From an optimization exercise on the open Yosys and OpenROAD flow, aimed at small area; shortcuts taken in it are not production practice.
At most, simulation tests tie the RTL to the original design; equivalence was not proved.
Some runs may be left out. An edit can pass the tests and still lose a function that they never use.
No functional check of the RTL was part of run 2.
No activity file was given, so power comes from the tool's default toggle rates.

--- run.sh ---
#!/bin/bash
# synth_recipe.tcl (not shown) runs the flow's synth.tcl, then flattens the netlist and writes it again
# the make line also repeats each setting of config.mk as NAME=value (left out here)
make -C /OpenROAD-flow-scripts/flow DESIGN_CONFIG=/design/flow/config.mk WORK_HOME=/design/flow/orfs CLKGATE_MAP_FILE= SYNTH_SCRIPT=/design/flow/synth_recipe.tcl finish
--- config.mk ---
export PLATFORM = sky130hd
export DESIGN_NAME = Single_Cycle_Top
export DESIGN_NICKNAME = Single_Cycle_Top
export VERILOG_FILES = /design/flow/design.v
export SDC_FILE = /design/flow/constraint.sdc
export NUM_CORES = 4
export LEC_CHECK = 0
export CAP_MARGIN = 20
export CELL_PAD_IN_SITES_DETAIL_PLACEMENT = 2
export CELL_PAD_IN_SITES_GLOBAL_PLACEMENT = 2
export CORE_MARGIN = 2
export CORE_UTILIZATION = 30
export PLACE_DENSITY = 0.45
export SLEW_MARGIN = 20
--- constraint.sdc ---
create_clock -name core_clock -period 14.0 [get_ports {clk}]
set_input_delay 2.8000 -clock core_clock [delete_from_list [all_inputs] [get_ports {clk}]]
set_output_delay 2.8000 -clock core_clock [all_outputs]
set_load 0.01 [all_outputs]
--- design.v ---
module PC_adder(a,b,s);
input [31:0] a, b;
output [31:0] s;
assign s = a + b;
endmodule
module Program_Counter(clk, reset, PC_Next, PC);
input clk, reset;
input [31:0] PC_Next;
output reg [31:0] PC;
always @ (posedge clk or posedge reset)
begin
  if(reset) begin
    PC <= 32'h00000000;
  end else begin
    PC <= PC_Next;
  end
end
endmodule
module MUX(a,b,s,o);
input [31:0] a,b;
input s;
output [31:0] o;
assign o = (s) ? b : a;
endmodule
module Branch_Target(ImmExtendOutput, PCOutPut, BranchTarget);
input [31:0] ImmExtendOutput, PCOutPut;
output [31:0] BranchTarget;
assign BranchTarget = ImmExtendOutput + PCOutPut;
endmodule
module ImmExtend (
  input [31:0] instr,
  input [1:0] ImmSrc,
  output reg [31:0] extendedImm
);
always @*
begin
  case (ImmSrc)
    2'b00:  
      extendedImm = {{20{instr[31]}}, instr[31:20]};
    2'b01:  
      extendedImm = {{20{instr[31]}}, instr[31:25], instr[11:7]};
    2'b10:  
      extendedImm = {{19{instr[31]}}, instr[31], instr[7], instr[30:25], instr[11:8], 1'b0};
    2'b11:  
      extendedImm = {{12{instr[31]}}, instr[31], instr[19:12], instr[20], instr[30:21], 1'b0};
    default:
      extendedImm = 32'h0;
  endcase
end
endmodule
module ALU(A, B,ALU_Control, Result, zeroFlag, negativeFlag, carryFlag, overflowFlag, branch_out);
input [31:0] A,B;
input [2:0] ALU_Control;
output [31:0] Result;
output zeroFlag,negativeFlag,carryFlag,overflowFlag, branch_out;
wire [31:0] A_AND_B, A_OR_B, NOT_B, MUX_1, SUM, SLT, MUX_2, XOR;
wire carry_out;
assign A_AND_B = A & B;
assign A_OR_B = A | B;
assign NOT_B = ~B;
assign XOR = A ^ B;
assign branch_out = (ALU_Control == 3'b110) ? (A==B) : 1'b0;
assign MUX_1 = (ALU_Control[0] == 1'b0) ? B : NOT_B;
assign {carry_out, SUM} = A + MUX_1 + ALU_Control[0];
assign SLT = {31'b0000000000000000000000000000000, SUM[31]};
assign MUX_2 = (ALU_Control == 3'b000) ? SUM : 
                (ALU_Control == 3'b001) ? SUM : 
                (ALU_Control == 3'b010) ? A_AND_B : 
                (ALU_Control == 3'b011) ? A_OR_B : 
                (ALU_Control == 3'b101) ? SLT :  
                (ALU_Control == 3'b111) ? XOR : 32'h00000000; 
assign Result = MUX_2;
assign zeroFlag = &(~Result);
assign negativeFlag = Result[31];
assign carryFlag = carry_out & (~(ALU_Control[1]));
assign overflowFlag = (A[31] ^ SUM[31]) & (~(A[31] ^ B[31] ^ ALU_Control[0])) & (~ALU_Control[1]);
endmodule
module ALU_Decoder(ALU_Op, func3, func7, ALU_Control);
  input [1:0] ALU_Op;
  input [2:0] func3;
  input [6:0] func7;
  output [2:0] ALU_Control;
  assign ALU_Control = (ALU_Op == 2'b00) ? 3'b000 :                    
                       (ALU_Op == 2'b10 && func3 == 3'b000 && func7 == 7'b0000000) ? 3'b000 :   
                       (ALU_Op == 2'b10 && func3 == 3'b000 && func7 == 7'b0100000) ? 3'b001 :   
                       (ALU_Op == 2'b10 && func3 == 3'b010 && func7 == 7'b0000000) ? 3'b101 :   
                       (ALU_Op == 2'b10 && func3 == 3'b110 && func7 == 7'b0000000) ? 3'b011 :   
                       (ALU_Op == 2'b10 && func3 == 3'b111 && func7 == 7'b0000000) ? 3'b010 :   
                       (ALU_Op == 2'b10 && func3 == 3'b100 && func7 == 7'b0000000) ? 3'b111 :   
                       (ALU_Op == 2'b01 && func3 == 3'b000) ? 3'b110 :   
                       (ALU_Op == 2'b10 && func3 == 3'b000) ? 3'b000 :    
                       3'b000;  
endmodule
module Main_Decoder(zero, opcode, regWrite, ImmSrc, ALUSrc, MemWrite, MemReg, ResultSrc, ALU_Op, PCSrc, Branch, Jump);
input zero;
input [6:0] opcode;
output reg regWrite, ALUSrc, MemWrite, MemReg, PCSrc, Branch, Jump;
output reg [1:0] ImmSrc, ResultSrc, ALU_Op;
always @ (opcode or zero)
begin
  if(opcode == 7'b0000011) begin   
    regWrite = 1'b1;
    ImmSrc = 2'b00;
    ALUSrc = 1'b1;
    MemWrite = 1'b0;
    ResultSrc = 2'b10;
    Branch = 1'b0;
    ALU_Op = 2'b00;
    MemReg = 1'b1;
    Jump = 1'b0;
    PCSrc = Branch & zero;
  end
  else if (opcode == 7'b0100011) begin  
    regWrite = 1'b0;
    ImmSrc = 2'b01;
    ALUSrc = 1'b1;
    MemWrite = 1'b1;
    ResultSrc = 2'b00;
    Branch = 1'b0;
    ALU_Op = 2'b00;
    MemReg = 1'b0;
    Jump = 1'b0;
    PCSrc = Branch & zero;
  end
  else if (opcode == 7'b0110011) begin  
    regWrite = 1'b1;
    ImmSrc = 2'b00;
    ALUSrc = 1'b0;
    MemWrite = 1'b0;
    ResultSrc = 2'b01;
    Branch = 1'b0;
    ALU_Op = 2'b10;
    MemReg = 1'b0;
    Jump = 1'b0;
    PCSrc = Branch & zero;
  end
  else if (opcode == 7'b0010011) begin   
    regWrite = 1'b1;
    ImmSrc = 2'b00;
    ALUSrc = 1'b1;
    MemWrite = 1'b0;
    ResultSrc = 2'b01;
    Branch = 1'b0;
    ALU_Op = 2'b10;
    MemReg = 1'b0;
    Jump = 1'b0;
    PCSrc = Branch & zero;
  end else if (opcode == 7'b1100011) begin   
    regWrite = 1'b0;
    ImmSrc = 2'b10;
    ALUSrc = 1'b0;
    MemWrite = 1'b0;
    ResultSrc = 2'b00;
    Branch = 1'b1;
    ALU_Op = 2'b01;
    MemReg = 1'b0;
    Jump = 1'b0;
    PCSrc = Branch & zero;
  end else if (opcode == 7'b1101111) begin   
    regWrite = 1'b1;
    ImmSrc = 2'b11;
    ALUSrc = 1'b0;
    MemWrite = 1'b0;
    ResultSrc = 2'b10;
    Branch = 1'b0;
    ALU_Op = 2'b00;
    MemReg = 1'b0;
    Jump = 1'b1;
    PCSrc = Branch & zero;
  end else begin
    regWrite = 1'b1;
    ImmSrc = 2'b00;
    ALUSrc = 1'b1;
    MemWrite = 1'b0;
    ResultSrc = 2'b10;
    Branch = 1'b0;
    ALU_Op = 2'b00;
    MemReg = 1'b1;
    Jump = 1'b0;
    PCSrc = Branch & zero;
  end
end
endmodule
module Control_unit_top(
    input zero,
    input [6:0] opcode,
    input [2:0] func3,
    input [6:0] func7,
    output wire regWrite,
    output [1:0] ImmSrc, ResultSrc,
    output [2:0] ALU_Control,
    output ALUSrc, MemReg, PCSrc,
    output MemWrite, Branch, Jump,
    output [1:0] ALU_Op
);
Main_Decoder Main_Decoder(
    .zero(zero),
    .opcode(opcode),
    .regWrite(regWrite),
    .ImmSrc(ImmSrc),
    .ALUSrc(ALUSrc),
    .MemWrite(MemWrite),
    .MemReg(MemReg),
    .PCSrc(PCSrc),
    .ResultSrc(ResultSrc),
    .ALU_Op(ALU_Op),
    .Branch(Branch),
    .Jump(Jump)
);
ALU_Decoder ALU_Decoder(
    .ALU_Op(ALU_Op),
    .func3(func3),
    .func7(func7),
    .ALU_Control(ALU_Control)  
);
endmodule
module Register_File (
    input [4:0] A1, A2, A3,
    input clk, reset, WE3,
    input [31:0] WD3,
    output reg [31:0] RD1, RD2
);
reg [31:0] Register [0:31];  
always @(posedge clk or posedge reset) begin
    if (reset) begin
        for (integer i = 0; i < 32; i = i + 1) begin
            Register[i] <= 32'h00000000;  
        end
    end else begin
        if (WE3) begin
            Register[A3] <= WD3;  
        end
    end
end
always @(*) begin
    RD1 = (A1 == 5'd0) ? 32'b0 : Register[A1];
    RD2 = (A2 == 5'd0) ? 32'b0 : Register[A2];
end
endmodule
module Single_Cycle_Top(clk, reset, imem_addr, imem_rdata, dmem_addr, dmem_wdata, dmem_we, dmem_rdata);
input clk, reset;
output [31:0] imem_addr;
input [31:0] imem_rdata;
output [31:0] dmem_addr, dmem_wdata;
output dmem_we;
input [31:0] dmem_rdata;
wire [31:0] instr, PC_Plus_4, PC_out, RD_1_top, RD_2_top, ImmExtend_top, srcB, MUXBDM_OUT, ALU_result_top, DM_RD, PC_Mux_out, Final_result, BT;
wire regWrite, ALUSrc, zero, MemWrite, MemReg, PCSrc, branch_out, Branch, Jump;
wire [1:0] ImmSrc, ResultSrc, ALU_Op;
wire [2:0] ALU_Control_top;
Program_Counter Program_Counter(
    .clk(clk), 
    .reset(reset), 
    .PC_Next(PC_Mux_out), 
    .PC(PC_out)
    );
PC_adder PC_adder(
    .a(PC_out),
    .b(32'd4),
    .s(PC_Plus_4)
    );
Branch_Target Branch_Target(
    .ImmExtendOutput(ImmExtend_top), 
    .PCOutPut(PC_out), 
    .BranchTarget(BT)
    );
MUX Mux_PC(
    .a(PC_Plus_4),
    .b(BT),
    .s((branch_out && Branch) || Jump),
    .o(PC_Mux_out)
);
assign imem_addr = PC_out;
assign instr = (reset) ? 32'h00000000 : imem_rdata;
Register_File Register_File(
    .clk(clk),
    .reset(reset),
    .A1(instr[19:15]), 
    .A2(instr[24:20]), 
    .A3(instr[11:7]),  
    .WE3(regWrite), 
    .WD3(Final_result), 
    .RD1(RD_1_top), 
    .RD2(RD_2_top)
    );
ImmExtend ImmExtend(
    .instr(instr), 
    .ImmSrc(ImmSrc), 
    .extendedImm(ImmExtend_top)
    );
MUX MUX(
    .a(RD_2_top),
    .b(ImmExtend_top),
    .s(ALUSrc),
    .o(srcB)
    );
ALU ALU(
    .A(RD_1_top), 
    .B(srcB),
    .ALU_Control(ALU_Control_top), 
    .Result(ALU_result_top),
    .branch_out(branch_out)
    );
assign dmem_addr = ALU_result_top;
assign dmem_wdata = RD_2_top;
assign dmem_we = MemWrite;
assign DM_RD = dmem_rdata;
MUX MUX_Before_DM(
    .a(ALU_result_top),
    .b(PC_Plus_4),
    .s(Jump),
    .o(MUXBDM_OUT)
);
MUX MUX_after_DM(
    .a(MUXBDM_OUT),
    .b(DM_RD),
    .s(MemReg),
    .o(Final_result)
    );
Control_unit_top Control_unit_top(
    .zero(1'b0),
    .opcode(instr[6:0]), 
    .func3(instr[14:12]), 
    .func7(instr[31:25]), 
    .regWrite(regWrite), 
    .ImmSrc(ImmSrc), 
    .ResultSrc(ResultSrc), 
    .ALU_Control(ALU_Control_top), 
    .ALUSrc(ALUSrc), 
    .MemWrite(MemWrite), 
    .MemReg(MemReg),
    .Jump(Jump),
    .PCSrc(PCSrc),
    .Branch(Branch),
    .ALU_Op(ALU_Op)
    );
endmodule
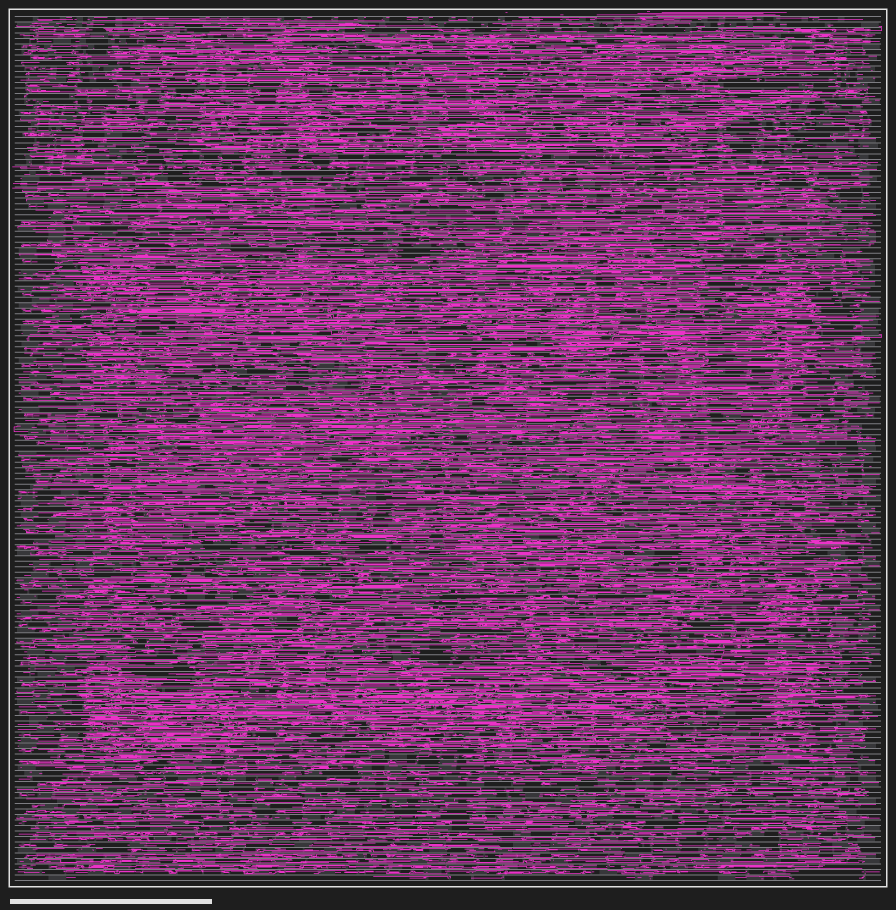
**Above:** run 1 (metal 1).
Scale bar: 100 µm. Supply wires on this layer in gray.
6110 nets have wire on it. The longest straight run is 127 µm. The layer holds 42% of the routed length. The layer carries 160 mm of wire.
met1 Track Usage GR: 53.1%
Routed WL: 385000 µm

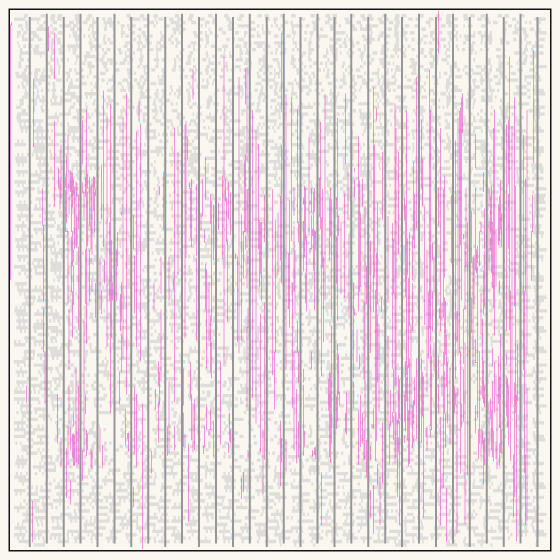
**Above:** run 1 (the metal 4 layer).
Supply wires on this layer in gray.
The layer holds 7.1% of the routed length. The layer carries 27.2 mm of wire. The longest straight run is 248 µm. 260 nets have wire on it. The wires run mostly vertical.
Vias: 57700

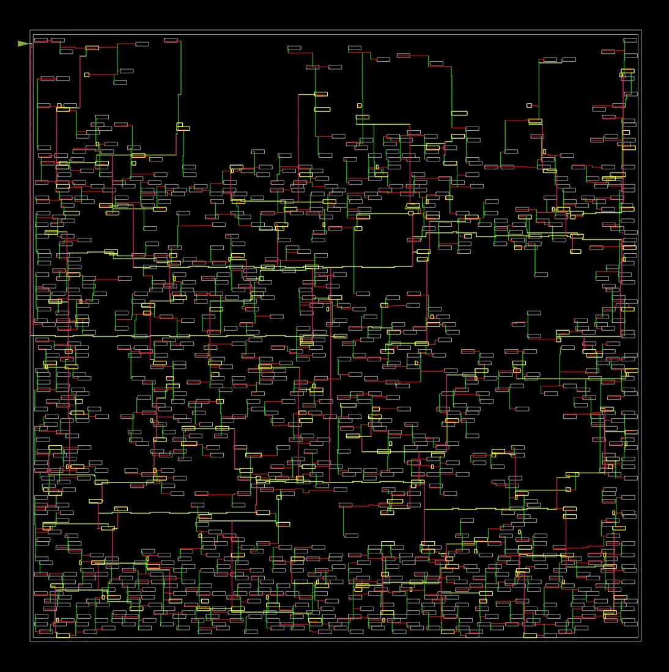
**Above:** run 1 (clock routing).
FFs & Latches: 1024
clock buffers: 194
clk sinks: 1024
Clk power: 3.61 mW

==> impl_results.md, run 1 <==
* CTS Hold Bufs at 0
* Fmax achieved at 0.0733 GHz
* GR met3 Demand/Resource at 8.92%
* Most frequent cells in the layout: dfrtp_1, nand2_1, o21ai_0
* CP peak stage delay at 1.10 ns
* # placed instances at 8595
* Distinct cells, synth at 90
* Synth async-reset ratio at 100%
* Status: complete, no violations
* CP top delay family: buffers and inverters
* Routed len/inst at 43.5 µm
* DR pass1 iterations at 9
* # fillers at 20000
* CP startpoint kind: primary input
* P_int at 6.13 mW
* Max clock buf depth at 3
* DP Worst Slack at 0.588 ns
* Global route hottest layer: met2
* Slowest-stage cell, CP: clkdlybuf4s50_1
* Core area at 183000 µm²
* CP Buf/Inv Count at 3
* GPL Wtd Cong at 0.958
* Hold Slack at 0.506 ns
* Total Power at 9.33 mW
* Gr usage total at 40.5%
* Combinational gate power at 1.54 mW
* Global Route met2 Usage at 60.8%
* Cells after Synth at 6265
* 1st-iter DRT viols at 6864
* Clock Latency Late Sink at 0.82 ns
* Tmin final at 13.65 ns
* Final Skew at 0.0386 ns
* Critical Path RT at 11.20 ns
* # setup viols final at 0
* Synth Area in Simple Gates at 14.8%
* DRC viols at 0
* Design area at 65400 µm²
* Clk root buf: clkbuf_16
* VDD IR max at 91.9 µV
* Proportion of synthesized chip area in sequential cells at 46.4%
* Mux contribution to synthesized area at 0.612%
* DPL Wire Length at 254000 µm
* Full die area at 187000 µm²
* Post-route core utilization at 35.8%
* Data arrival, critical path at 10.85 ns
* Dpl cell area at 60900 µm²
* Post-synthesis average cell area at 8.81 µm²
* First-pass GRT wire length at 520000 µm
* Sequential logic power at 4.17 mW
* Crit Path Max Fanout at 21
* PortBufs at 162
* Post-DRT Antenna Nets at 0
* Seq pwr share at 44.7%
* PwrDens at 143 nW/µm²
* CTS Buf Count at 133
* Number of global-route vias before repair at 58400
* Vias per std cell at 6.53
* Sw Share at 34.3%
* Most common cell after layout, fill and taps aside: dfrtp_1
* Leak at 27.9 nW
* Initial Util at 30.2%
* Clock tree from TritonCTS: done
* Psw at 3.20 mW
* H-tree Lvls at 4
* Clk pwr share at 38.7%
* PnR worst setup slack at 0.353 ns
* Setup TNS Final at 0 ns
* Kind of critical path: in2out
* Die Width at 433 µm
* Number of nets in the layout at 6460
* Largest family of logic cells by synthesized area: compound AO/OA/AOI/OAI gates
* Num ports at 163
* EDFF count, synth at 0
* Largest net degree at the start of global routing at 149
* Predominant post-synthesis flop cell: dfrtp_1
* Die span in y at 433 µm
* Initial antenna violation count at 14
* Synth Area in Adders at 2.93%
* Fin. Hold Viols at 0
* MaxCap Viol Count at 0
* Slew @ Worst Pin at 1.25 ns
* Top Consumer: registers
* Area growth syn-to-layout at 18.4%
* Ratio of final minimum period to clock period at 97.5%
* Post-CTS setup buffer count at 0
* Clock transition at the registers of the reported paths at 0.05 ns
* Share of post-route cells with drive strength above 1 at 10.7%
* CP Capture Type: primary output
* CP Cell Sequence: clkdlybuf4s50_1 -> nand4b_1 -> nor2_4 -> buf_4 -> a22oi_1 -> nand4_1 -> nor2_1 -> a21oi_1 -> mux2i_1 -> xnor2_1 -> ha_1 -> nand2_1 -> nor3_1 -> nand2_1 -> a211oi_2 -> a31oi_4 -> o211ai_2 -> a311oi_2 -> xnor2_1 -> a21oi_1 -> clkdlybuf4s50_1
* Yosys warns at 5
* Syn Std Cell Area at 55200 µm²
==> run 1: sequential cells by signal, indices dropped and copies added, names as in the netlist <==
register,count
Program_Counter.PC,32
Register_File.Register,992
==> run 1: metal layers <==
layer	wire length, µm	up-vias
met3	30700	1103
li1	-	23000
met1	160000	30400
met5	11	-
met2	167000	3215
met4	27200	2
==> run 1: final cells by class <==
| type | count | area, µm² | share of cell area (%) |
|---|---|---|---|
| antenna | 13 | 32.5 | 0.0497 |
| clock inverter | 41 | 533 | 0.815 |
| clock buffer | 194 | 3900 | 5.97 |
| timing repair buffer | 428 | 3850 | 5.89 |
| tap | 2464 | 3080 | 4.71 |
| inverter | 99 | 398 | 0.608 |
| sequential | 1024 | 25600 | 39.2 |
| multi-input combinational | 4580 | 28000 | 42.8 |
==> run 1: worst paths after layout <==
path | slack [ns] | to | start | cells past startpoint
worst max-delay path | 0.35 | dmem_addr[19] | imem_rdata[23] | 21
worst min-delay path | 0.51 | Register_File.Register[1][7] | Register_File.Register[1][7] | 2
worst max register to register | 7.15 | Register_File.Register[9][18] | Register_File.Register[28][0] | 24
worst min register to register | 0.51 | Register_File.Register[1][7] | Register_File.Register[1][7] | 2
max in group asynchronous | 7.84 | Register_File.Register[15][14] | reset | 7
min in group asynchronous | 2.47 | Program_Counter.PC[0] | reset | 3
==> run 1: synth_stat cells, types with 6 or more instances <==
cell	n	area [µm²]
dfrtp_1	1024	25600
or2_2	7	43.8
a31oi_1	40	250
inv_1	97	364
o31ai_2	31	388
nand3_1	145	726
and2_1	11	68.8
o21ai_0	845	4230
o21ai_1	187	936
a21oi_1	233	1170
nor2_1	348	1310
and4_1	8	70.1
clkbuf_1	479	1800
and3_1	31	194
xnor2_1	79	692
a21o_1	69	518
nand4_1	116	726
a22o_1	152	1330
nor2b_1	14	87.6
nor3_1	65	325
mux2_2	6	67.6
xor2_1	35	307
nand4bb_1	6	67.6
nor2_2	6	37.5
buf_1	38	143
a222oi_1	61	611
o21bai_1	8	60.1
buf_4	6	45.0
nand2_1	1040	3900
nand3b_1	6	45.0
o21a_1	15	113
ha_1	126	1580
mux2i_1	27	270
nand2b_1	19	119
buf_2	33	165
o211ai_1	18	135
a221oi_1	150	1310
a22oi_1	554	4160
nor4_1	18	113
**Run 1: the metal 3 layer**

Scale bar: 100 µm.
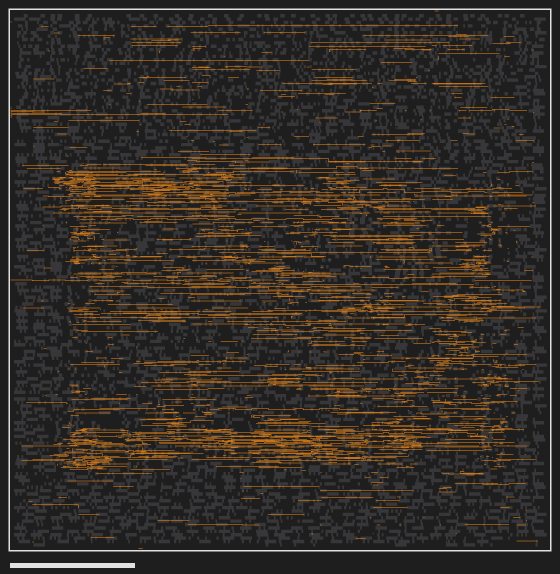

==> run 2: a larger rewrite; changed files in full <==
==> design.v <==
module rf_aoi222(input a0, s0, a1, s1, a2, s2, output y);
  assign y = ~((a0 & s0) | (a1 & s1) | (a2 & s2));
endmodule
module rf_nand2(input a, s, output y);
  assign y = ~(a & s);
endmodule
module rf_nand4(input a, b, c, d, output y);
  assign y = ~(a & b & c & d);
endmodule
module rf_nand3(input a, b, c, output y);
  assign y = ~(a & b & c);
endmodule
module rf_or3(input a, b, c, output y);
  assign y = a | b | c;
endmodule
module rf_hold(input we, d, hold, q, output y);
  assign y = (we & d) | (hold & q);
endmodule
module rf_read_bit(input [30:0] a, input [30:0] s, output y);
  wire [10:0] t;
  genvar j;
  generate
    for (j = 0; j < 10; j = j + 1) begin : g
      rf_aoi222 u(.a0(a[3*j]), .s0(s[3*j]), .a1(a[3*j+1]), .s1(s[3*j+1]),
                  .a2(a[3*j+2]), .s2(s[3*j+2]), .y(t[j]));
    end
  endgenerate
  rf_nand2 u10(.a(a[30]), .s(s[30]), .y(t[10]));
  wire n0, n1, n2;
  rf_nand4 u11(.a(t[0]), .b(t[1]), .c(t[2]), .d(t[3]), .y(n0));
  rf_nand4 u12(.a(t[4]), .b(t[5]), .c(t[6]), .d(t[7]), .y(n1));
  rf_nand3 u13(.a(t[8]), .b(t[9]), .c(t[10]), .y(n2));
  rf_or3   u14(.a(n0), .b(n1), .c(n2), .y(y));
endmodule
module Single_Cycle_Top(clk, reset, imem_addr, imem_rdata, dmem_addr, dmem_wdata, dmem_we, dmem_rdata);
input clk, reset;
output [31:0] imem_addr;
input [31:0] imem_rdata;
output [31:0] dmem_addr, dmem_wdata;
output dmem_we;
input [31:0] dmem_rdata;
wire [31:0] instr = imem_rdata;
wire [6:0] opcode = instr[6:0];
wire [2:0] f3 = instr[14:12];
wire [6:0] f7 = instr[31:25];
wire [4:0] a1 = instr[19:15];
wire [4:0] a2 = instr[24:20];
wire [4:0] a3 = instr[11:7];
wire is_r   = (opcode == 7'b0110011);
wire is_i   = (opcode == 7'b0010011);
wire is_st  = (opcode == 7'b0100011);
wire is_br  = (opcode == 7'b1100011);
wire is_jal = (opcode == 7'b1101111);
wire is_alu = is_r | is_i;
wire is_ld  = ~(is_alu | is_st | is_br | is_jal);    
reg  [31:0] R [1:31];
reg  [31:1] valid;
wire [31:1] we, sel1, sel2;
wire [31:0] wd;
wire reg_we = ~(is_st | is_br);
genvar k, b;
generate
  for (k = 1; k < 32; k = k + 1) begin : rf
    assign we[k]   = reg_we && (a3 == k);
    assign sel1[k] = valid[k] && (a1 == k);
    assign sel2[k] = valid[k] && (a2 == k);
    wire hold = ~we[k];
    wire [31:0] nxt;
    for (b = 0; b < 32; b = b + 1) begin : hb
      rf_hold h(.we(we[k]), .d(wd[b]), .hold(hold), .q(R[k][b]), .y(nxt[b]));
    end
    always @(posedge clk)
      R[k] <= nxt;
    always @(posedge clk or posedge reset)
      if (reset) valid[k] <= 1'b0;
      else if (we[k]) valid[k] <= 1'b1;
  end
endgenerate
wire [31:0] rs1, rs2;
generate
  for (b = 0; b < 32; b = b + 1) begin : rd
    wire [30:0] col;
    for (k = 1; k < 32; k = k + 1) begin : c
      assign col[k-1] = R[k][b];
    end
    rf_read_bit p1(.a(col), .s(sel1), .y(rs1[b]));
    rf_read_bit p2(.a(col), .s(sel2), .y(rs2[b]));
  end
endgenerate
reg [31:1] pc;
wire [31:0] immI = {{20{instr[31]}}, instr[31:20]};
wire [31:0] immS = {{20{instr[31]}}, instr[31:25], instr[11:7]};
wire [31:0] immB = {{19{instr[31]}}, instr[31], instr[7], instr[30:25], instr[11:8], 1'b0};
wire [31:0] immJ = {{12{instr[31]}}, instr[31], instr[19:12], instr[20], instr[30:21], 1'b0};
wire f7z = (f7 == 7'b0000000);
wire f7s = (f7 == 7'b0100000);
wire op_slt = f7z & (f3 == 3'b010);
wire op_or  = f7z & (f3 == 3'b110);
wire op_and = f7z & (f3 == 3'b111);
wire op_xor = f7z & (f3 == 3'b100);
wire sub    = is_alu & (op_slt | (f7s & (f3 == 3'b000)));
wire [31:0] opB = (is_r | is_br) ? rs2 : is_st ? immS : immI;
wire [31:0] sum = rs1 + (opB ^ {32{sub}}) + {31'b0, sub};
wire [31:0] x_and = rs1 & opB;
wire [31:0] x_or  = rs1 | opB;
wire [31:0] x_xor = rs1 ^ opB;
wire [31:0] alu_res = (op_slt) ? {31'b0, sum[31]} :
                      (op_or)  ? x_or :
                      (op_and) ? x_and :
                      (op_xor) ? x_xor : sum;
wire [31:1] pc_plus4 = pc + 31'd2;
wire [31:1] target = pc + (is_jal ? immJ[31:1] : immB[31:1]);
wire taken = is_jal | (is_br & (f3 == 3'b000) & ~|x_xor);
always @(posedge clk or posedge reset)
  if (reset) pc <= 31'b0;
  else pc <= taken ? target : pc_plus4;
assign wd = is_ld ? dmem_rdata : is_jal ? {pc_plus4, 1'b0} : alu_res;
assign imem_addr = {pc, 1'b0};
assign dmem_addr = sum;
assign dmem_wdata = rs2;
assign dmem_we = is_st & ~reset;
endmodule
==> config.mk <==
export PLATFORM = sky130hd
export DESIGN_NAME = Single_Cycle_Top
export DESIGN_NICKNAME = Single_Cycle_Top
export VERILOG_FILES = /design/flow/design.v
export SDC_FILE = /design/flow/constraint.sdc
export NUM_CORES = 4
export LEC_CHECK = 0
export CAP_MARGIN = 20
export CORE_MARGIN = 2
export CORE_UTILIZATION = 50
export CTS_BUF_LIST = sky130_fd_sc_hd__clkbuf_8
export CTS_CLUSTER_SIZE = 30
export PLACE_DENSITY = 0.6
export SLEW_MARGIN = 20
export SYNTH_HIERARCHICAL = 1
export SYNTH_MINIMUM_KEEP_SIZE = 0
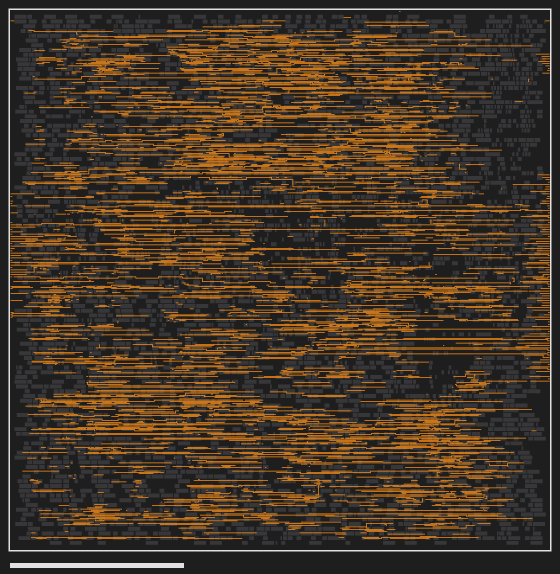
**Above:** run 2 (the metal 3 layer).
Scale bar: 100 µm.
The layer carries 34.6 mm of wire. The layer holds 15% of the routed length. The wires run mostly horizontal. The longest straight run is 211 µm. 1138 nets have wire on it.

==> impl_results.md, run 2 <==
* Status: complete, no violations
* Fmax achieved at 0.0765 GHz
* Number of nets in the layout at 4953
* Global Route met2 Usage at 59.8%
* CP Buf/Inv Count at 3
* Largest regs: R: 992 flops, pc: 31 flops, valid: 31 flops
* Top Metal Used: met5
* Post-route core utilization at 58.9%
* Predominant post-synthesis flop cell: dfxtp_1
* Seq. cell area at 21400 µm²
* PwrDens at 172 nW/µm²
* H-tree Lvls at 4
* # placed instances at 5838
* Slew @ Worst Pin at 1.19 ns
* Number of flip-flops in the largest register at 992
* PortBufs at 161
* Top area cells in the synthesized netlist: dfxtp_1, a22o_1, a222oi_1
* Most frequent cells after synthesis: a22o_1, dfxtp_1, a222oi_1, nand2_1, nand4_1
* Distinct cells, synth at 76
* Design area at 54800 µm²
* Max clock buf depth at 3
* DRC viols at 0
* 1st-iter DRT viols at 11800
* Post-CTS setup buffer count at 0
* Tmin final at 13.06 ns
* Clk root buf: clkbuf_8
* R2R Setup Slk at 6.74 ns
* Ratio of final minimum period to clock period at 93.3%
* DPL Wire Length at 147000 µm
* CTS Buf Count at 173
* Number of global-route vias before repair at 43500
* Gr usage total at 44.8%
* Setup TNS Final at 0 ns
* # fillers at 8111
* Clock transition at the registers of the reported paths at 0.06 ns
* Dpl cell area at 51300 µm²
* Clock Latency Late Sink at 0.90 ns
* Clock tree from TritonCTS: done
* Routed len/inst at 36.5 µm
* CTS Hold Bufs at 0
* Global route hottest layer: met1
* Worst Hold Launch: valid[19]
* Core area at 93000 µm²
* CP startpoint kind: primary input
* Most frequent cell after synthesis: a22o_1
* CP peak stage delay at 0.94 ns
* Met1 Track Usage GR at 61.8%
* Post-synthesis average cell area at 10.8 µm²
* Full die area at 96000 µm²
* Top-area cell type share of the netlist area at 42.4%
* Syn Std Cell Area at 46800 µm²
* Initial Util at 50.3%
* Synth async-reset ratio at 5.88%
* Share of post-route cells with drive strength above 1 at 11.1%
* Critical path destination: dmem_addr[28]
* Data arrival, critical path at 10.26 ns
* DR pass1 iterations at 15
* Vias per std cell at 7.78
* Cells after Synth at 4322
* Post-DRT Antenna Nets at 0
* Die Width at 310 µm
* R2R Path End: R[23][8]
* CP Cell Sequence: clkdlybuf4s50_1 -> nor2b_1 -> and3_2 -> a222oi_1 -> nand4_1 -> or3_1 -> mux2_2 -> nor4_1 -> a211oi_4 -> mux2i_1 -> fa_1 -> nor2b_1 -> o31a_1 -> o31a_1 -> a22oi_1 -> o21a_1 -> o31ai_1 -> buf_4 -> o31a_1 -> xor2_1 -> clkdlybuf4s50_1
* EDFF count, synth at 0
* Clk sinks at 1054
* Yosys warns at 9
* Metal1 wirelength at 87200 µm
* Initial antenna violation count at 11
* Kind of critical path: in2out
* Origin of the critical flop-to-flop path: valid[16]
* Crit. Startpoint: imem_rdata[22]
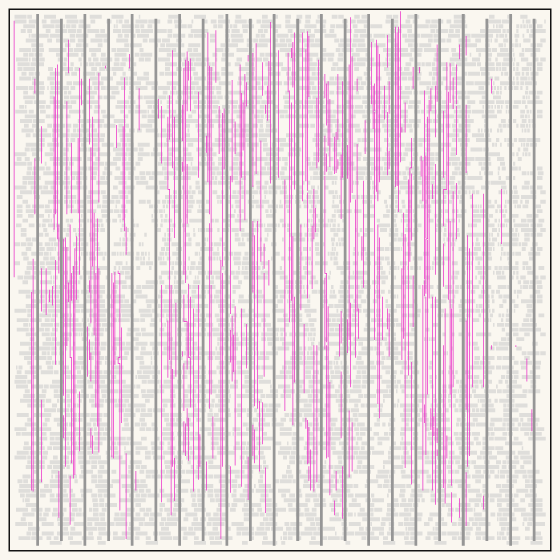
**Above:** run 2 (the metal 4 layer).
Supply wires on this layer in gray.
The layer holds 6.9% of the routed length. 247 nets have wire on it.
Vias: 47900
Routed WL: 225000 µm

run 2: cell count changes after synthesis, moves of 586 or more:
cell | before | now
a222oi_1 | 61 | 647
dfxtp_1 | 0 | 992
o21ai_0 | 845 | 53
dfrtp_1 | 1024 | 62
a22o_1 | 152 | 993
nand2_1 | 1040 | 203
run 2: where the power goes:
part	total, mW	switching, mW	internal (mW)	leakage, nW
Clock	2.75	1.33	1.42	2.03
Sequential	4.36	0.638	3.72	8.95
Combinational	2.30	1.28	1.02	12.4
Total	9.41	3.25	6.16	23.4
run 2: cell type report:
| class | instances | area share (%) |
|---|---|---|
| Inverter | 127 | 0.870 |
| Clock inverter | 98 | 1.01 |
| Multi-Input combinational cell | 3081 | 45.6 |
| Clock buffer | 213 | 5.35 |
| Antenna cell | 7 | 0.0320 |
| Sequential cell | 1054 | 39.1 |
| Timing Repair Buffer | 322 | 5.22 |
| Tap cell | 1254 | 2.86 |
run 2: modules after synthesis (local to each module, per instance), excerpt:
module,cell area (µm²),flops+latches,cells inside
Single_Cycle_Top,29900,1054,2370
rf_aoi222,10.0,0,1
rf_hold,8.76,0,1
rf_nand2,3.75,0,1
rf_nand3,5.00,0,1
rf_nand4,6.26,0,1
rf_or3,6.26,0,1
run 2: worst min-delay path by stage:
stage | to | slack [ns]
6_report | valid[19] | 0.48
5_1_grt | valid[9] | 0.51
4_1_cts | valid[24] | 0.48
3_5_place_dp | valid[24] | 0.46
3_3_place_gp | valid[19] | 0.46
2_1_floorplan | valid[10] | 0.44
run 2: worst reg2reg max path, stage by stage (launching register included):
cell and delay (ns):
dfrtp_1 0.44, and3_2 0.32, buf_4 0.29, a222oi_1 0.35, nand4_1 0.22, or3_1 0.55, mux2_2 0.31, nor4_1 0.39
a211oi_4 0.12, mux2i_1 0.38, fa_1 0.30, nor2b_1 0.08, o31a_1 0.28, o31a_1 0.30, buf_4 0.18, o21ai_1 0.14
a21oi_1 0.10, nor2_1 0.54, mux2_2 0.29, o21ai_0 0.19, o221ai_2 0.75, buf_4 0.44, a22o_1 0.22
run 2: through the flow:
step,total power [mW],hold WS [ns]
global route,9.73,0.508
finish,9.41,0.481
detailed placement,6.57,0.460
floorplan,5.55,0.440
global placement,6.55,0.463
CTS,9.29,0.476
**Run 2: congestion heat map**

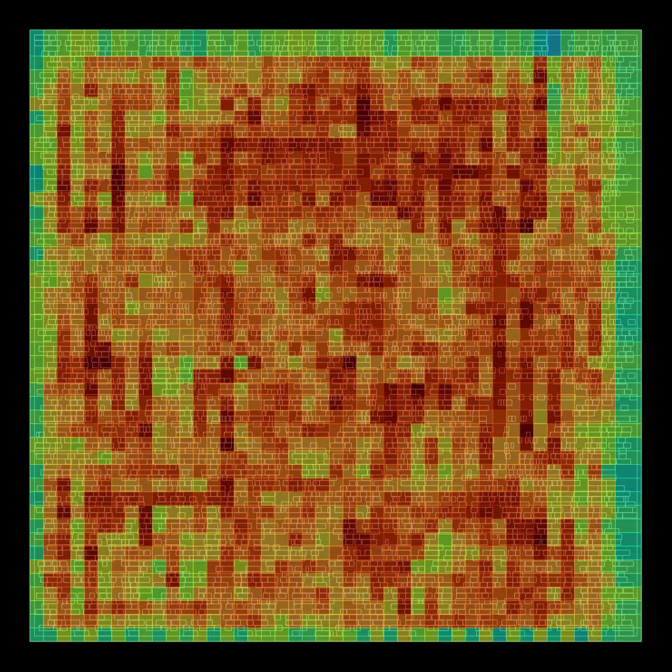

==> run 3: a larger rewrite; changed files in full <==
removed: run.sh
==> design.v <==
module rf_aoi222(input a0, s0, a1, s1, a2, s2, output y);
  assign y = ~((a0 & s0) | (a1 & s1) | (a2 & s2));
endmodule
module rf_nand2(input a, b, output y);
  assign y = ~(a & b);
endmodule
module rf_nand4(input a, b, c, d, output y);
  assign y = ~(a & b & c & d);
endmodule
module rf_nand3(input a, b, c, output y);
  assign y = ~(a & b & c);
endmodule
module rf_or3(input a, b, c, output y);
  assign y = a | b | c;
endmodule
module rf_hold(input we, d, hold, q, output y);
  assign y = (we & d) | (hold & q);
endmodule
module rf_read_bit #(parameter W = 32) (input [W-1:0] a, input [W-1:0] s, output y);
  wire [10:0] t;
  genvar j;
  generate
    for (j = 0; j < 10; j = j + 1) begin : g
      rf_aoi222 u(.a0(a[3*j]), .s0(s[3*j]), .a1(a[3*j+1]), .s1(s[3*j+1]),
                  .a2(a[3*j+2]), .s2(s[3*j+2]), .y(t[j]));
    end
    if (W == 32) begin : w32
      rf_aoi222 u10(.a0(a[30]), .s0(s[30]), .a1(a[31]), .s1(s[31]),
                    .a2(a[31]), .s2(s[31]), .y(t[10]));
    end else begin : w31
      rf_nand2 u10(.a(a[30]), .b(s[30]), .y(t[10]));
    end
  endgenerate
  wire n0, n1, n2;
  rf_nand4 u11(.a(t[0]), .b(t[1]), .c(t[2]), .d(t[3]), .y(n0));
  rf_nand4 u12(.a(t[4]), .b(t[5]), .c(t[6]), .d(t[7]), .y(n1));
  rf_nand3 u13(.a(t[8]), .b(t[9]), .c(t[10]), .y(n2));
  rf_or3   u14(.a(n0), .b(n1), .c(n2), .y(y));
endmodule
module cy_stage(input p, g, c, output y);
  assign y = ~(p ? c : g);
endmodule
module Single_Cycle_Top(clk, reset, imem_addr, imem_rdata, dmem_addr, dmem_wdata, dmem_we, dmem_rdata);
input clk, reset;
output [31:0] imem_addr;
input [31:0] imem_rdata;
output [31:0] dmem_addr, dmem_wdata;
output dmem_we;
input [31:0] dmem_rdata;
wire [31:0] instr = imem_rdata;
wire [6:0] opcode = instr[6:0];
wire [2:0] f3 = instr[14:12];
wire [6:0] f7 = instr[31:25];
wire [4:0] a1 = instr[19:15];
wire [4:0] a2 = instr[24:20];
wire [4:0] a3 = instr[11:7];
wire is_r   = (opcode == 7'b0110011);
wire is_i   = (opcode == 7'b0010011);
wire is_st  = (opcode == 7'b0100011);
wire is_br  = (opcode == 7'b1100011);
wire is_jal = (opcode == 7'b1101111);
wire is_alu = is_r | is_i;
wire is_ld  = ~(is_alu | is_st | is_br | is_jal);    
reg [31:1] pc;
wire [31:0] pc32 = {pc, 1'b0};
reg  [31:0] R [1:31];
reg  [31:1] valid;
wire [31:1] we;
wire [31:0] sel1;
wire [30:0] sel2;
wire [31:0] wd;
wire reg_we = ~(is_st | is_br);
genvar k, b, i;
generate
  for (k = 1; k < 32; k = k + 1) begin : rf
    assign we[k]   = reg_we && (a3 == k);
    assign sel1[k-1] = valid[k] && (a1 == k) && !is_jal;
    assign sel2[k-1] = valid[k] && (a2 == k);
    wire hold = ~we[k];
    wire [31:0] nxt;
    for (b = 0; b < 32; b = b + 1) begin : hb
      rf_hold h(.we(we[k]), .d(wd[b]), .hold(hold), .q(R[k][b]), .y(nxt[b]));
    end
    always @(posedge clk)
      R[k] <= nxt;
    always @(posedge clk or posedge reset)
      if (reset) valid[k] <= 1'b0;
      else if (we[k]) valid[k] <= 1'b1;
  end
endgenerate
assign sel1[31] = is_jal;
wire [31:0] opA, rs2;
generate
  for (b = 0; b < 32; b = b + 1) begin : rd
    wire [31:0] col;
    for (k = 1; k < 32; k = k + 1) begin : c
      assign col[k-1] = R[k][b];
    end
    assign col[31] = pc32[b];
    rf_read_bit #(.W(32)) p1(.a(col), .s(sel1), .y(opA[b]));
    rf_read_bit #(.W(31)) p2(.a(col[30:0]), .s(sel2), .y(rs2[b]));
  end
endgenerate
wire [31:0] immI = {{20{instr[31]}}, instr[31:20]};
wire [31:0] immS = {{20{instr[31]}}, instr[31:25], instr[11:7]};
wire [31:0] immB = {{19{instr[31]}}, instr[31], instr[7], instr[30:25], instr[11:8], 1'b0};
wire [31:0] immJ = {{12{instr[31]}}, instr[31], instr[19:12], instr[20], instr[30:21], 1'b0};
wire f7z = (f7 == 7'b0000000);
wire f7s = (f7 == 7'b0100000);
wire op_slt = is_alu & f7z & (f3 == 3'b010);
wire op_or  = is_alu & f7z & (f3 == 3'b110);
wire op_and = is_alu & f7z & (f3 == 3'b111);
wire op_xor = is_alu & f7z & (f3 == 3'b100);
wire sub    = op_slt | (is_alu & f7s & (f3 == 3'b000));
wire [31:0] opB = (is_r | is_br) ? rs2 : is_st ? immS : is_jal ? 32'd4 : immI;
wire [31:0] bq = opB ^ {32{sub}};
wire [31:0] p  = opA ^ bq;
wire [31:0] x  = opA & bq;
localparam M = 11, T = 22;
wire [M:0] cl;                      
assign cl[0] = sub;
generate
  for (i = 0; i < M; i = i + 1) begin : lo
    if (i % 2 == 0) begin : ev
      cy_stage u(.p(p[i]), .g(opA[i]), .c(cl[i]), .y(cl[i+1]));
    end else begin : od
      cy_stage u(.p(p[i]), .g(~bq[i]), .c(cl[i]), .y(cl[i+1]));
    end
  end
endgenerate
wire [T:M+1] m0, m1;
wire [32:T+1] t0, t1;
assign m0[M+1] = ~p[M] & bq[M];
assign m1[M+1] = p[M] | bq[M];
generate
  for (i = M + 1; i < T; i = i + 1) begin : mid
    if (i % 2 == 0) begin : ev
      cy_stage u0(.p(p[i]), .g(opA[i]), .c(m0[i]), .y(m0[i+1]));
      cy_stage u1(.p(p[i]), .g(opA[i]), .c(m1[i]), .y(m1[i+1]));
    end else begin : od
      cy_stage u0(.p(p[i]), .g(~bq[i]), .c(m0[i]), .y(m0[i+1]));
      cy_stage u1(.p(p[i]), .g(~bq[i]), .c(m1[i]), .y(m1[i+1]));
    end
  end
endgenerate
assign t0[T+1] = ~(~p[T] & opA[T]);
assign t1[T+1] = ~(p[T] | opA[T]);
generate
  for (i = T + 1; i < 32; i = i + 1) begin : top
    if (i % 2 == 0) begin : ev
      cy_stage u0(.p(p[i]), .g(opA[i]), .c(t0[i]), .y(t0[i+1]));
      cy_stage u1(.p(p[i]), .g(opA[i]), .c(t1[i]), .y(t1[i+1]));
    end else begin : od
      cy_stage u0(.p(p[i]), .g(~bq[i]), .c(t0[i]), .y(t0[i+1]));
      cy_stage u1(.p(p[i]), .g(~bq[i]), .c(t1[i]), .y(t1[i+1]));
    end
  end
endgenerate
wire c11 = ~cl[M];                  
wire [31:0] cin_t;                  
generate
  for (i = 0; i < M; i = i + 1) begin : ct
    assign cin_t[i] = (i % 2 == 0) ? cl[i] : ~cl[i];
  end
  for (i = M + 1; i <= T; i = i + 1) begin : cm
    wire v = c11 ? m1[i] : m0[i];
    assign cin_t[i] = (i % 2 == 0) ? v : ~v;
  end
  for (i = T + 1; i < 32; i = i + 1) begin : ch
    wire v = cin_t[T] ? t1[i] : t0[i];
    assign cin_t[i] = (i % 2 == 0) ? v : ~v;
  end
endgenerate
assign cin_t[M] = c11;
wire [31:0] sum = p ^ cin_t;
wire taken_br = is_br & (f3 == 3'b000) & ~|p;    
wire taken = is_jal | taken_br;
wire [31:1] o = taken ? (is_jal ? immJ[31:1] : immB[31:1]) : 31'd2;
wire [31:1] q = pc ^ o;
wire [17:2] cp;                     
assign cp[2] = pc[1] & o[1];
generate
  for (i = 2; i < 17; i = i + 1) begin : pa
    if (i % 2 == 0) begin : ev
      cy_stage u(.p(q[i]), .g(pc[i]), .c(cp[i]), .y(cp[i+1]));
    end else begin : od
      cy_stage u(.p(q[i]), .g(~o[i]), .c(cp[i]), .y(cp[i+1]));
    end
  end
endgenerate
wire [32:18] u0, u1;                
assign u0[18] = ~q[17] & o[17];
assign u1[18] = q[17] | o[17];
generate
  for (i = 18; i < 32; i = i + 1) begin : pu
    if (i % 2 == 0) begin : ev
      cy_stage v0(.p(q[i]), .g(pc[i]), .c(u0[i]), .y(u0[i+1]));
      cy_stage v1(.p(q[i]), .g(pc[i]), .c(u1[i]), .y(u1[i+1]));
    end else begin : od
      cy_stage v0(.p(q[i]), .g(~o[i]), .c(u0[i]), .y(u0[i+1]));
      cy_stage v1(.p(q[i]), .g(~o[i]), .c(u1[i]), .y(u1[i+1]));
    end
  end
endgenerate
wire c17 = ~cp[17];
wire [31:1] cpt;                    
assign cpt[1] = 1'b0;
generate
  for (i = 2; i < 17; i = i + 1) begin : pt
    assign cpt[i] = (i % 2 == 0) ? cp[i] : ~cp[i];
  end
  for (i = 18; i < 32; i = i + 1) begin : ps
    wire v = c17 ? u1[i] : u0[i];
    assign cpt[i] = (i % 2 == 0) ? v : ~v;
  end
endgenerate
assign cpt[17] = c17;
wire [31:1] npc = q ^ cpt;
always @(posedge clk or posedge reset)
  if (reset) pc <= 31'b0;
  else pc <= npc;
wire e_p = op_xor | op_or;
wire e_x = op_and | op_or;
wire e_s = is_jal | (is_alu & ~(op_xor | op_or | op_and | op_slt));
wire [31:0] res = ({32{e_p}} & p) | ({32{e_x}} & x) | ({32{e_s}} & sum) |
                  {31'b0, op_slt & sum[31]};
assign wd = is_ld ? dmem_rdata : res;
assign imem_addr = pc32;
assign dmem_addr = sum;
assign dmem_wdata = rs2;
assign dmem_we = is_st & ~reset;
endmodule
==> flow/run.sh <==
#!/bin/bash
# Layout flow: the standard ORFS flow (standard.sh) with two changes:
#  - ports are buffered with sky130_fd_sc_hd__buf_2 instead of the default
#    delay-cell buffer (every input and output port still gets a buffer);
#  - clock tree synthesis clusters up to 25 sinks within 100 um per leaf
#    buffer and inserts no dummy loads.
# Each ORFS step writes its full log under orfs/logs/; make's own output goes
# to flow_make.log in the work folder.
set -euo pipefail
export BUFFER_PORTS_ARGS="-buffer_cell sky130_fd_sc_hd__buf_2"
export CTS_ARGS="-sink_clustering_enable -repair_clock_nets -dont_use_dummy_load -sink_clustering_size 25 -sink_clustering_max_diameter 100"
bash standard.sh finish > flow_make.log 2>&1
==> standard.sh <==
#!/bin/bash
# synth_recipe.tcl (not shown) runs the flow's synth.tcl, then flattens the netlist and writes it again
# the make line also repeats each setting of config.mk as NAME=value (left out here)
make -C /OpenROAD-flow-scripts/flow DESIGN_CONFIG=/design/flow/config.mk WORK_HOME=/design/flow/orfs CLKGATE_MAP_FILE= SYNTH_SCRIPT=/design/flow/synth_recipe.tcl "${@:-finish}"
==> config.mk <==
export PLATFORM = sky130hd
export DESIGN_NAME = Single_Cycle_Top
export DESIGN_NICKNAME = Single_Cycle_Top
export VERILOG_FILES = /design/flow/design.v
export SDC_FILE = /design/flow/constraint.sdc
export NUM_CORES = 4
export LEC_CHECK = 0
export CAP_MARGIN = 20
export CELL_PAD_IN_SITES_DETAIL_PLACEMENT = 2
export CELL_PAD_IN_SITES_GLOBAL_PLACEMENT = 2
export CORE_MARGIN = 2
export CORE_UTILIZATION = 40
export PLACE_DENSITY = 0.55
export SLEW_MARGIN = 20
export SYNTH_HIERARCHICAL = 1
export SYNTH_MINIMUM_KEEP_SIZE = 0
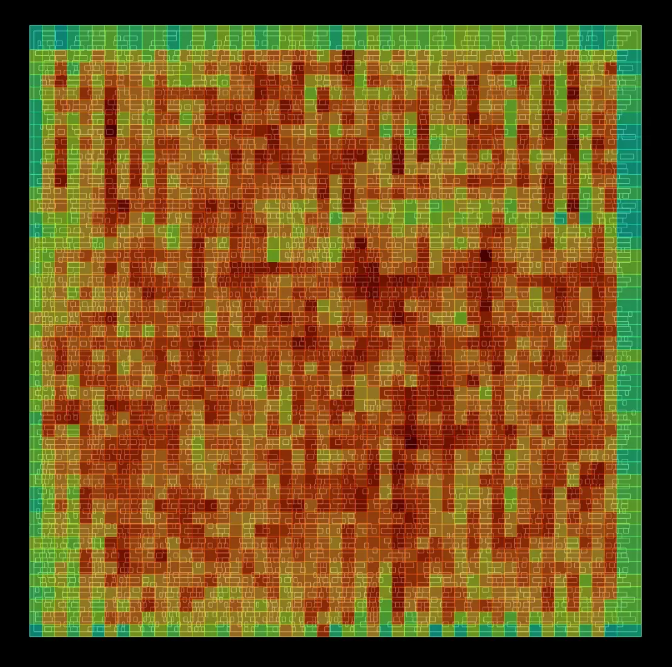
**Above:** run 3 (congestion heat map).
Global Route met2 Usage: 63.2%
global route hottest layer: met2
routed len/inst: 44.2 µm
met1 Track Usage GR: 56.2%

==> impl_results.md, run 3 <==
* Status: complete, no violations
* CTS Hold Bufs at 0
* Most frequent cells in the layout: a22o_1, dfxtp_1, a222oi_1
* CTS Buf Count at 50
* Design area at 50400 µm²
* Initial Util at 40.3%
* VDD IR max at 139 µV
* Distinct cells, synth at 59
* Full die area at 114000 µm²
* Number of global-route vias before repair at 45900
* Most frequent cell after synthesis: a22o_1
* Crit. Startpoint: imem_rdata[21]
* Core area at 111000 µm²
* Die span in y at 338 µm
* Share of post-route cells with drive strength above 1 at 12.8%
* Data arrival, critical path at 10.88 ns
* Clk root buf: clkbuf_16
* Synth Area in Adders at 1.09%
* Gr usage total at 43.0%
* Number of nets in the layout at 4332
* PwrDens at 166 nW/µm²
* R2R Path End: pc[31]
* Top area cells in the synthesized netlist: dfxtp_1, a22o_1, a222oi_1
* Synth area leader: dfxtp_1
* R2R Setup Slk at 3.13 ns
* Reg2Reg Depth at 33
* Synth async-reset ratio at 5.88%
* Die Width at 338 µm
* Post-CTS setup buffer count at 0
* Largest regs: R: 992 flops, pc: 31 flops, valid: 31 flops
* EDFF count, synth at 0
* Clk sinks at 1054
* Kind of critical path: in2out
* MaxCap Viol Count at 0
* H-tree Lvls at 2
* GPL Wtd Cong at 0.975
* Final Skew at 0.0820 ns
* CP peak stage delay at 0.84 ns
* Top-area cell type share of the netlist area at 44.6%
* Synth Area in Simple Gates at 7.26%
* Crit Path Max Fanout at 19
* Post-DRT Antenna Nets at 0
* Clock transition at the registers of the reported paths at 0.10 ns
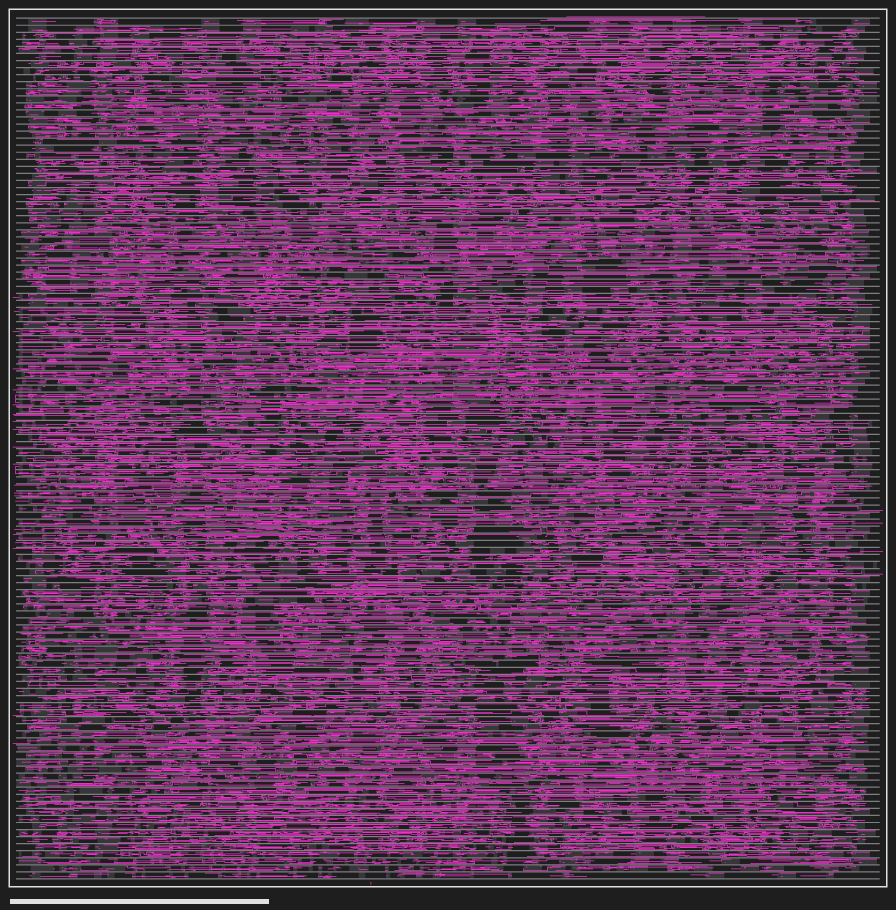
**Above:** run 3 (metal 1).
Scale bar: 100 µm. Supply wires on this layer in gray.
The longest straight run is 89.7 µm. 4186 nets have wire on it. The wires run mostly horizontal.
Vias: 45500
Routed WL: 254000 µm

run 3: cell count changes in the layout (fill, tap and decap cells not counted), sizes merged, moves of 96 or more:
cell	previous run	this run
buf	161	358
clkbuf	213	51
clkdlybuf4s50	161	0
inv	196	62
mux2i	23	122
nand2	203	107
run 3: how the worst min path moves through the flow:
stage                     startpoint        end  slack [ns]
after floorplan            valid[10]  valid[10]        0.44
after global placement     valid[25]  valid[25]        0.46
after detailed placement    valid[8]   valid[8]        0.47
after CTS                   valid[8]   valid[8]        0.50
after global routing       valid[29]  valid[29]        0.52
final                       valid[8]   valid[8]        0.50
run 3: cell families after synthesis:
group | after synthesis
adders and majority gates | 39
xor gates and xnor gates | 128
muxes | 126
AOI/OAI and AO/OA | 1814
DFF | 1054
and+or+nand+nor | 589
other | 1
buffers and inverters | 113
run 3: power breakdown:
part / internal (mW) / switching [mW] / total, mW
Combinational: 0.955 / 1.24 / 2.19
Clock: 0.640 / 1.03 / 1.67
Sequential: 3.72 / 0.760 / 4.48
Total: 5.31 / 3.03 / 8.35
run 3: Yosys stat by module (local to each module, per instance), a selection:
module | flops+latches | cells | cell area [µm²] | copies in the design
Single_Cycle_Top | 1054 | 1824 | 26600 | 1
cy_stage | 0 | 1 | 10.0 | 88
rf_aoi222 | 0 | 1 | 10.0 | 672
rf_hold | 0 | 1 | 8.76 | 992
rf_nand3 | 0 | 1 | 5.00 | 64
rf_or3 | 0 | 1 | 6.26 | 64
run 3: layout make-up:
| type | count | area (µm²) |
|---|---|---|
| antenna | 22 | 55.1 |
| tap | 1488 | 1860 |
| fill | 11200 | 60100 |
| timing repair buffer | 359 | 2410 |
| sequential | 1054 | 21400 |
| inverter | 64 | 241 |
| clock buffer | 50 | 1250 |
| multi-input combinational | 2699 | 23200 |
run 3: metal layers:
metal,routed length [µm],track usage (%)
met3,30800,11.7
met2,107000,63.2
met4,16900,25.7
met5,90,0
met1,98400,56.2
run 3: per-stage QoR:
stage,worst slack (ns),util (%),std cells
2_1_floorplan,1.41,-,3866
3_3_place_gp,0.674,44.3,5657
3_5_place_dp,0.387,44.3,5659
4_1_cts,0.392,45.5,5709
5_1_grt,0.0326,45.6,5726
6_report,0.323,45.6,5736
**Run 3: the metal 4 layer**

Supply wires on this layer in gray.
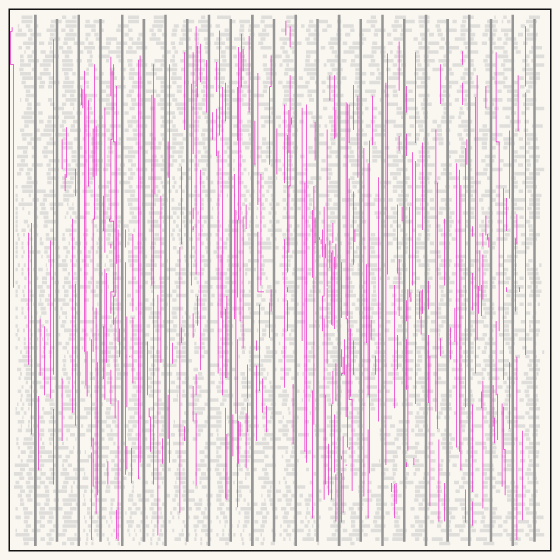

==> inputs of run 4 (changes only) <==
==> flow/run.sh (replaced) <==
#!/bin/bash
# Layout flow: the standard ORFS flow (standard.sh) with two changes:
#  - ports are buffered with sky130_fd_sc_hd__buf_1 instead of the default
#    delay-cell buffer (every input and output port still gets a buffer);
#  - clock tree synthesis clusters up to 25 sinks within 100 um per leaf
#    buffer and inserts no dummy loads.
# Each ORFS step writes its full log under orfs/logs/; make's own output goes
# to flow_make.log in the work folder.
set -euo pipefail
export BUFFER_PORTS_ARGS="-buffer_cell sky130_fd_sc_hd__buf_1"
export CTS_ARGS="-sink_clustering_enable -repair_clock_nets -dont_use_dummy_load -sink_clustering_size 25 -sink_clustering_max_diameter 100"
bash standard.sh finish > flow_make.log 2>&1
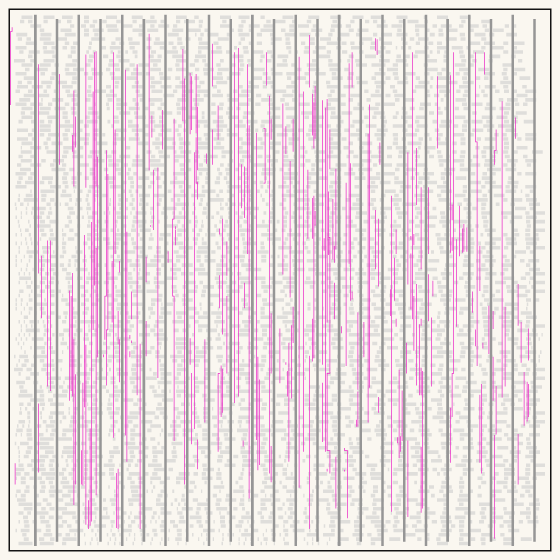
**Above:** run 4 (the metal 4 layer).
Supply wires on this layer in gray.
The layer carries 13000 µm of wire. 155 nets have wire on it. The longest straight run is 269 µm.
Vias: 45100
Routed WL: 249000 µm

==> impl_results.md, run 4 <==
* Slew @ Worst Pin at 1.19 ns
* Largest Register: R
* Top area cells in the synthesized netlist: dfxtp_1, a22o_1, a222oi_1
* Top-area cell type share of the netlist area at 44.6%
* # setup viols final at 0
* Number of nets in the layout at 4333
* Full die area at 114000 µm²
* PwrDens at 165 nW/µm²
* Clk root buf: clkbuf_16
* Fin. Hold Viols at 0
* EDFF count, synth at 0
* # fillers at 11400
* DRC viols at 0
* H-tree Lvls at 2
* Most frequent cell after synthesis: a22o_1
* Top Metal Used: met5
* Synth async-reset ratio at 5.88%
* Status: complete, no violations
* PnR worst setup slack at 0.408 ns
* Num ports at 163
* 1st-iter DRT viols at 8923
* Fmax achieved at 0.0736 GHz
* Largest net degree at the start of global routing at 63
* VDD IR max at 119 µV
* Vias per std cell at 7.83
* Post-CTS setup buffer count at 0
* Most frequent cells after synthesis: a22o_1, dfxtp_1, a222oi_1, nand4_1, mux2i_1
* Area growth syn-to-layout at 13.1%
* Metal1 wirelength at 102000 µm
* Origin of the critical flop-to-flop path: valid[4]
* Critical Path RT at 11.20 ns
* Die span in y at 338 µm
* Routed length on met3 at 29500 µm
* DR pass1 iterations at 14
* Clk pwr share at 20.5%
* Cells after Synth at 3864
* Share of post-route cells with drive strength above 1 at 9.89%
* CP startpoint kind: primary input
* Combinational share of power at 25.7%
* Design area at 50400 µm²
* CP Capture Type: primary output
* MaxCap Viol Count at 0
* Leak at 20.9 nW
* Initial antenna violation count at 32
* CTS Hold Bufs at 0
* Post-DRT Antenna Nets at 0
* PortBufs at 161
* Clock transition at the registers of the reported paths at 0.09 ns
* Number of flip-flops in the largest register at 992
* Largest regs: R: 992 flops, pc: 31 flops, valid: 31 flops
* Max clock buf depth at 3
* Initial Util at 40.3%
* # placed instances at 5661
* Post-synthesis average cell area at 11.5 µm²
* Syn Std Cell Area at 44500 µm²
* GPL Wtd Cong at 0.929
* Number of global-route vias before repair at 43900
* Tmin final at 13.59 ns
* Clock tree from TritonCTS: done
* Most common cell after layout, fill and taps aside: a22o_1
* Core area at 111000 µm²
* Crit. Startpoint: imem_rdata[4]
* CP peak stage delay at 0.71 ns
* Dpl cell area at 48900 µm²
* Worst Hold Launch: valid[12]
* DP Worst Slack at 0.427 ns
* Final Skew at 0.0871 ns
* DPL Wire Length at 162000 µm
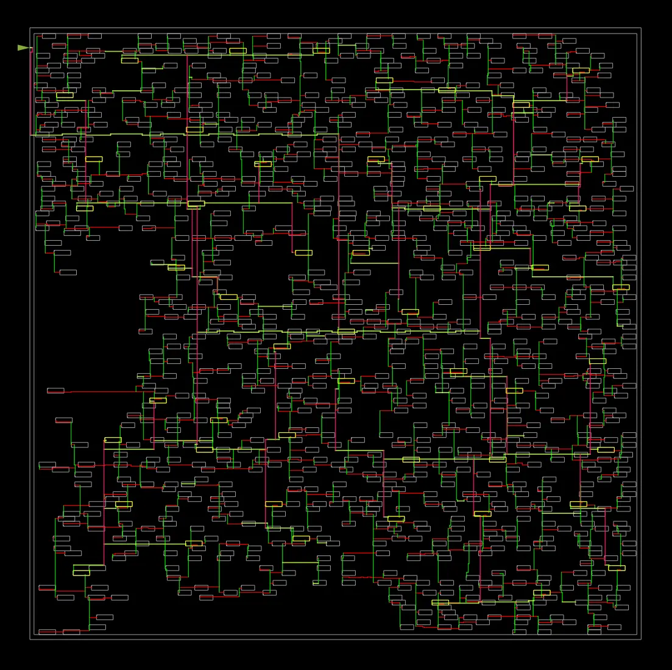
**Above:** run 4 (clock routing).
clk sinks: 1054
clock buffers: 51

run 4: changes by cell type in the layout (fill, tap and decap cells not counted), sizes merged:
cell	previous run	this run
diode	22	38
clkinv	2	6
clkbuf	51	52
inv	62	58
run 4: cell type report:
class	count	area, µm²	area share [%]
Antenna cell	38	95.1	0.189
Sequential cell	1054	21400	42.5
Multi-Input combinational cell	2699	23300	46.3
Timing Repair Buffer	359	2180	4.34
Tap cell	1488	1860	3.70
Inverter	64	241	0.479
Clock buffer	51	1280	2.53
run 4: power groups by stage:
stage                     registers, mW  clock network, mW  logic, mW
final                              4.48               1.70       2.13
after global routing               4.55               1.81       2.24
after CTS                          4.44               1.71       2.08
after detailed placement           4.49                  0       2.06
after global placement             4.47                  0       1.98
after floorplan                    4.24                  0       1.32
run 4: final timing paths:
check	cells after the start	slack, ns	to
min in group asynchronous	3	2.36	pc[4]
max in group asynchronous	3	10.97	pc[9]
worst max-delay path	25	0.41	dmem_addr[22]
worst min register to register	1	0.49	valid[12]
worst max register to register	34	3.59	pc[18]
worst min-delay path	1	0.49	valid[12]
run 4: cells by family after synthesis:
kind of cell | count (synthesis) | share of synthesized area [%]
compound gates | 1814 | 36.8
xor+xnor | 128 | 2.89
fa+ha+maj | 39 | 1.09
buf+inv | 113 | 1.06
flops | 1054 | 48.1
mux | 126 | 2.84
other cells | 1 | 0.00842
simple gates | 589 | 7.26
run 4: routing by layer:
layer,global-route usage (%),up-vias
met1,57.4,23600
met4,20.6,16
met2,60.8,2992
met3,11.3,475
li1,-,18000
met5,0,-
run 4: metrics by stage:
stage	power (mW)	utilization [%]	hold WS, ns
after global routing	8.61	45.5	0.503
final	8.32	45.6	0.488
after CTS	8.23	45.4	0.491
after detailed placement	6.56	44.3	0.468
after floorplan	5.56	-	0.440
after global placement	6.46	44.2	0.459
run 4: modules after synthesis (local to each module, per instance), excerpt:
module | cells | times used
cy_stage | 1 | 88
rf_or3 | 1 | 64
rf_nand4 | 1 | 128
rf_hold | 1 | 992
Single_Cycle_Top | 1824 | 1
rf_nand2 | 1 | 32
rf_aoi222 | 1 | 672
rf_nand3 | 1 | 64
run 4: critical path: cells and delay by family:
kind                       cells  cell delay [ns]
adders and majority gates      1             0.26
buffers and inverters          5             1.28
AOI/OAI and AO/OA              1             0.20
xor gates and xnor gates       1             0.71
muxes                         11             3.34
and+or+nand+nor                6             2.15
**Run 4: metal 1**

Scale bar: 100 µm. Supply wires on this layer in gray.
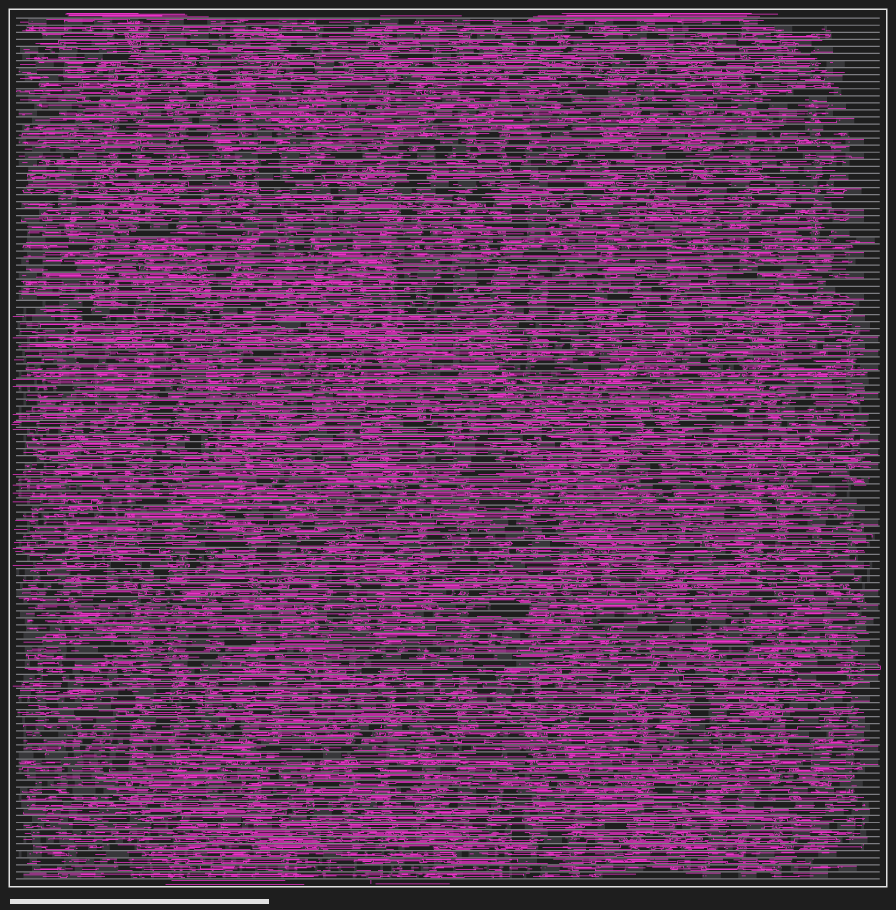

==> inputs of run 5 (changes only) <==
--- a/config.mk
+++ b/config.mk
@@ -12,4 +12,5 @@
 export CORE_UTILIZATION = 40
 export PLACE_DENSITY = 0.55
+export SETUP_SLACK_MARGIN = 1.0
 export SLEW_MARGIN = 20
 export SYNTH_HIERARCHICAL = 1
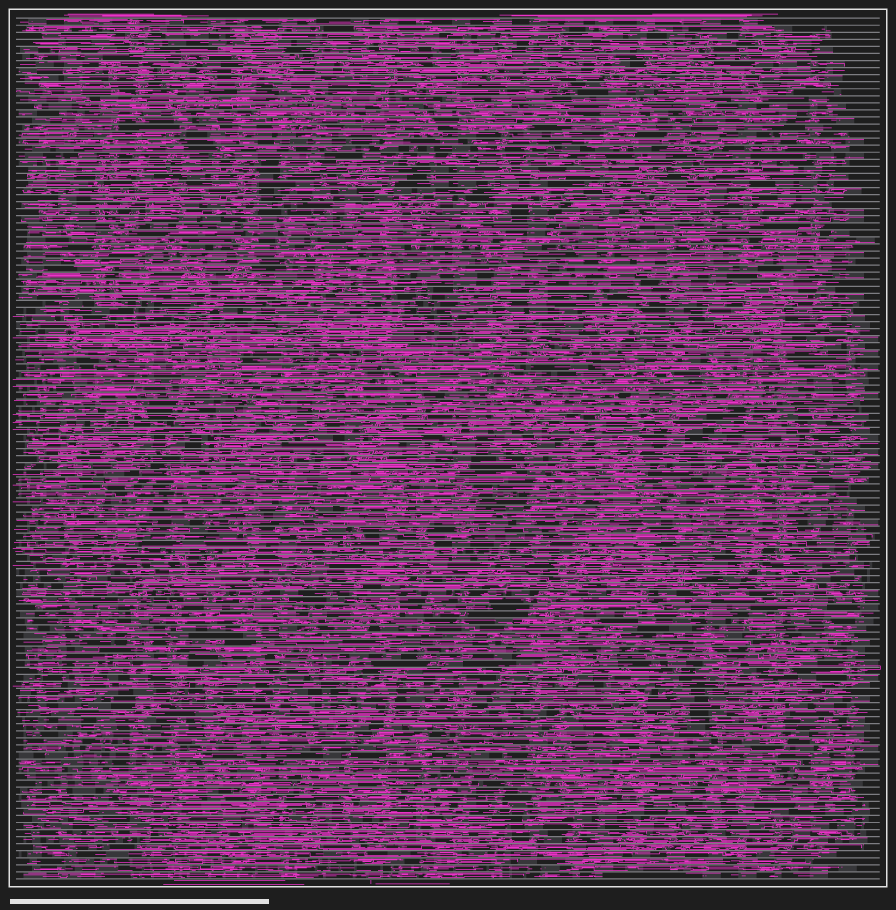
**Above:** run 5 (metal 1).
Scale bar: 100 µm. Supply wires on this layer in gray.
The layer carries 101 mm of wire. 4180 nets have wire on it. The layer holds 40% of the routed length. The wires run mostly horizontal. The longest straight run is 97.1 µm.

==> impl_results.md, run 5 <==
* CP Cell Sequence: buf_1 -> nand4b_1 -> or2_1 -> and3_1 -> and3_2 -> buf_4 -> a222oi_1 -> nand4_1 -> or3_1 -> ha_1 -> mux2i_1 -> mux2i_1 -> mux2i_1 -> mux2i_1 -> mux2i_1 -> mux2i_4 -> mux2i_1 -> mux2i_1 -> mux2i_1 -> mux2i_1 -> buf_4 -> xnor2_1 -> buf_1
* DR pass1 iterations at 13
* Crit Path Max Fanout at 24
* Tmin final at 13.09 ns
* Full die area at 114000 µm²
* Setup TNS Final at 0 ns
* Post-CTS setup buffer count at 0
* Number of nets in the layout at 4333
* PortBufs at 161
* Vias at 44900
* Largest Register: R
* Most frequent cells in the layout: a22o_1, dfxtp_1, a222oi_1
* Post-DRT Antenna Nets at 0
* Clock Latency Late Sink at 0.72 ns
* Core area at 111000 µm²
* R2R Setup Slk at 3.81 ns
* DRC viols at 0
* H-tree Lvls at 2
* CP Capture Type: primary output
* Post-synthesis average cell area at 11.5 µm²
* Worst Hold Launch: valid[12]
* CTS Buf Count at 51
* 1st-iter DRT viols at 9022
* Kind of critical path: in2out
* CP top delay family: simple AND/OR/NAND/NOR gates
* Vias per std cell at 7.83
* GPL Wtd Cong at 0.929
* MaxCap Viol Count at 0
* Number of flip-flops in the largest register at 992
* Critical Path RT at 11.20 ns
* Cells after Synth at 3864
* Largest regs: R: 992 flops, pc: 31 flops, valid: 31 flops
* Top area cells in the synthesized netlist: dfxtp_1, a22o_1, a222oi_1
* PwrDens at 165 nW/µm²
* Synth async-reset ratio at 5.88%
* CP Buf/Inv Count at 4
* Initial Util at 40.3%
* Synth area leader: dfxtp_1
* Reg2Reg Depth at 34
* Num ports at 163
* Distinct cells, synth at 59
* Area growth syn-to-layout at 13.3%
* Status: complete, no violations
* DPL Wire Length at 162000 µm
* Routed WL at 249000 µm
* Fmax achieved at 0.0764 GHz
* Most frequent cells after synthesis: a22o_1, dfxtp_1, a222oi_1, nand4_1, mux2i_1
* Largest net degree at the start of global routing at 63
* Die span in y at 338 µm
* Slowest-stage cell, CP: a222oi_1
* WHS Path Cells at 1
* Proportion of synthesized chip area in sequential cells at 48.1%
* Most common cell after layout, fill and taps aside: a22o_1
* Clock tree from TritonCTS: done
* VDD IR max at 120 µV
* Top-area cell type share of the netlist area at 44.6%
* Max clock buf depth at 3
* Hold Slack at 0.488 ns
* Number of global-route vias before repair at 44000
* CP startpoint kind: primary input
* Syn Std Cell Area at 44500 µm²
* Initial antenna violation count at 29
* CTS Hold Bufs at 0
* Total Power at 8.34 mW
* Final Skew at 0.0768 ns
* First-pass GRT wire length at 345000 µm
* Yosys warns at 9
* Clk sinks at 1054
* R2R Path End: pc[18]
* Leak at 20.9 nW
* Fin. Hold Viols at 0
* Predominant post-synthesis flop cell: dfxtp_1
* # setup viols final at 0
* Share of post-route cells with drive strength above 1 at 10.2%
* Die Width at 338 µm
* Ratio of final minimum period to clock period at 93.5%
* Clock transition at the registers of the reported paths at 0.08 ns
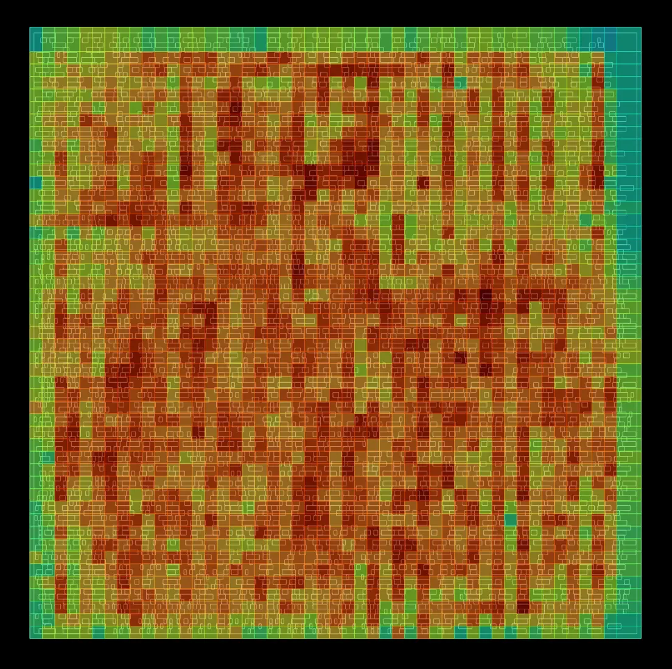
**Above:** run 5 (congestion heat map).
gr usage total: 42.0%
routed len/inst: 43.4 µm
GR met3 Demand/Resource: 11.5%
post-route core utilization: 45.7%

[run 5: cell counts after synthesis]
Identical to the previous run, type by type.
[run 5: power breakdown]
group,switching [mW],internal (mW)
Sequential,0.760,3.72
Clock,1.05,0.652
Combinational,1.24,0.925
Total,3.04,5.30
[run 5: per-stage QoR]
stage | cells | instance area, µm² | setup WS (ns) | util, %
2_1_floorplan | 3866 | 44600 | 1.41 | -
3_3_place_gp | 5659 | 48900 | 0.682 | 44.2
3_5_place_dp | 5661 | 48900 | 0.427 | 44.3
4_1_cts | 5712 | 50200 | 1.00 | 45.4
5_1_grt | 5734 | 50400 | 0.971 | 45.6
6_report | 5741 | 50500 | 0.906 | 45.7
[run 5: worst max-delay path by stage]
stage / start / end / slack, ns / depth (start not counted)
detailed placement: imem_rdata[4] / pc[18] / 0.43 / 37
finish: imem_rdata[4] / dmem_addr[22] / 0.91 / 23
global route: imem_rdata[4] / dmem_addr[31] / 0.97 / 25
global placement: imem_rdata[4] / dmem_addr[23] / 0.68 / 25
floorplan: imem_rdata[4] / dmem_addr[31] / 1.41 / 28
CTS: imem_rdata[4] / dmem_addr[23] / 1.00 / 26
[run 5: metal layers]
layer,share of wire [%],GRT usage (%),wire (µm)
met1,40,57.3,101000
met2,42,60.3,105000
met4,5.3,21.5,13300
met3,12,11.5,30400
met5,0.040,0,100
[run 5: cell type report]
class | instances | area [µm²]
fill | 11400 | 60100
multi-input combinational | 2699 | 23400
sequential | 1054 | 21400
timing repair buffer | 359 | 2190
tap | 1488 | 1860
clock buffer | 51 | 1280
inverter | 64 | 241
antenna | 26 | 65.1
[run 5: cell families (layout without fill, tap and decap cells)]
group | Yosys count | in the layout | synth area share, %
XOR/XNOR | 128 | 128 | 2.89
AND/OR/NAND/NOR | 589 | 589 | 7.26
buffers and inverters | 113 | 474 | 1.06
AO/OA/AOI/OAI | 1814 | 1814 | 36.8
other | 1 | 29 | 0.00842
multiplexers | 126 | 126 | 2.84
flip-flops | 1054 | 1054 | 48.1
adder cells (fa/ha/maj) | 39 | 39 | 1.09
[run 5: timing repair]
| item | in CTS | in global routing |
|---|---|---|
| pin swaps | 0 | 1 |
| gates resized for setup | 6 | 17 |
| setup endpoints to repair | 20 | 35 |
**Run 5: the metal 3 layer**

Scale bar: 100 µm.
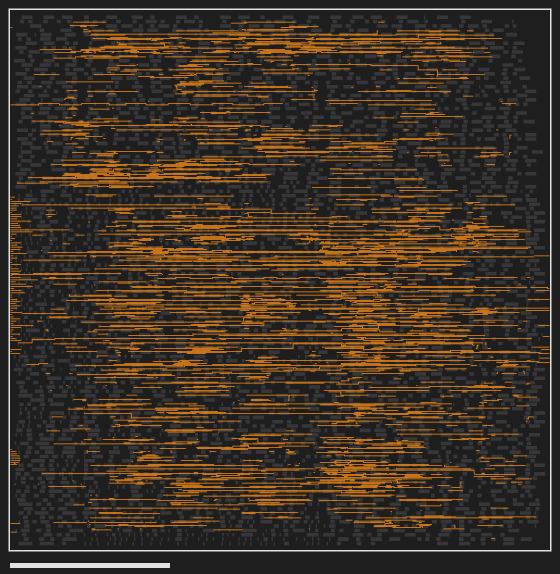

==> inputs of run 6 (changes only) <==
--- a/design.v
+++ b/design.v
@@ -8,9 +8,6 @@
   assign y = ~(a & b & c & d);
 endmodule
-module rf_nand3(input a, b, c, output y);
-  assign y = ~(a & b & c);
-endmodule
-module rf_or3(input a, b, c, output y);
-  assign y = a | b | c;
+module rf_nor2(input a, b, output y);
+  assign y = ~(a | b);
 endmodule
 module rf_hold(input we, d, hold, q, output y);
@@ -32,9 +29,9 @@
     end
   endgenerate
-  wire n0, n1, n2;
+  wire n0, n1, m;
   rf_nand4 u11(.a(t[0]), .b(t[1]), .c(t[2]), .d(t[3]), .y(n0));
   rf_nand4 u12(.a(t[4]), .b(t[5]), .c(t[6]), .d(t[7]), .y(n1));
-  rf_nand3 u13(.a(t[8]), .b(t[9]), .c(t[10]), .y(n2));
-  rf_or3   u14(.a(n0), .b(n1), .c(n2), .y(y));
+  rf_nor2  u13(.a(n0), .b(n1), .y(m));
+  rf_nand4 u14(.a(m), .b(t[8]), .c(t[9]), .d(t[10]), .y(y));
 endmodule
 module cy_stage(input p, g, c, output y);
@@ -117,9 +114,15 @@
 wire [31:0] p  = opA ^ bq;
 wire [31:0] x  = opA & bq;
-localparam M = 11, T = 22;
-wire [M:0] cl;                      
+localparam NS = 4;                  
+function integer SB(input integer k);    
+  case (k)
+    0: SB = 0;  1: SB = 8;  2: SB = 16;  3: SB = 24;  default: SB = 32;
+  endcase
+endfunction
+wire [31:0] cin_t;                  
+wire [SB(1):0] cl;
 assign cl[0] = sub;
 generate
-  for (i = 0; i < M; i = i + 1) begin : lo
+  for (i = 0; i < SB(1); i = i + 1) begin : lo
     if (i % 2 == 0) begin : ev
       cy_stage u(.p(p[i]), .g(opA[i]), .c(cl[i]), .y(cl[i+1]));
@@ -128,49 +131,40 @@
     end
   end
-endgenerate
-wire [T:M+1] m0, m1;
-wire [32:T+1] t0, t1;
-assign m0[M+1] = ~p[M] & bq[M];
-assign m1[M+1] = p[M] | bq[M];
-generate
-  for (i = M + 1; i < T; i = i + 1) begin : mid
-    if (i % 2 == 0) begin : ev
-      cy_stage u0(.p(p[i]), .g(opA[i]), .c(m0[i]), .y(m0[i+1]));
-      cy_stage u1(.p(p[i]), .g(opA[i]), .c(m1[i]), .y(m1[i+1]));
-    end else begin : od
-      cy_stage u0(.p(p[i]), .g(~bq[i]), .c(m0[i]), .y(m0[i+1]));
-      cy_stage u1(.p(p[i]), .g(~bq[i]), .c(m1[i]), .y(m1[i+1]));
-    end
-  end
-endgenerate
-assign t0[T+1] = ~(~p[T] & opA[T]);
-assign t1[T+1] = ~(p[T] | opA[T]);
-generate
-  for (i = T + 1; i < 32; i = i + 1) begin : top
-    if (i % 2 == 0) begin : ev
-      cy_stage u0(.p(p[i]), .g(opA[i]), .c(t0[i]), .y(t0[i+1]));
-      cy_stage u1(.p(p[i]), .g(opA[i]), .c(t1[i]), .y(t1[i+1]));
-    end else begin : od
-      cy_stage u0(.p(p[i]), .g(~bq[i]), .c(t0[i]), .y(t0[i+1]));
-      cy_stage u1(.p(p[i]), .g(~bq[i]), .c(t1[i]), .y(t1[i+1]));
-    end
-  end
-endgenerate
-wire c11 = ~cl[M];                  
-wire [31:0] cin_t;                  
-generate
-  for (i = 0; i < M; i = i + 1) begin : ct
+  for (i = 0; i < SB(1); i = i + 1) begin : ct
     assign cin_t[i] = (i % 2 == 0) ? cl[i] : ~cl[i];
   end
-  for (i = M + 1; i <= T; i = i + 1) begin : cm
-    wire v = c11 ? m1[i] : m0[i];
-    assign cin_t[i] = (i % 2 == 0) ? v : ~v;
-  end
-  for (i = T + 1; i < 32; i = i + 1) begin : ch
-    wire v = cin_t[T] ? t1[i] : t0[i];
-    assign cin_t[i] = (i % 2 == 0) ? v : ~v;
-  end
-endgenerate
-assign cin_t[M] = c11;
+  for (k = 1; k < NS; k = k + 1) begin : sec
+    localparam S = SB(k), E = SB(k + 1);
+    wire [(E == 32 ? 31 : E):S+1] x0, x1;   
+    wire cs;
+    if (k == 1) begin : c1
+      assign cs = (S % 2 == 0) ? cl[S] : ~cl[S];
+    end else begin : cn
+      wire v = sec[k-1].cs ? sec[k-1].x1[S] : sec[k-1].x0[S];
+      assign cs = (S % 2 == 0) ? v : ~v;
+    end
+    if (S % 2 == 0) begin : fe      
+      assign x0[S+1] = ~(~p[S] & opA[S]);
+      assign x1[S+1] = ~(p[S] | opA[S]);
+    end else begin : fo             
+      assign x0[S+1] = ~p[S] & bq[S];
+      assign x1[S+1] = p[S] | bq[S];
+    end
+    for (i = S + 1; i < E && i < 31; i = i + 1) begin : st
+      if (i % 2 == 0) begin : ev
+        cy_stage u0(.p(p[i]), .g(opA[i]), .c(x0[i]), .y(x0[i+1]));
+        cy_stage u1(.p(p[i]), .g(opA[i]), .c(x1[i]), .y(x1[i+1]));
+      end else begin : od
+        cy_stage u0(.p(p[i]), .g(~bq[i]), .c(x0[i]), .y(x0[i+1]));
+        cy_stage u1(.p(p[i]), .g(~bq[i]), .c(x1[i]), .y(x1[i+1]));
+      end
+    end
+    assign cin_t[S] = cs;
+    for (i = S + 1; i < E; i = i + 1) begin : cm
+      wire v = cs ? x1[i] : x0[i];
+      assign cin_t[i] = (i % 2 == 0) ? v : ~v;
+    end
+  end
+endgenerate
 wire [31:0] sum = p ^ cin_t;
 wire taken_br = is_br & (f3 == 3'b000) & ~|p;    
@@ -189,9 +183,9 @@
   end
 endgenerate
-wire [32:18] u0, u1;                
+wire [31:18] u0, u1;                
 assign u0[18] = ~q[17] & o[17];
 assign u1[18] = q[17] | o[17];
 generate
-  for (i = 18; i < 32; i = i + 1) begin : pu
+  for (i = 18; i < 31; i = i + 1) begin : pu
     if (i % 2 == 0) begin : ev
       cy_stage v0(.p(q[i]), .g(pc[i]), .c(u0[i]), .y(u0[i+1]));
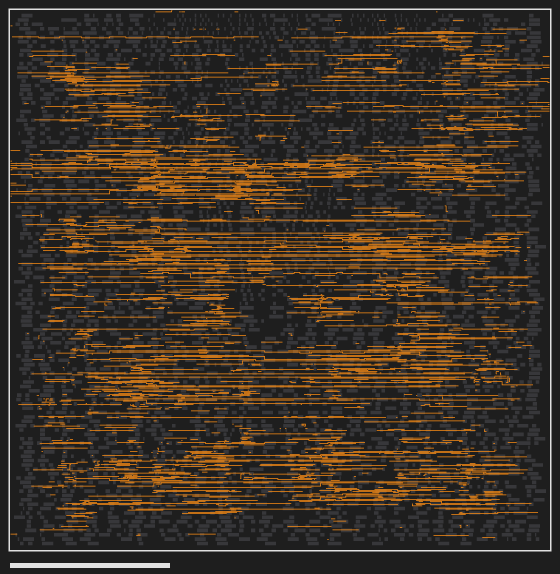
**Above:** run 6 (the metal 3 layer).
Scale bar: 100 µm.
The longest straight run is 235 µm. The wires run mostly horizontal. 825 nets have wire on it. The layer holds 12% of the routed length. The layer carries 29.1 mm of wire.
Routed WL: 253000 µm
Vias: 45400
GR met3 Demand/Resource: 11.6%

==> impl_results.md, run 6 <==
* Status: complete, no violations
* Syn Std Cell Area at 44300 µm²
* Seq. cell area at 21400 µm²
* CP Cell Sequence: buf_1 -> nand2b_1 -> or3_1 -> clkinv_2 -> nor3b_1 -> and3_1 -> buf_4 -> a222oi_1 -> nand4_1 -> nor2_1 -> nand4_1 -> ha_1 -> mux2i_1 -> mux2i_1 -> mux2i_1 -> mux2i_1 -> mux2i_1 -> buf_6 -> mux2i_2 -> buf_4 -> mux2i_1 -> xor2_1 -> buf_1
* Fraction of area in multi-input gates at 46.2%
* Post-DRT Antenna Nets at 0
* NonClk Buf Share at 4.01%
* Tmin final at 13.00 ns
* FFs & Latches at 1054
* Multi-input gates at 2684
* PnR worst setup slack at 1.00 ns
* Num ports at 163
* MaxCap Viol Count at 0
* DR pass1 iterations at 14
* Kind of critical path: in2out
* First-pass GRT wire length at 353000 µm
* Proportion of synthesized chip area in sequential cells at 48.4%
* Top area cells in the synthesized netlist: dfxtp_1, a22o_1, a222oi_1
* Design area at 49800 µm²
* Data arrival, critical path at 10.20 ns
* Total Power at 8.36 mW
* Leak at 20.3 nW
* Routed len/inst at 44.5 µm
* Seq pwr share at 53.7%
* # fillers at 11200
* Initial Util at 40.2%
* Number of flip-flops in the largest register at 992
* Area growth syn-to-layout at 12.4%
* Synth async-reset ratio at 5.88%
* Largest net degree at the start of global routing at 49
* Non-clock inverters at 64
* Fin. Hold Viols at 0
* # setup viols final at 0
* CP top delay family: simple AND/OR/NAND/NOR gates
* GPL Wtd Cong at 1.01
* Setup TNS Final at 0 ns
* DRC viols at 0
* Critical Path RT at 11.20 ns
* Slowest-stage cell, CP: ha_1
* Post-synthesis average cell area at 11.5 µm²
* CTS Hold Bufs at 0
* Die Width at 337 µm
* Tapcell count at 1488
* N_diodes at 3
* Max clock buf depth at 3
* Fin cells at 5681
* Most common cell after layout, fill and taps aside: a22o_1
* Largest area class, layout: multi-input combinational cells
* VDD IR max at 111 µV
* P_int at 5.27 mW
* Slew @ Worst Pin at 1.16 ns
* CP Capture Type: primary output
* H-tree Lvls at 2
* Psw at 3.09 mW
* Combinational share of power at 26.2%
* Most frequent cells in the layout: a22o_1, dfxtp_1, a222oi_1
* PwrDens at 168 nW/µm²
* 1st-iter DRT viols at 9424
* Distinct cells, synth at 56
* Crit Path Max Fanout at 18
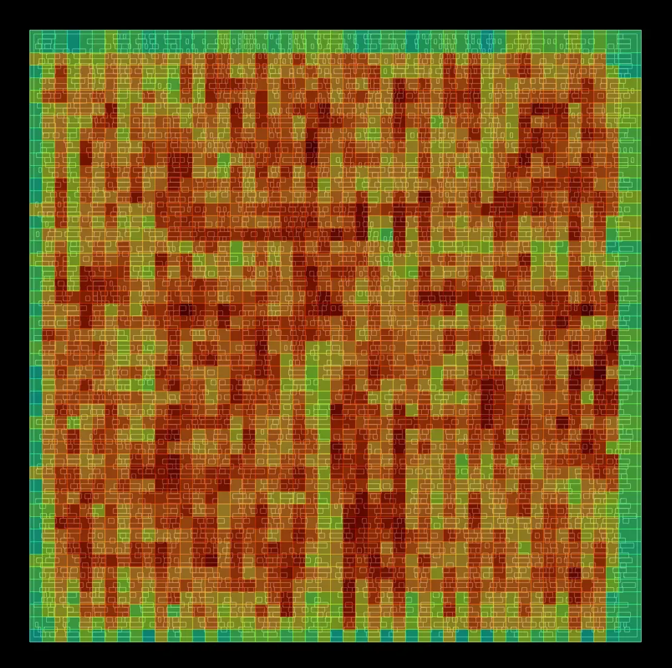
**Above:** run 6 (congestion heat map).
Global Route met2 Usage: 64.0%
post-route core utilization: 45.2%

run 6: changes by cell type after synthesis, sizes merged, moves of 9 or more:
cell / previous run / this run
a221oi: 8 / 23
a22oi: 25 / 8
a31oi: 25 / 2
buf: 30 / 21
nand3: 70 / 14
nand4: 132 / 198
nor2: 58 / 105
or3: 65 / 5
run 6: kinds of logic (layout without fill, tap and decap cells):
logic type | count (synthesis) | count (layout) | synth area share, %
flops | 1054 | 1054 | 48.4
fa+ha+maj | 39 | 39 | 1.10
xor+xnor | 125 | 125 | 2.66
compound gates | 1787 | 1787 | 36.6
simple gates | 607 | 607 | 7.42
mux | 123 | 123 | 2.79
buf+inv | 110 | 452 | 1.03
other cells | 1 | 6 | 0.00847
run 6: metal layers:
metal	wire length, µm	vias up	GRT usage [%]
li1	-	17800	-
met1	97900	23700	55.3
met2	109000	3157	64.0
met3	29100	643	11.6
met4	16900	10	25.6
met5	63	-	0
run 6: per-module statistics from Yosys (local to each module, per instance), a selection:
| module | cell area, µm² | cells inside |
|---|---|---|
| rf_nand2 | 3.75 | 1 |
| rf_nor2 | 3.75 | 1 |
| rf_nand4 | 6.26 | 1 |
| Single_Cycle_Top | 26400 | 1805 |
| rf_hold | 8.76 | 1 |
| cy_stage | 10.0 | 1 |
| rf_aoi222 | 10.0 | 1 |
run 6: worst register-to-register path, delay by kind of cell (launching register included):
family | cells | cell delay (ns)
flops | 1 | 0.44
compound gates | 6 | 1.34
mux | 15 | 3.23
xor+xnor | 2 | 0.35
simple gates | 7 | 3.05
fa+ha+maj | 2 | 0.59
buf+inv | 5 | 1.21
run 6: path summary, 6_finish.rpt:
kind                            slack, ns             to           from
min in group asynchronous            2.13         pc[26]          reset
worst min-delay path                 0.50       valid[1]       valid[1]
worst min register to register       0.50       valid[1]       valid[1]
worst max-delay path                 1.00  dmem_addr[31]  imem_rdata[4]
max in group asynchronous           10.77       valid[7]          reset
worst max register to register       3.72         pc[18]       valid[9]
run 6: power groups by stage:
stage / logic (mW) / registers [mW] / clock network [mW]
global route: 2.29 / 4.55 / 1.80
detailed placement: 2.09 / 4.50 / 0
global placement: 1.98 / 4.43 / 0
finish: 2.19 / 4.49 / 1.68
CTS: 2.11 / 4.45 / 1.69
floorplan: 1.31 / 4.23 / 0
run 6: what timing repair did:
item,4_1_cts,5_1_grt
setup endpoints to repair,8,20
setup buffers,0,3
gates cloned,0,0
gates resized for setup,15,31
pin swaps,2,9
**Run 6: metal 1**

Scale bar: 100 µm. Supply wires on this layer in gray.
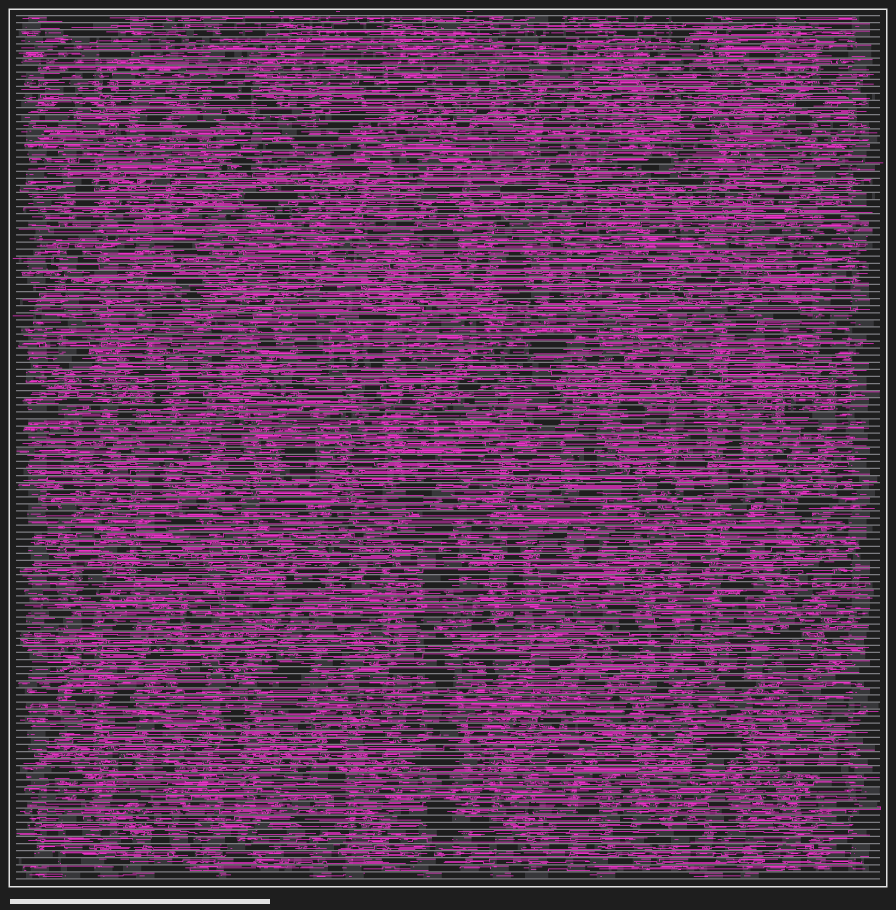

==> inputs of run 7 (changes only) <==
--- a/config.mk
+++ b/config.mk
@@ -12,5 +12,5 @@
 export CORE_UTILIZATION = 40
 export PLACE_DENSITY = 0.55
-export SETUP_SLACK_MARGIN = 1.0
+export SETUP_SLACK_MARGIN = 0.5
 export SLEW_MARGIN = 20
 export SYNTH_HIERARCHICAL = 1
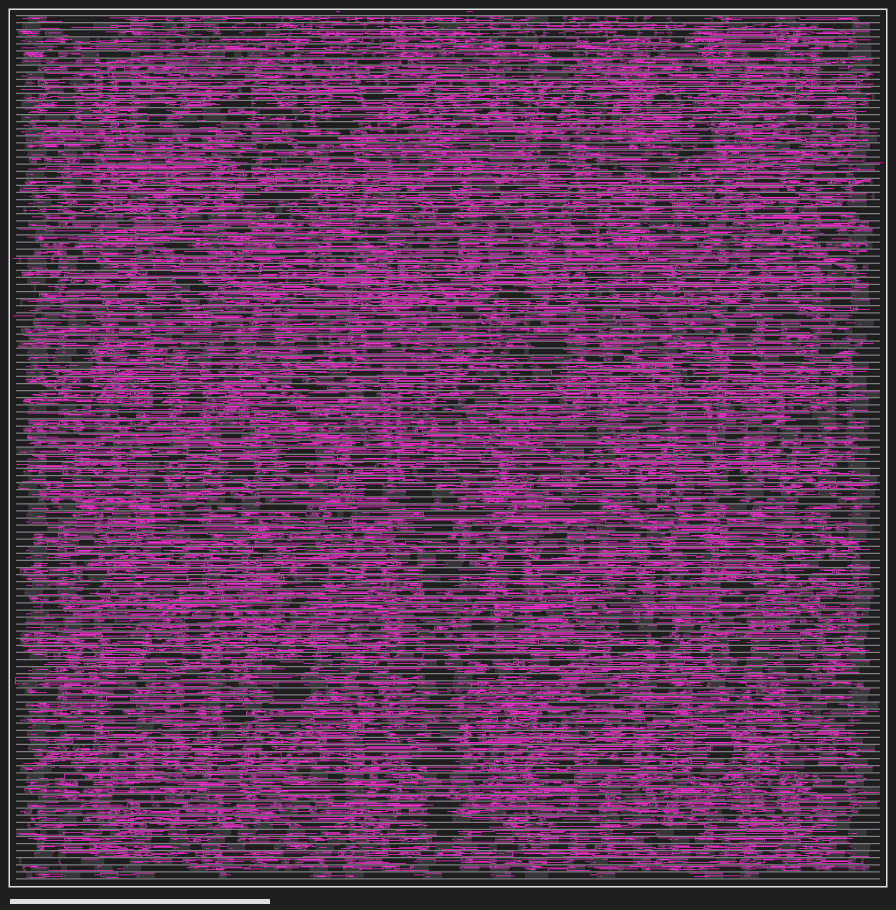
**Above:** run 7 (metal 1).
Scale bar: 100 µm. Supply wires on this layer in gray.
The longest straight run is 148 µm. The layer carries 97.6 mm of wire. The layer holds 39% of the routed length.
Vias: 45300
met1 Track Usage GR: 55.6%

==> impl_results.md, run 7 <==
* Critical Path RT at 11.20 ns
* Gr usage total at 42.9%
* Full die area at 113000 µm²
* Synth area leader: dfxtp_1
* Post-synthesis average cell area at 11.5 µm²
* Most frequent cell after synthesis: a22o_1
* CP startpoint kind: primary input
* Mux contribution to synthesized area at 2.79%
* Global route hottest layer: met2
* CP peak stage delay at 0.52 ns
* Distinct cells, synth at 56
* H-tree Lvls at 2
* PortBufs at 161
* DRC viols at 0
* Yosys warns at 9
* Initial Util at 40.2%
* Die Width at 337 µm
* Vias per std cell at 7.98
* Status: complete, no violations
* Max clock buf depth at 3
* Slew @ Worst Pin at 1.13 ns
* Ratio of final minimum period to clock period at 94.6%
* Routed length on met3 at 29200 µm
* GRT Residual Overflow at 0
* Routed len/inst at 44.5 µm
* Slew headroom at 24.3%
* Leak at 20.3 nW
* Cells after Synth at 3846
* Number of global-route vias before repair at 45600
* PnR worst setup slack at 0.757 ns
* Synth Area in Simple Gates at 7.42%
* Synth async-reset ratio at 5.88%
* Detailed-routed wire length on met2 at 108000 µm
* Total Power at 8.34 mW
* Largest Register: R
* Largest net degree at the start of global routing at 49
* Top area cells in the synthesized netlist: dfxtp_1, a22o_1, a222oi_1
* Number of flip-flops in the largest register at 992
* EDFF count, synth at 0
* Hold Path Class: reg2reg
* Tmin final at 13.24 ns
* Post-synthesis compound-gate area fraction at 36.6%
* Top-area cell type share of the netlist area at 44.9%
* VDD IR max at 110 µV
* Fmax achieved at 0.0755 GHz
* RSZ-0062 raised after global routing: no
* Number of nets in the layout at 4293
* 1st-iter DRT viols at 9183
* # setup viols final at 0
* PwrDens at 168 nW/µm²
* Die span in y at 337 µm
* Post-route core utilization at 45.0%
* Top Metal Used: met5
* Most frequent cells in the layout: a22o_1, dfxtp_1, a222oi_1
* Routed WL at 253000 µm
* CP top delay family: multiplexers
* Post-DRT Antenna Nets at 0
* First-pass GRT wire length at 353000 µm
* Most common cell after layout, fill and taps aside: a22o_1
* # fillers at 11300
* N_diodes at 0
* GPL Wtd Cong at 1.01
* Largest family of logic cells by synthesized area: compound AO/OA/AOI/OAI gates
* DPL Wire Length at 165000 µm
* Clock tree from TritonCTS: done
* Initial antenna violation count at 12
* Area growth syn-to-layout at 12.1%
* Data arrival, critical path at 10.44 ns
* CTS Hold Bufs at 0
* GR met3 Demand/Resource at 11.3%
* Num ports at 163
* Slew Limit Fails at 0
* Crit Path Max Fanout at 20
* MaxCap Viol Count at 0
* CP Capture Type: primary output
* Global Route met2 Usage at 63.9%
* Kind of critical path: in2out
* Setup TNS Final at 0 ns
* Share of post-route cells with drive strength above 1 at 8.69%
* Largest regs: R: 992 flops, pc: 31 flops, valid: 31 flops
* Clk sinks at 1054
* Slowest-stage cell, CP: or3_1
* Metal1 wirelength at 97600 µm
* Synth Register Bits at 1054
* DR pass1 iterations at 14
* Syn Std Cell Area at 44300 µm²
* Most frequent cells after synthesis: a22o_1, dfxtp_1, a222oi_1, nand4_1, mux2i_1
* Site row count at 122
* Core area at 110000 µm²
* Clock Latency Late Sink at 0.73 ns
* Post-Synth XOR/XNOR Area at 2.66%
* Fin. Hold Viols at 0
* Synth Area in Adders at 1.10%
* CP Buf/Inv Count at 7
* DP Worst Slack at 0.577 ns
* CTS Buf Count at 51
* Final Skew at 0.0973 ns
* Predominant post-synthesis flop cell: dfxtp_1
* Proportion of synthesized chip area in sequential cells at 48.4%
* Clock transition at the registers of the reported paths at 0.11 ns
* Clk root buf: clkbuf_16
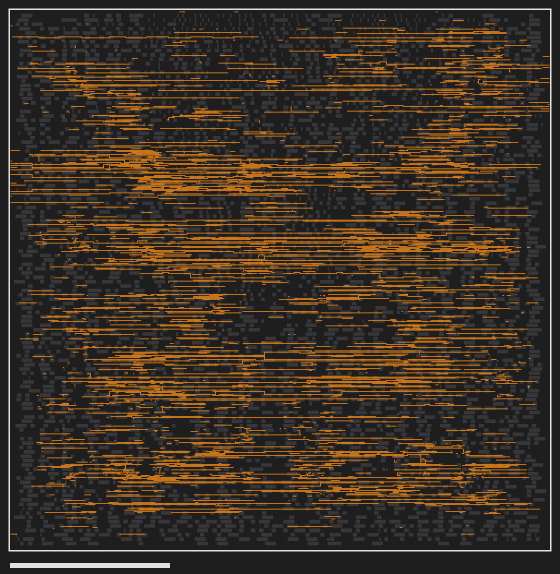
**Above:** run 7 (the metal 3 layer).
Scale bar: 100 µm.
The longest straight run is 258 µm. The layer holds 12% of the routed length. The wires run mostly horizontal. 798 nets have wire on it.

## run 7: cell counts after synthesis
Identical to the previous run, type by type.
## run 7: path summary, 6_finish.rpt
path                                    start  cells past startpoint  slack (ns)            end
worst max-delay path            imem_rdata[4]                     27        0.76  dmem_addr[31]
worst min-delay path                 valid[6]                      1        0.50       valid[6]
worst max register to register       valid[9]                     37        3.59         pc[18]
worst min register to register       valid[6]                      1        0.50       valid[6]
max in group asynchronous               reset                      3       10.77       valid[7]
min in group asynchronous               reset                      2        2.13         pc[26]
## run 7: where the power goes
group / switching (mW) / internal (mW) / total, mW
logic: 1.29 / 0.887 / 2.17
registers: 0.769 / 3.72 / 4.48
clock network: 1.03 / 0.652 / 1.68
total: 3.08 / 5.25 / 8.34
## run 7: modules after synthesis, one instance, submodules excluded, a selection
| module | copies in the design | flops+latches | area, µm² |
|---|---|---|---|
| rf_aoi222 | 672 | 0 | 10.0 |
| cy_stage | 89 | 0 | 10.0 |
| rf_nand2 | 32 | 0 | 3.75 |
| rf_nand4 | 192 | 0 | 6.26 |
| rf_nor2 | 64 | 0 | 3.75 |
| Single_Cycle_Top | 1 | 1054 | 26400 |
| rf_hold | 992 | 0 | 8.76 |
## run 7: cell type report
type / instances / area (µm²) / share of cell area, %
sequential: 1054 / 21400 / 43.1
multi-input combinational: 2684 / 22900 / 46.1
tap: 1488 / 1860 / 3.75
timing repair buffer: 334 / 1970 / 3.96
inverter: 64 / 241 / 0.487
clock buffer: 51 / 1280 / 2.57
## run 7: repair_timing
action,in CTS,in global routing
buffers inserted,0,0
gates resized for setup,0,15
endpoints found under the hold margin,0,0
setup endpoints to repair,0,9
## run 7: kinds of logic after synthesis
family | after synthesis
buf+inv | 110
mux | 123
xor+xnor | 125
other cells | 1
flops | 1054
fa+ha+maj | 39
compound gates | 1787
simple gates | 607
## run 7: per-stage QoR
| stage | cell area (µm²) | std cells | hold WS, ns |
|---|---|---|---|
| 6_report | 49600 | 5675 | 0.498 |
| 5_1_grt | 49600 | 5675 | 0.501 |
| 4_1_cts | 49600 | 5674 | 0.495 |
| 3_5_place_dp | 48300 | 5623 | 0.470 |
| 3_3_place_gp | 48200 | 5620 | 0.473 |
| 2_1_floorplan | 44300 | 3848 | 0.440 |
**Run 7: clock routing**

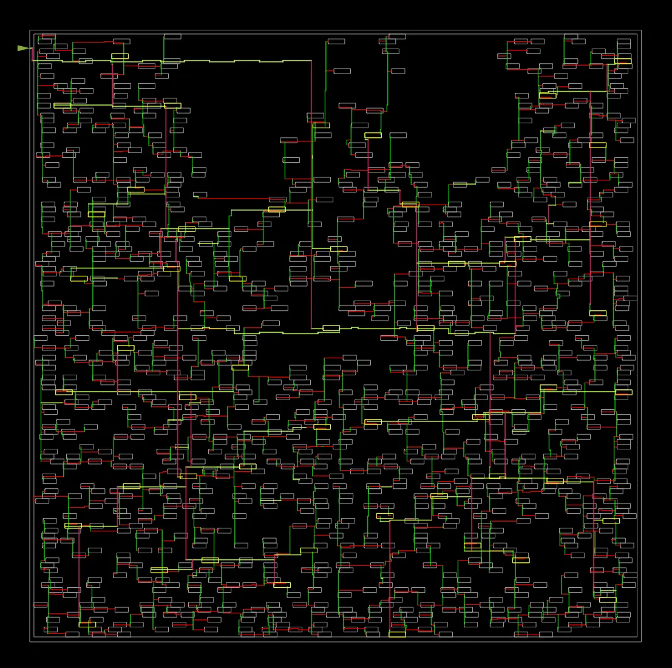

==> inputs of run 8 (changes only) <==
==> flow/run.sh (replaced) <==
#!/bin/bash
# Layout flow: the standard ORFS flow (standard.sh) with three changes:
#  - ports are buffered with sky130_fd_sc_hd__buf_1 instead of the default
#    delay-cell buffer (every input and output port still gets a buffer);
#  - clock tree synthesis clusters up to 25 sinks within 100 um per leaf
#    buffer and inserts no dummy loads;
#  - after global routing, ORFS's power recovery (RECOVER_POWER) downsizes
#    cells off the critical paths.
# Each ORFS step writes its full log under orfs/logs/; make's own output goes
# to flow_make.log in the work folder.
set -euo pipefail
export BUFFER_PORTS_ARGS="-buffer_cell sky130_fd_sc_hd__buf_1"
export CTS_ARGS="-sink_clustering_enable -repair_clock_nets -dont_use_dummy_load -sink_clustering_size 25 -sink_clustering_max_diameter 100"
export RECOVER_POWER=100
bash standard.sh finish > flow_make.log 2>&1
--- a/config.mk
+++ b/config.mk
@@ -12,5 +12,5 @@
 export CORE_UTILIZATION = 40
 export PLACE_DENSITY = 0.55
-export SETUP_SLACK_MARGIN = 0.5
+export SETUP_SLACK_MARGIN = 1.0
 export SLEW_MARGIN = 20
 export SYNTH_HIERARCHICAL = 1
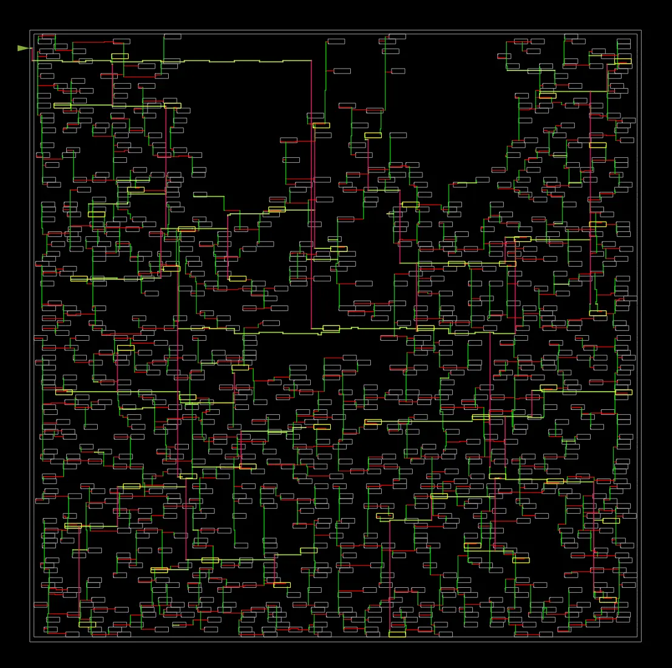
**Above:** run 8 (clock routing).
Final Skew: 0.0994 ns
Clk power: 1.68 mW
Clock Latency Late Sink: 0.73 ns
CTS Buf Count: 51

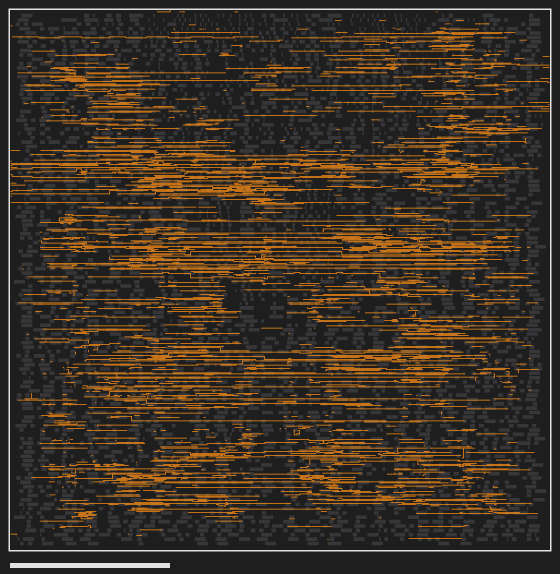
**Above:** run 8 (the metal 3 layer).
Scale bar: 100 µm.
The wires run mostly horizontal. 806 nets have wire on it. The layer holds 12% of the routed length. The longest straight run is 235 µm.
Vias: 45200
Routed WL: 252000 µm

==> impl_results.md, run 8 <==
* Mux contribution to synthesized area at 2.79%
* Initial Util at 40.2%
* Post-Synth XOR/XNOR Area at 2.66%
* Tmin final at 13.41 ns
* Routed len/inst at 44.4 µm
* PortBufs at 161
* Largest Register: R
* # setup viols final at 0
* Die span in y at 337 µm
* Syn Std Cell Area at 44300 µm²
* Predominant post-synthesis flop cell: dfxtp_1
* Vias per std cell at 7.96
* Critical Path RT at 11.20 ns
* Clock transition at the registers of the reported paths at 0.10 ns
* Fmax achieved at 0.0745 GHz
* Synth async-reset ratio at 5.88%
* Number of flip-flops in the largest register at 992
* H-tree Lvls at 2
* Post-DRT Antenna Nets at 0
* PwrDens at 169 nW/µm²
* GRT Residual Overflow at 0
* Slew @ Worst Pin at 3.52 ns
* First-pass GRT wire length at 353000 µm
* Max clock buf depth at 3
* VDD IR max at 110 µV
* Data arrival, critical path at 10.61 ns
* RSZ-0062 raised after global routing: yes
* Cells after Synth at 3846
* Setup TNS Final at 0 ns
* SO Viols: capacitance limit, slew limit
* EDFF count, synth at 0
* Most frequent cells after synthesis: a22o_1, dfxtp_1, a222oi_1, nand4_1, mux2i_1
* Num ports at 163
* Post-synthesis compound-gate area fraction at 36.6%
* Synth Area in Simple Gates at 7.42%
* Die Width at 337 µm
* MaxCap Viol Count at 59
* Slowest-stage cell, CP: and4_1
* Proportion of synthesized chip area in sequential cells at 48.4%
* Fin. Hold Viols at 0
* DPL Wire Length at 165000 µm
* CP Buf/Inv Count at 5
* Slew Limit Fails at 1937
* Initial antenna violation count at 12
* Yosys warns at 9
* Most frequent cells in the layout: a22o_1, dfxtp_1, a222oi_1
* CTS Hold Bufs at 0
* Number of nets in the layout at 4296
* Leak at 20.0 nW
* Status: complete, but fails checks
* Top-area cell type share of the netlist area at 44.9%
* Slew headroom at -136%
* DP Worst Slack at 0.577 ns
* Largest regs: R: 992 flops, pc: 31 flops, valid: 31 flops
* Synth area leader: dfxtp_1
* Most common cell after layout, fill and taps aside: a22o_1
* Gr usage total at 42.9%
* Share of post-route cells with drive strength above 1 at 7.11%
* Clock tree from TritonCTS: done
* Post-synthesis average cell area at 11.5 µm²
* Hold Path Class: reg2reg
* Distinct cells, synth at 56
* Most frequent cell after synthesis: a22o_1
* DR pass1 iterations at 17
* Site row count at 122
* Clk sinks at 1054
==> run 8: cell counts after synthesis <==
Identical to the previous run, type by type.
==> run 8: layer usage <==
layer  share of wire (%)  vias up  wire length, µm  global-route usage, %
li1                    -    17800                -                      -
met1                  38    23500            97100                   55.3
met2                  43     3195           108000                   64.0
met3                  12      662            29700                   11.6
met4                 6.8       10            17200                   25.6
met5               0.025        -               63                      0
==> run 8: area by class of cell <==
cell class              instances  area (µm²)  share of cell area (%)
multi-input cells            2684       22800                    46.3
clock buffers                  51        1280                    2.59
diodes                          3        7.51                  0.0152
inverters                      64         241                   0.490
well taps                    1488        1860                    3.77
flip-flops and latches       1054       21400                    43.4
repair buffers                337        1690                    3.43
==> run 8: power by group <==
part / leakage [nW] / internal, mW / total (mW) / switching, mW
clock network: 0.628 / 0.652 / 1.68 / 1.03
registers: 8.98 / 3.72 / 4.48 / 0.769
logic: 10.4 / 0.888 / 2.17 / 1.29
==> run 8: timing repair <==
action	CTS	global route
pin swaps	2	9
resized for setup	15	31
endpoints found under the setup margin	8	20
buffers inserted	0	3
endpoints found under the hold margin	0	0
==> run 8: path summary, 6_finish.rpt <==
kind | startpoint | end | slack, ns | cells after the start
max in group asynchronous | reset | pc[12] | 8.32 | 3
hold / removal | valid[1] | valid[1] | 0.50 | 1
hold reg to reg | valid[1] | valid[1] | 0.50 | 1
setup / recovery | imem_rdata[24] | dmem_addr[31] | 0.59 | 26
min in group asynchronous | reset | pc[26] | 2.26 | 2
setup reg to reg | valid[9] | pc[18] | 3.17 | 37
==> run 8: through the flow <==
step	instance area [µm²]	power (mW)	hold WS, ns	util [%]	instances
CTS	49600	8.25	0.495	45.0	5674
global route	49300	8.63	0.512	44.7	5678
detailed placement	48300	6.59	0.470	43.8	5623
finish	49300	8.34	0.502	44.8	5681
floorplan	44300	5.54	0.440	-	3848
global placement	48200	6.41	0.473	43.7	5620
==> run 8: logic make-up (layout without fill, tap and decap cells) <==
kind of cell / count (synthesis) / count (layout)
buffers and inverters: 110 / 452
other: 1 / 6
flip-flops: 1054 / 1054
AO/OA/AOI/OAI: 1787 / 1787
XOR/XNOR: 125 / 125
multiplexers: 123 / 123
AND/OR/NAND/NOR: 607 / 607
adder cells (fa/ha/maj): 39 / 39

==> notes/layouts.md <==
Pictures saved along the way, in no particular order.

Clock routing.
picture 1
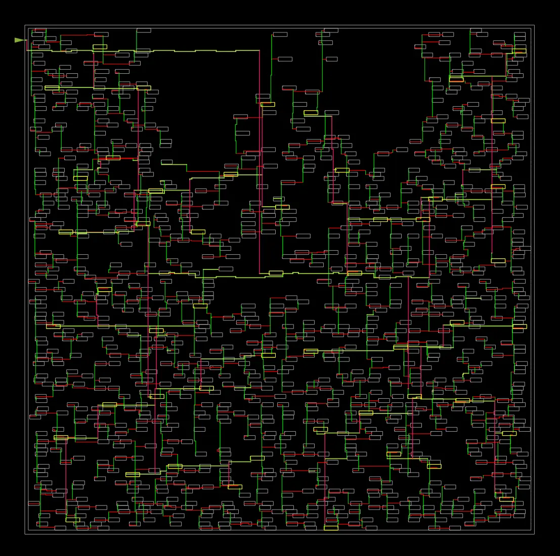
picture 2
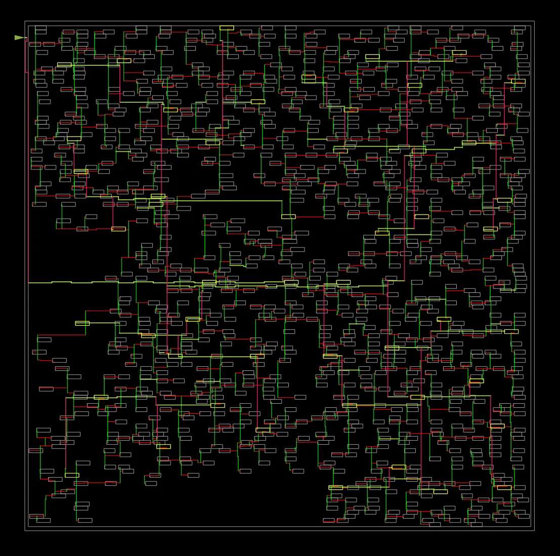
picture 3
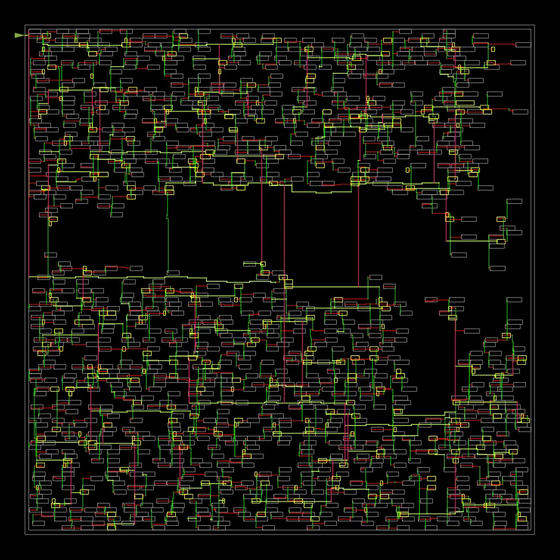
- most clock buffers: picture 3
- run 6 = picture 1
- run 3 = picture 2
- run 2 = picture 3


## Gallery

Congestion heat map.
panel A
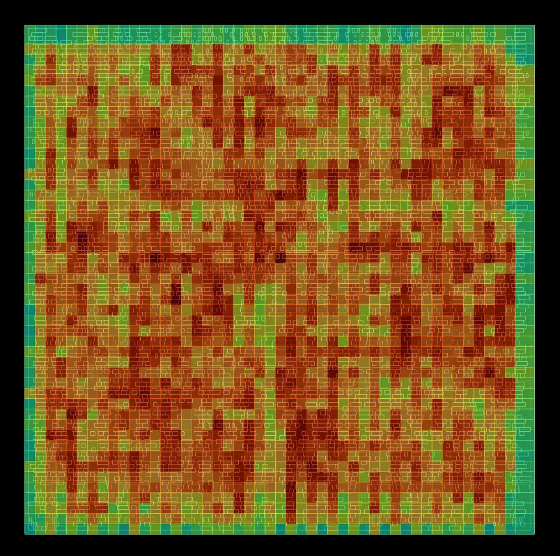
panel B
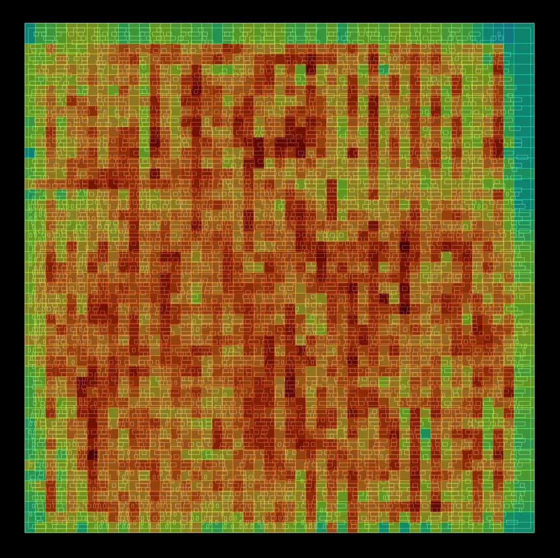
panel C
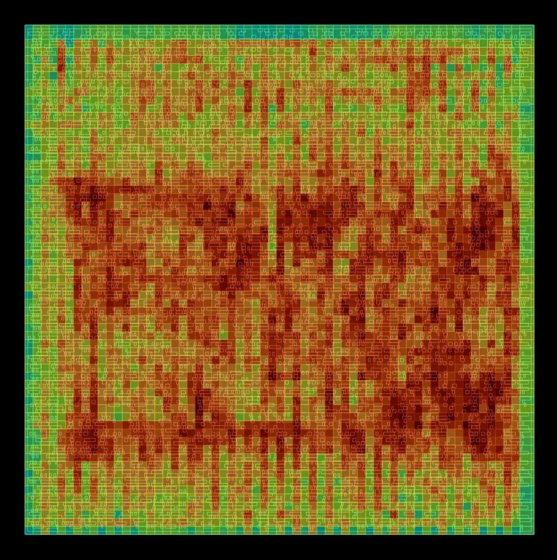
run 1: panel C
run 7: panel A
run 4: panel B
The one with the lowest utilization is panel C.

==> separate check: timing with driven ports <==
The results above use ideal ports. As a check the final layouts listed here were re-extracted and re-timed, cells and wires unchanged.
Step 1, drivers: a clkbuf_16 drives clk and a buf_2 each remaining input, both assumed.
Step 2, shift: input delay + t, output delay - t, t = (earliest + latest rising clock arrival at the registers) / 2. This alone moves slack from input paths to output paths.
Three values: ideal ports, drivers, drivers and shift; two values: the first two.
run	shift t [ns]	slack for setup (ns)	worst register clock-pin slew, ns	worst slew at a driven data input, ns	cell pins on the clock port's net
run 1	0.885	0.353 / 0.330 / 0.330	0.07 / 0.07	0.09	1
run 2	0.948	0.936 / 0.902 / 0.902	0.07 / 0.07	0.10	1
run 3	0.746	0.323 / 0.296 / -0.162	0.11 / 0.11	0.05	1
run 4	0.760	0.408 / 0.361 / 0.242	0.11 / 0.11	0.11	1
run 5	0.760	0.906 / 0.820 / 0.490	0.11 / 0.11	0.12	1
run 6	0.760	1.003 / 0.936 / 0.519	0.11 / 0.11	0.16	1
run 7	0.762	0.757 / 0.636 / 0.352	0.11 / 0.11	0.16	1
run 8	0.760	0.586 / 0.424 / -0.067	0.11 / 0.11	0.16	1
For run 8, which loses most, drivers alone change the setup slack by -0.162 ns; drivers and shift together by -0.653 ns.
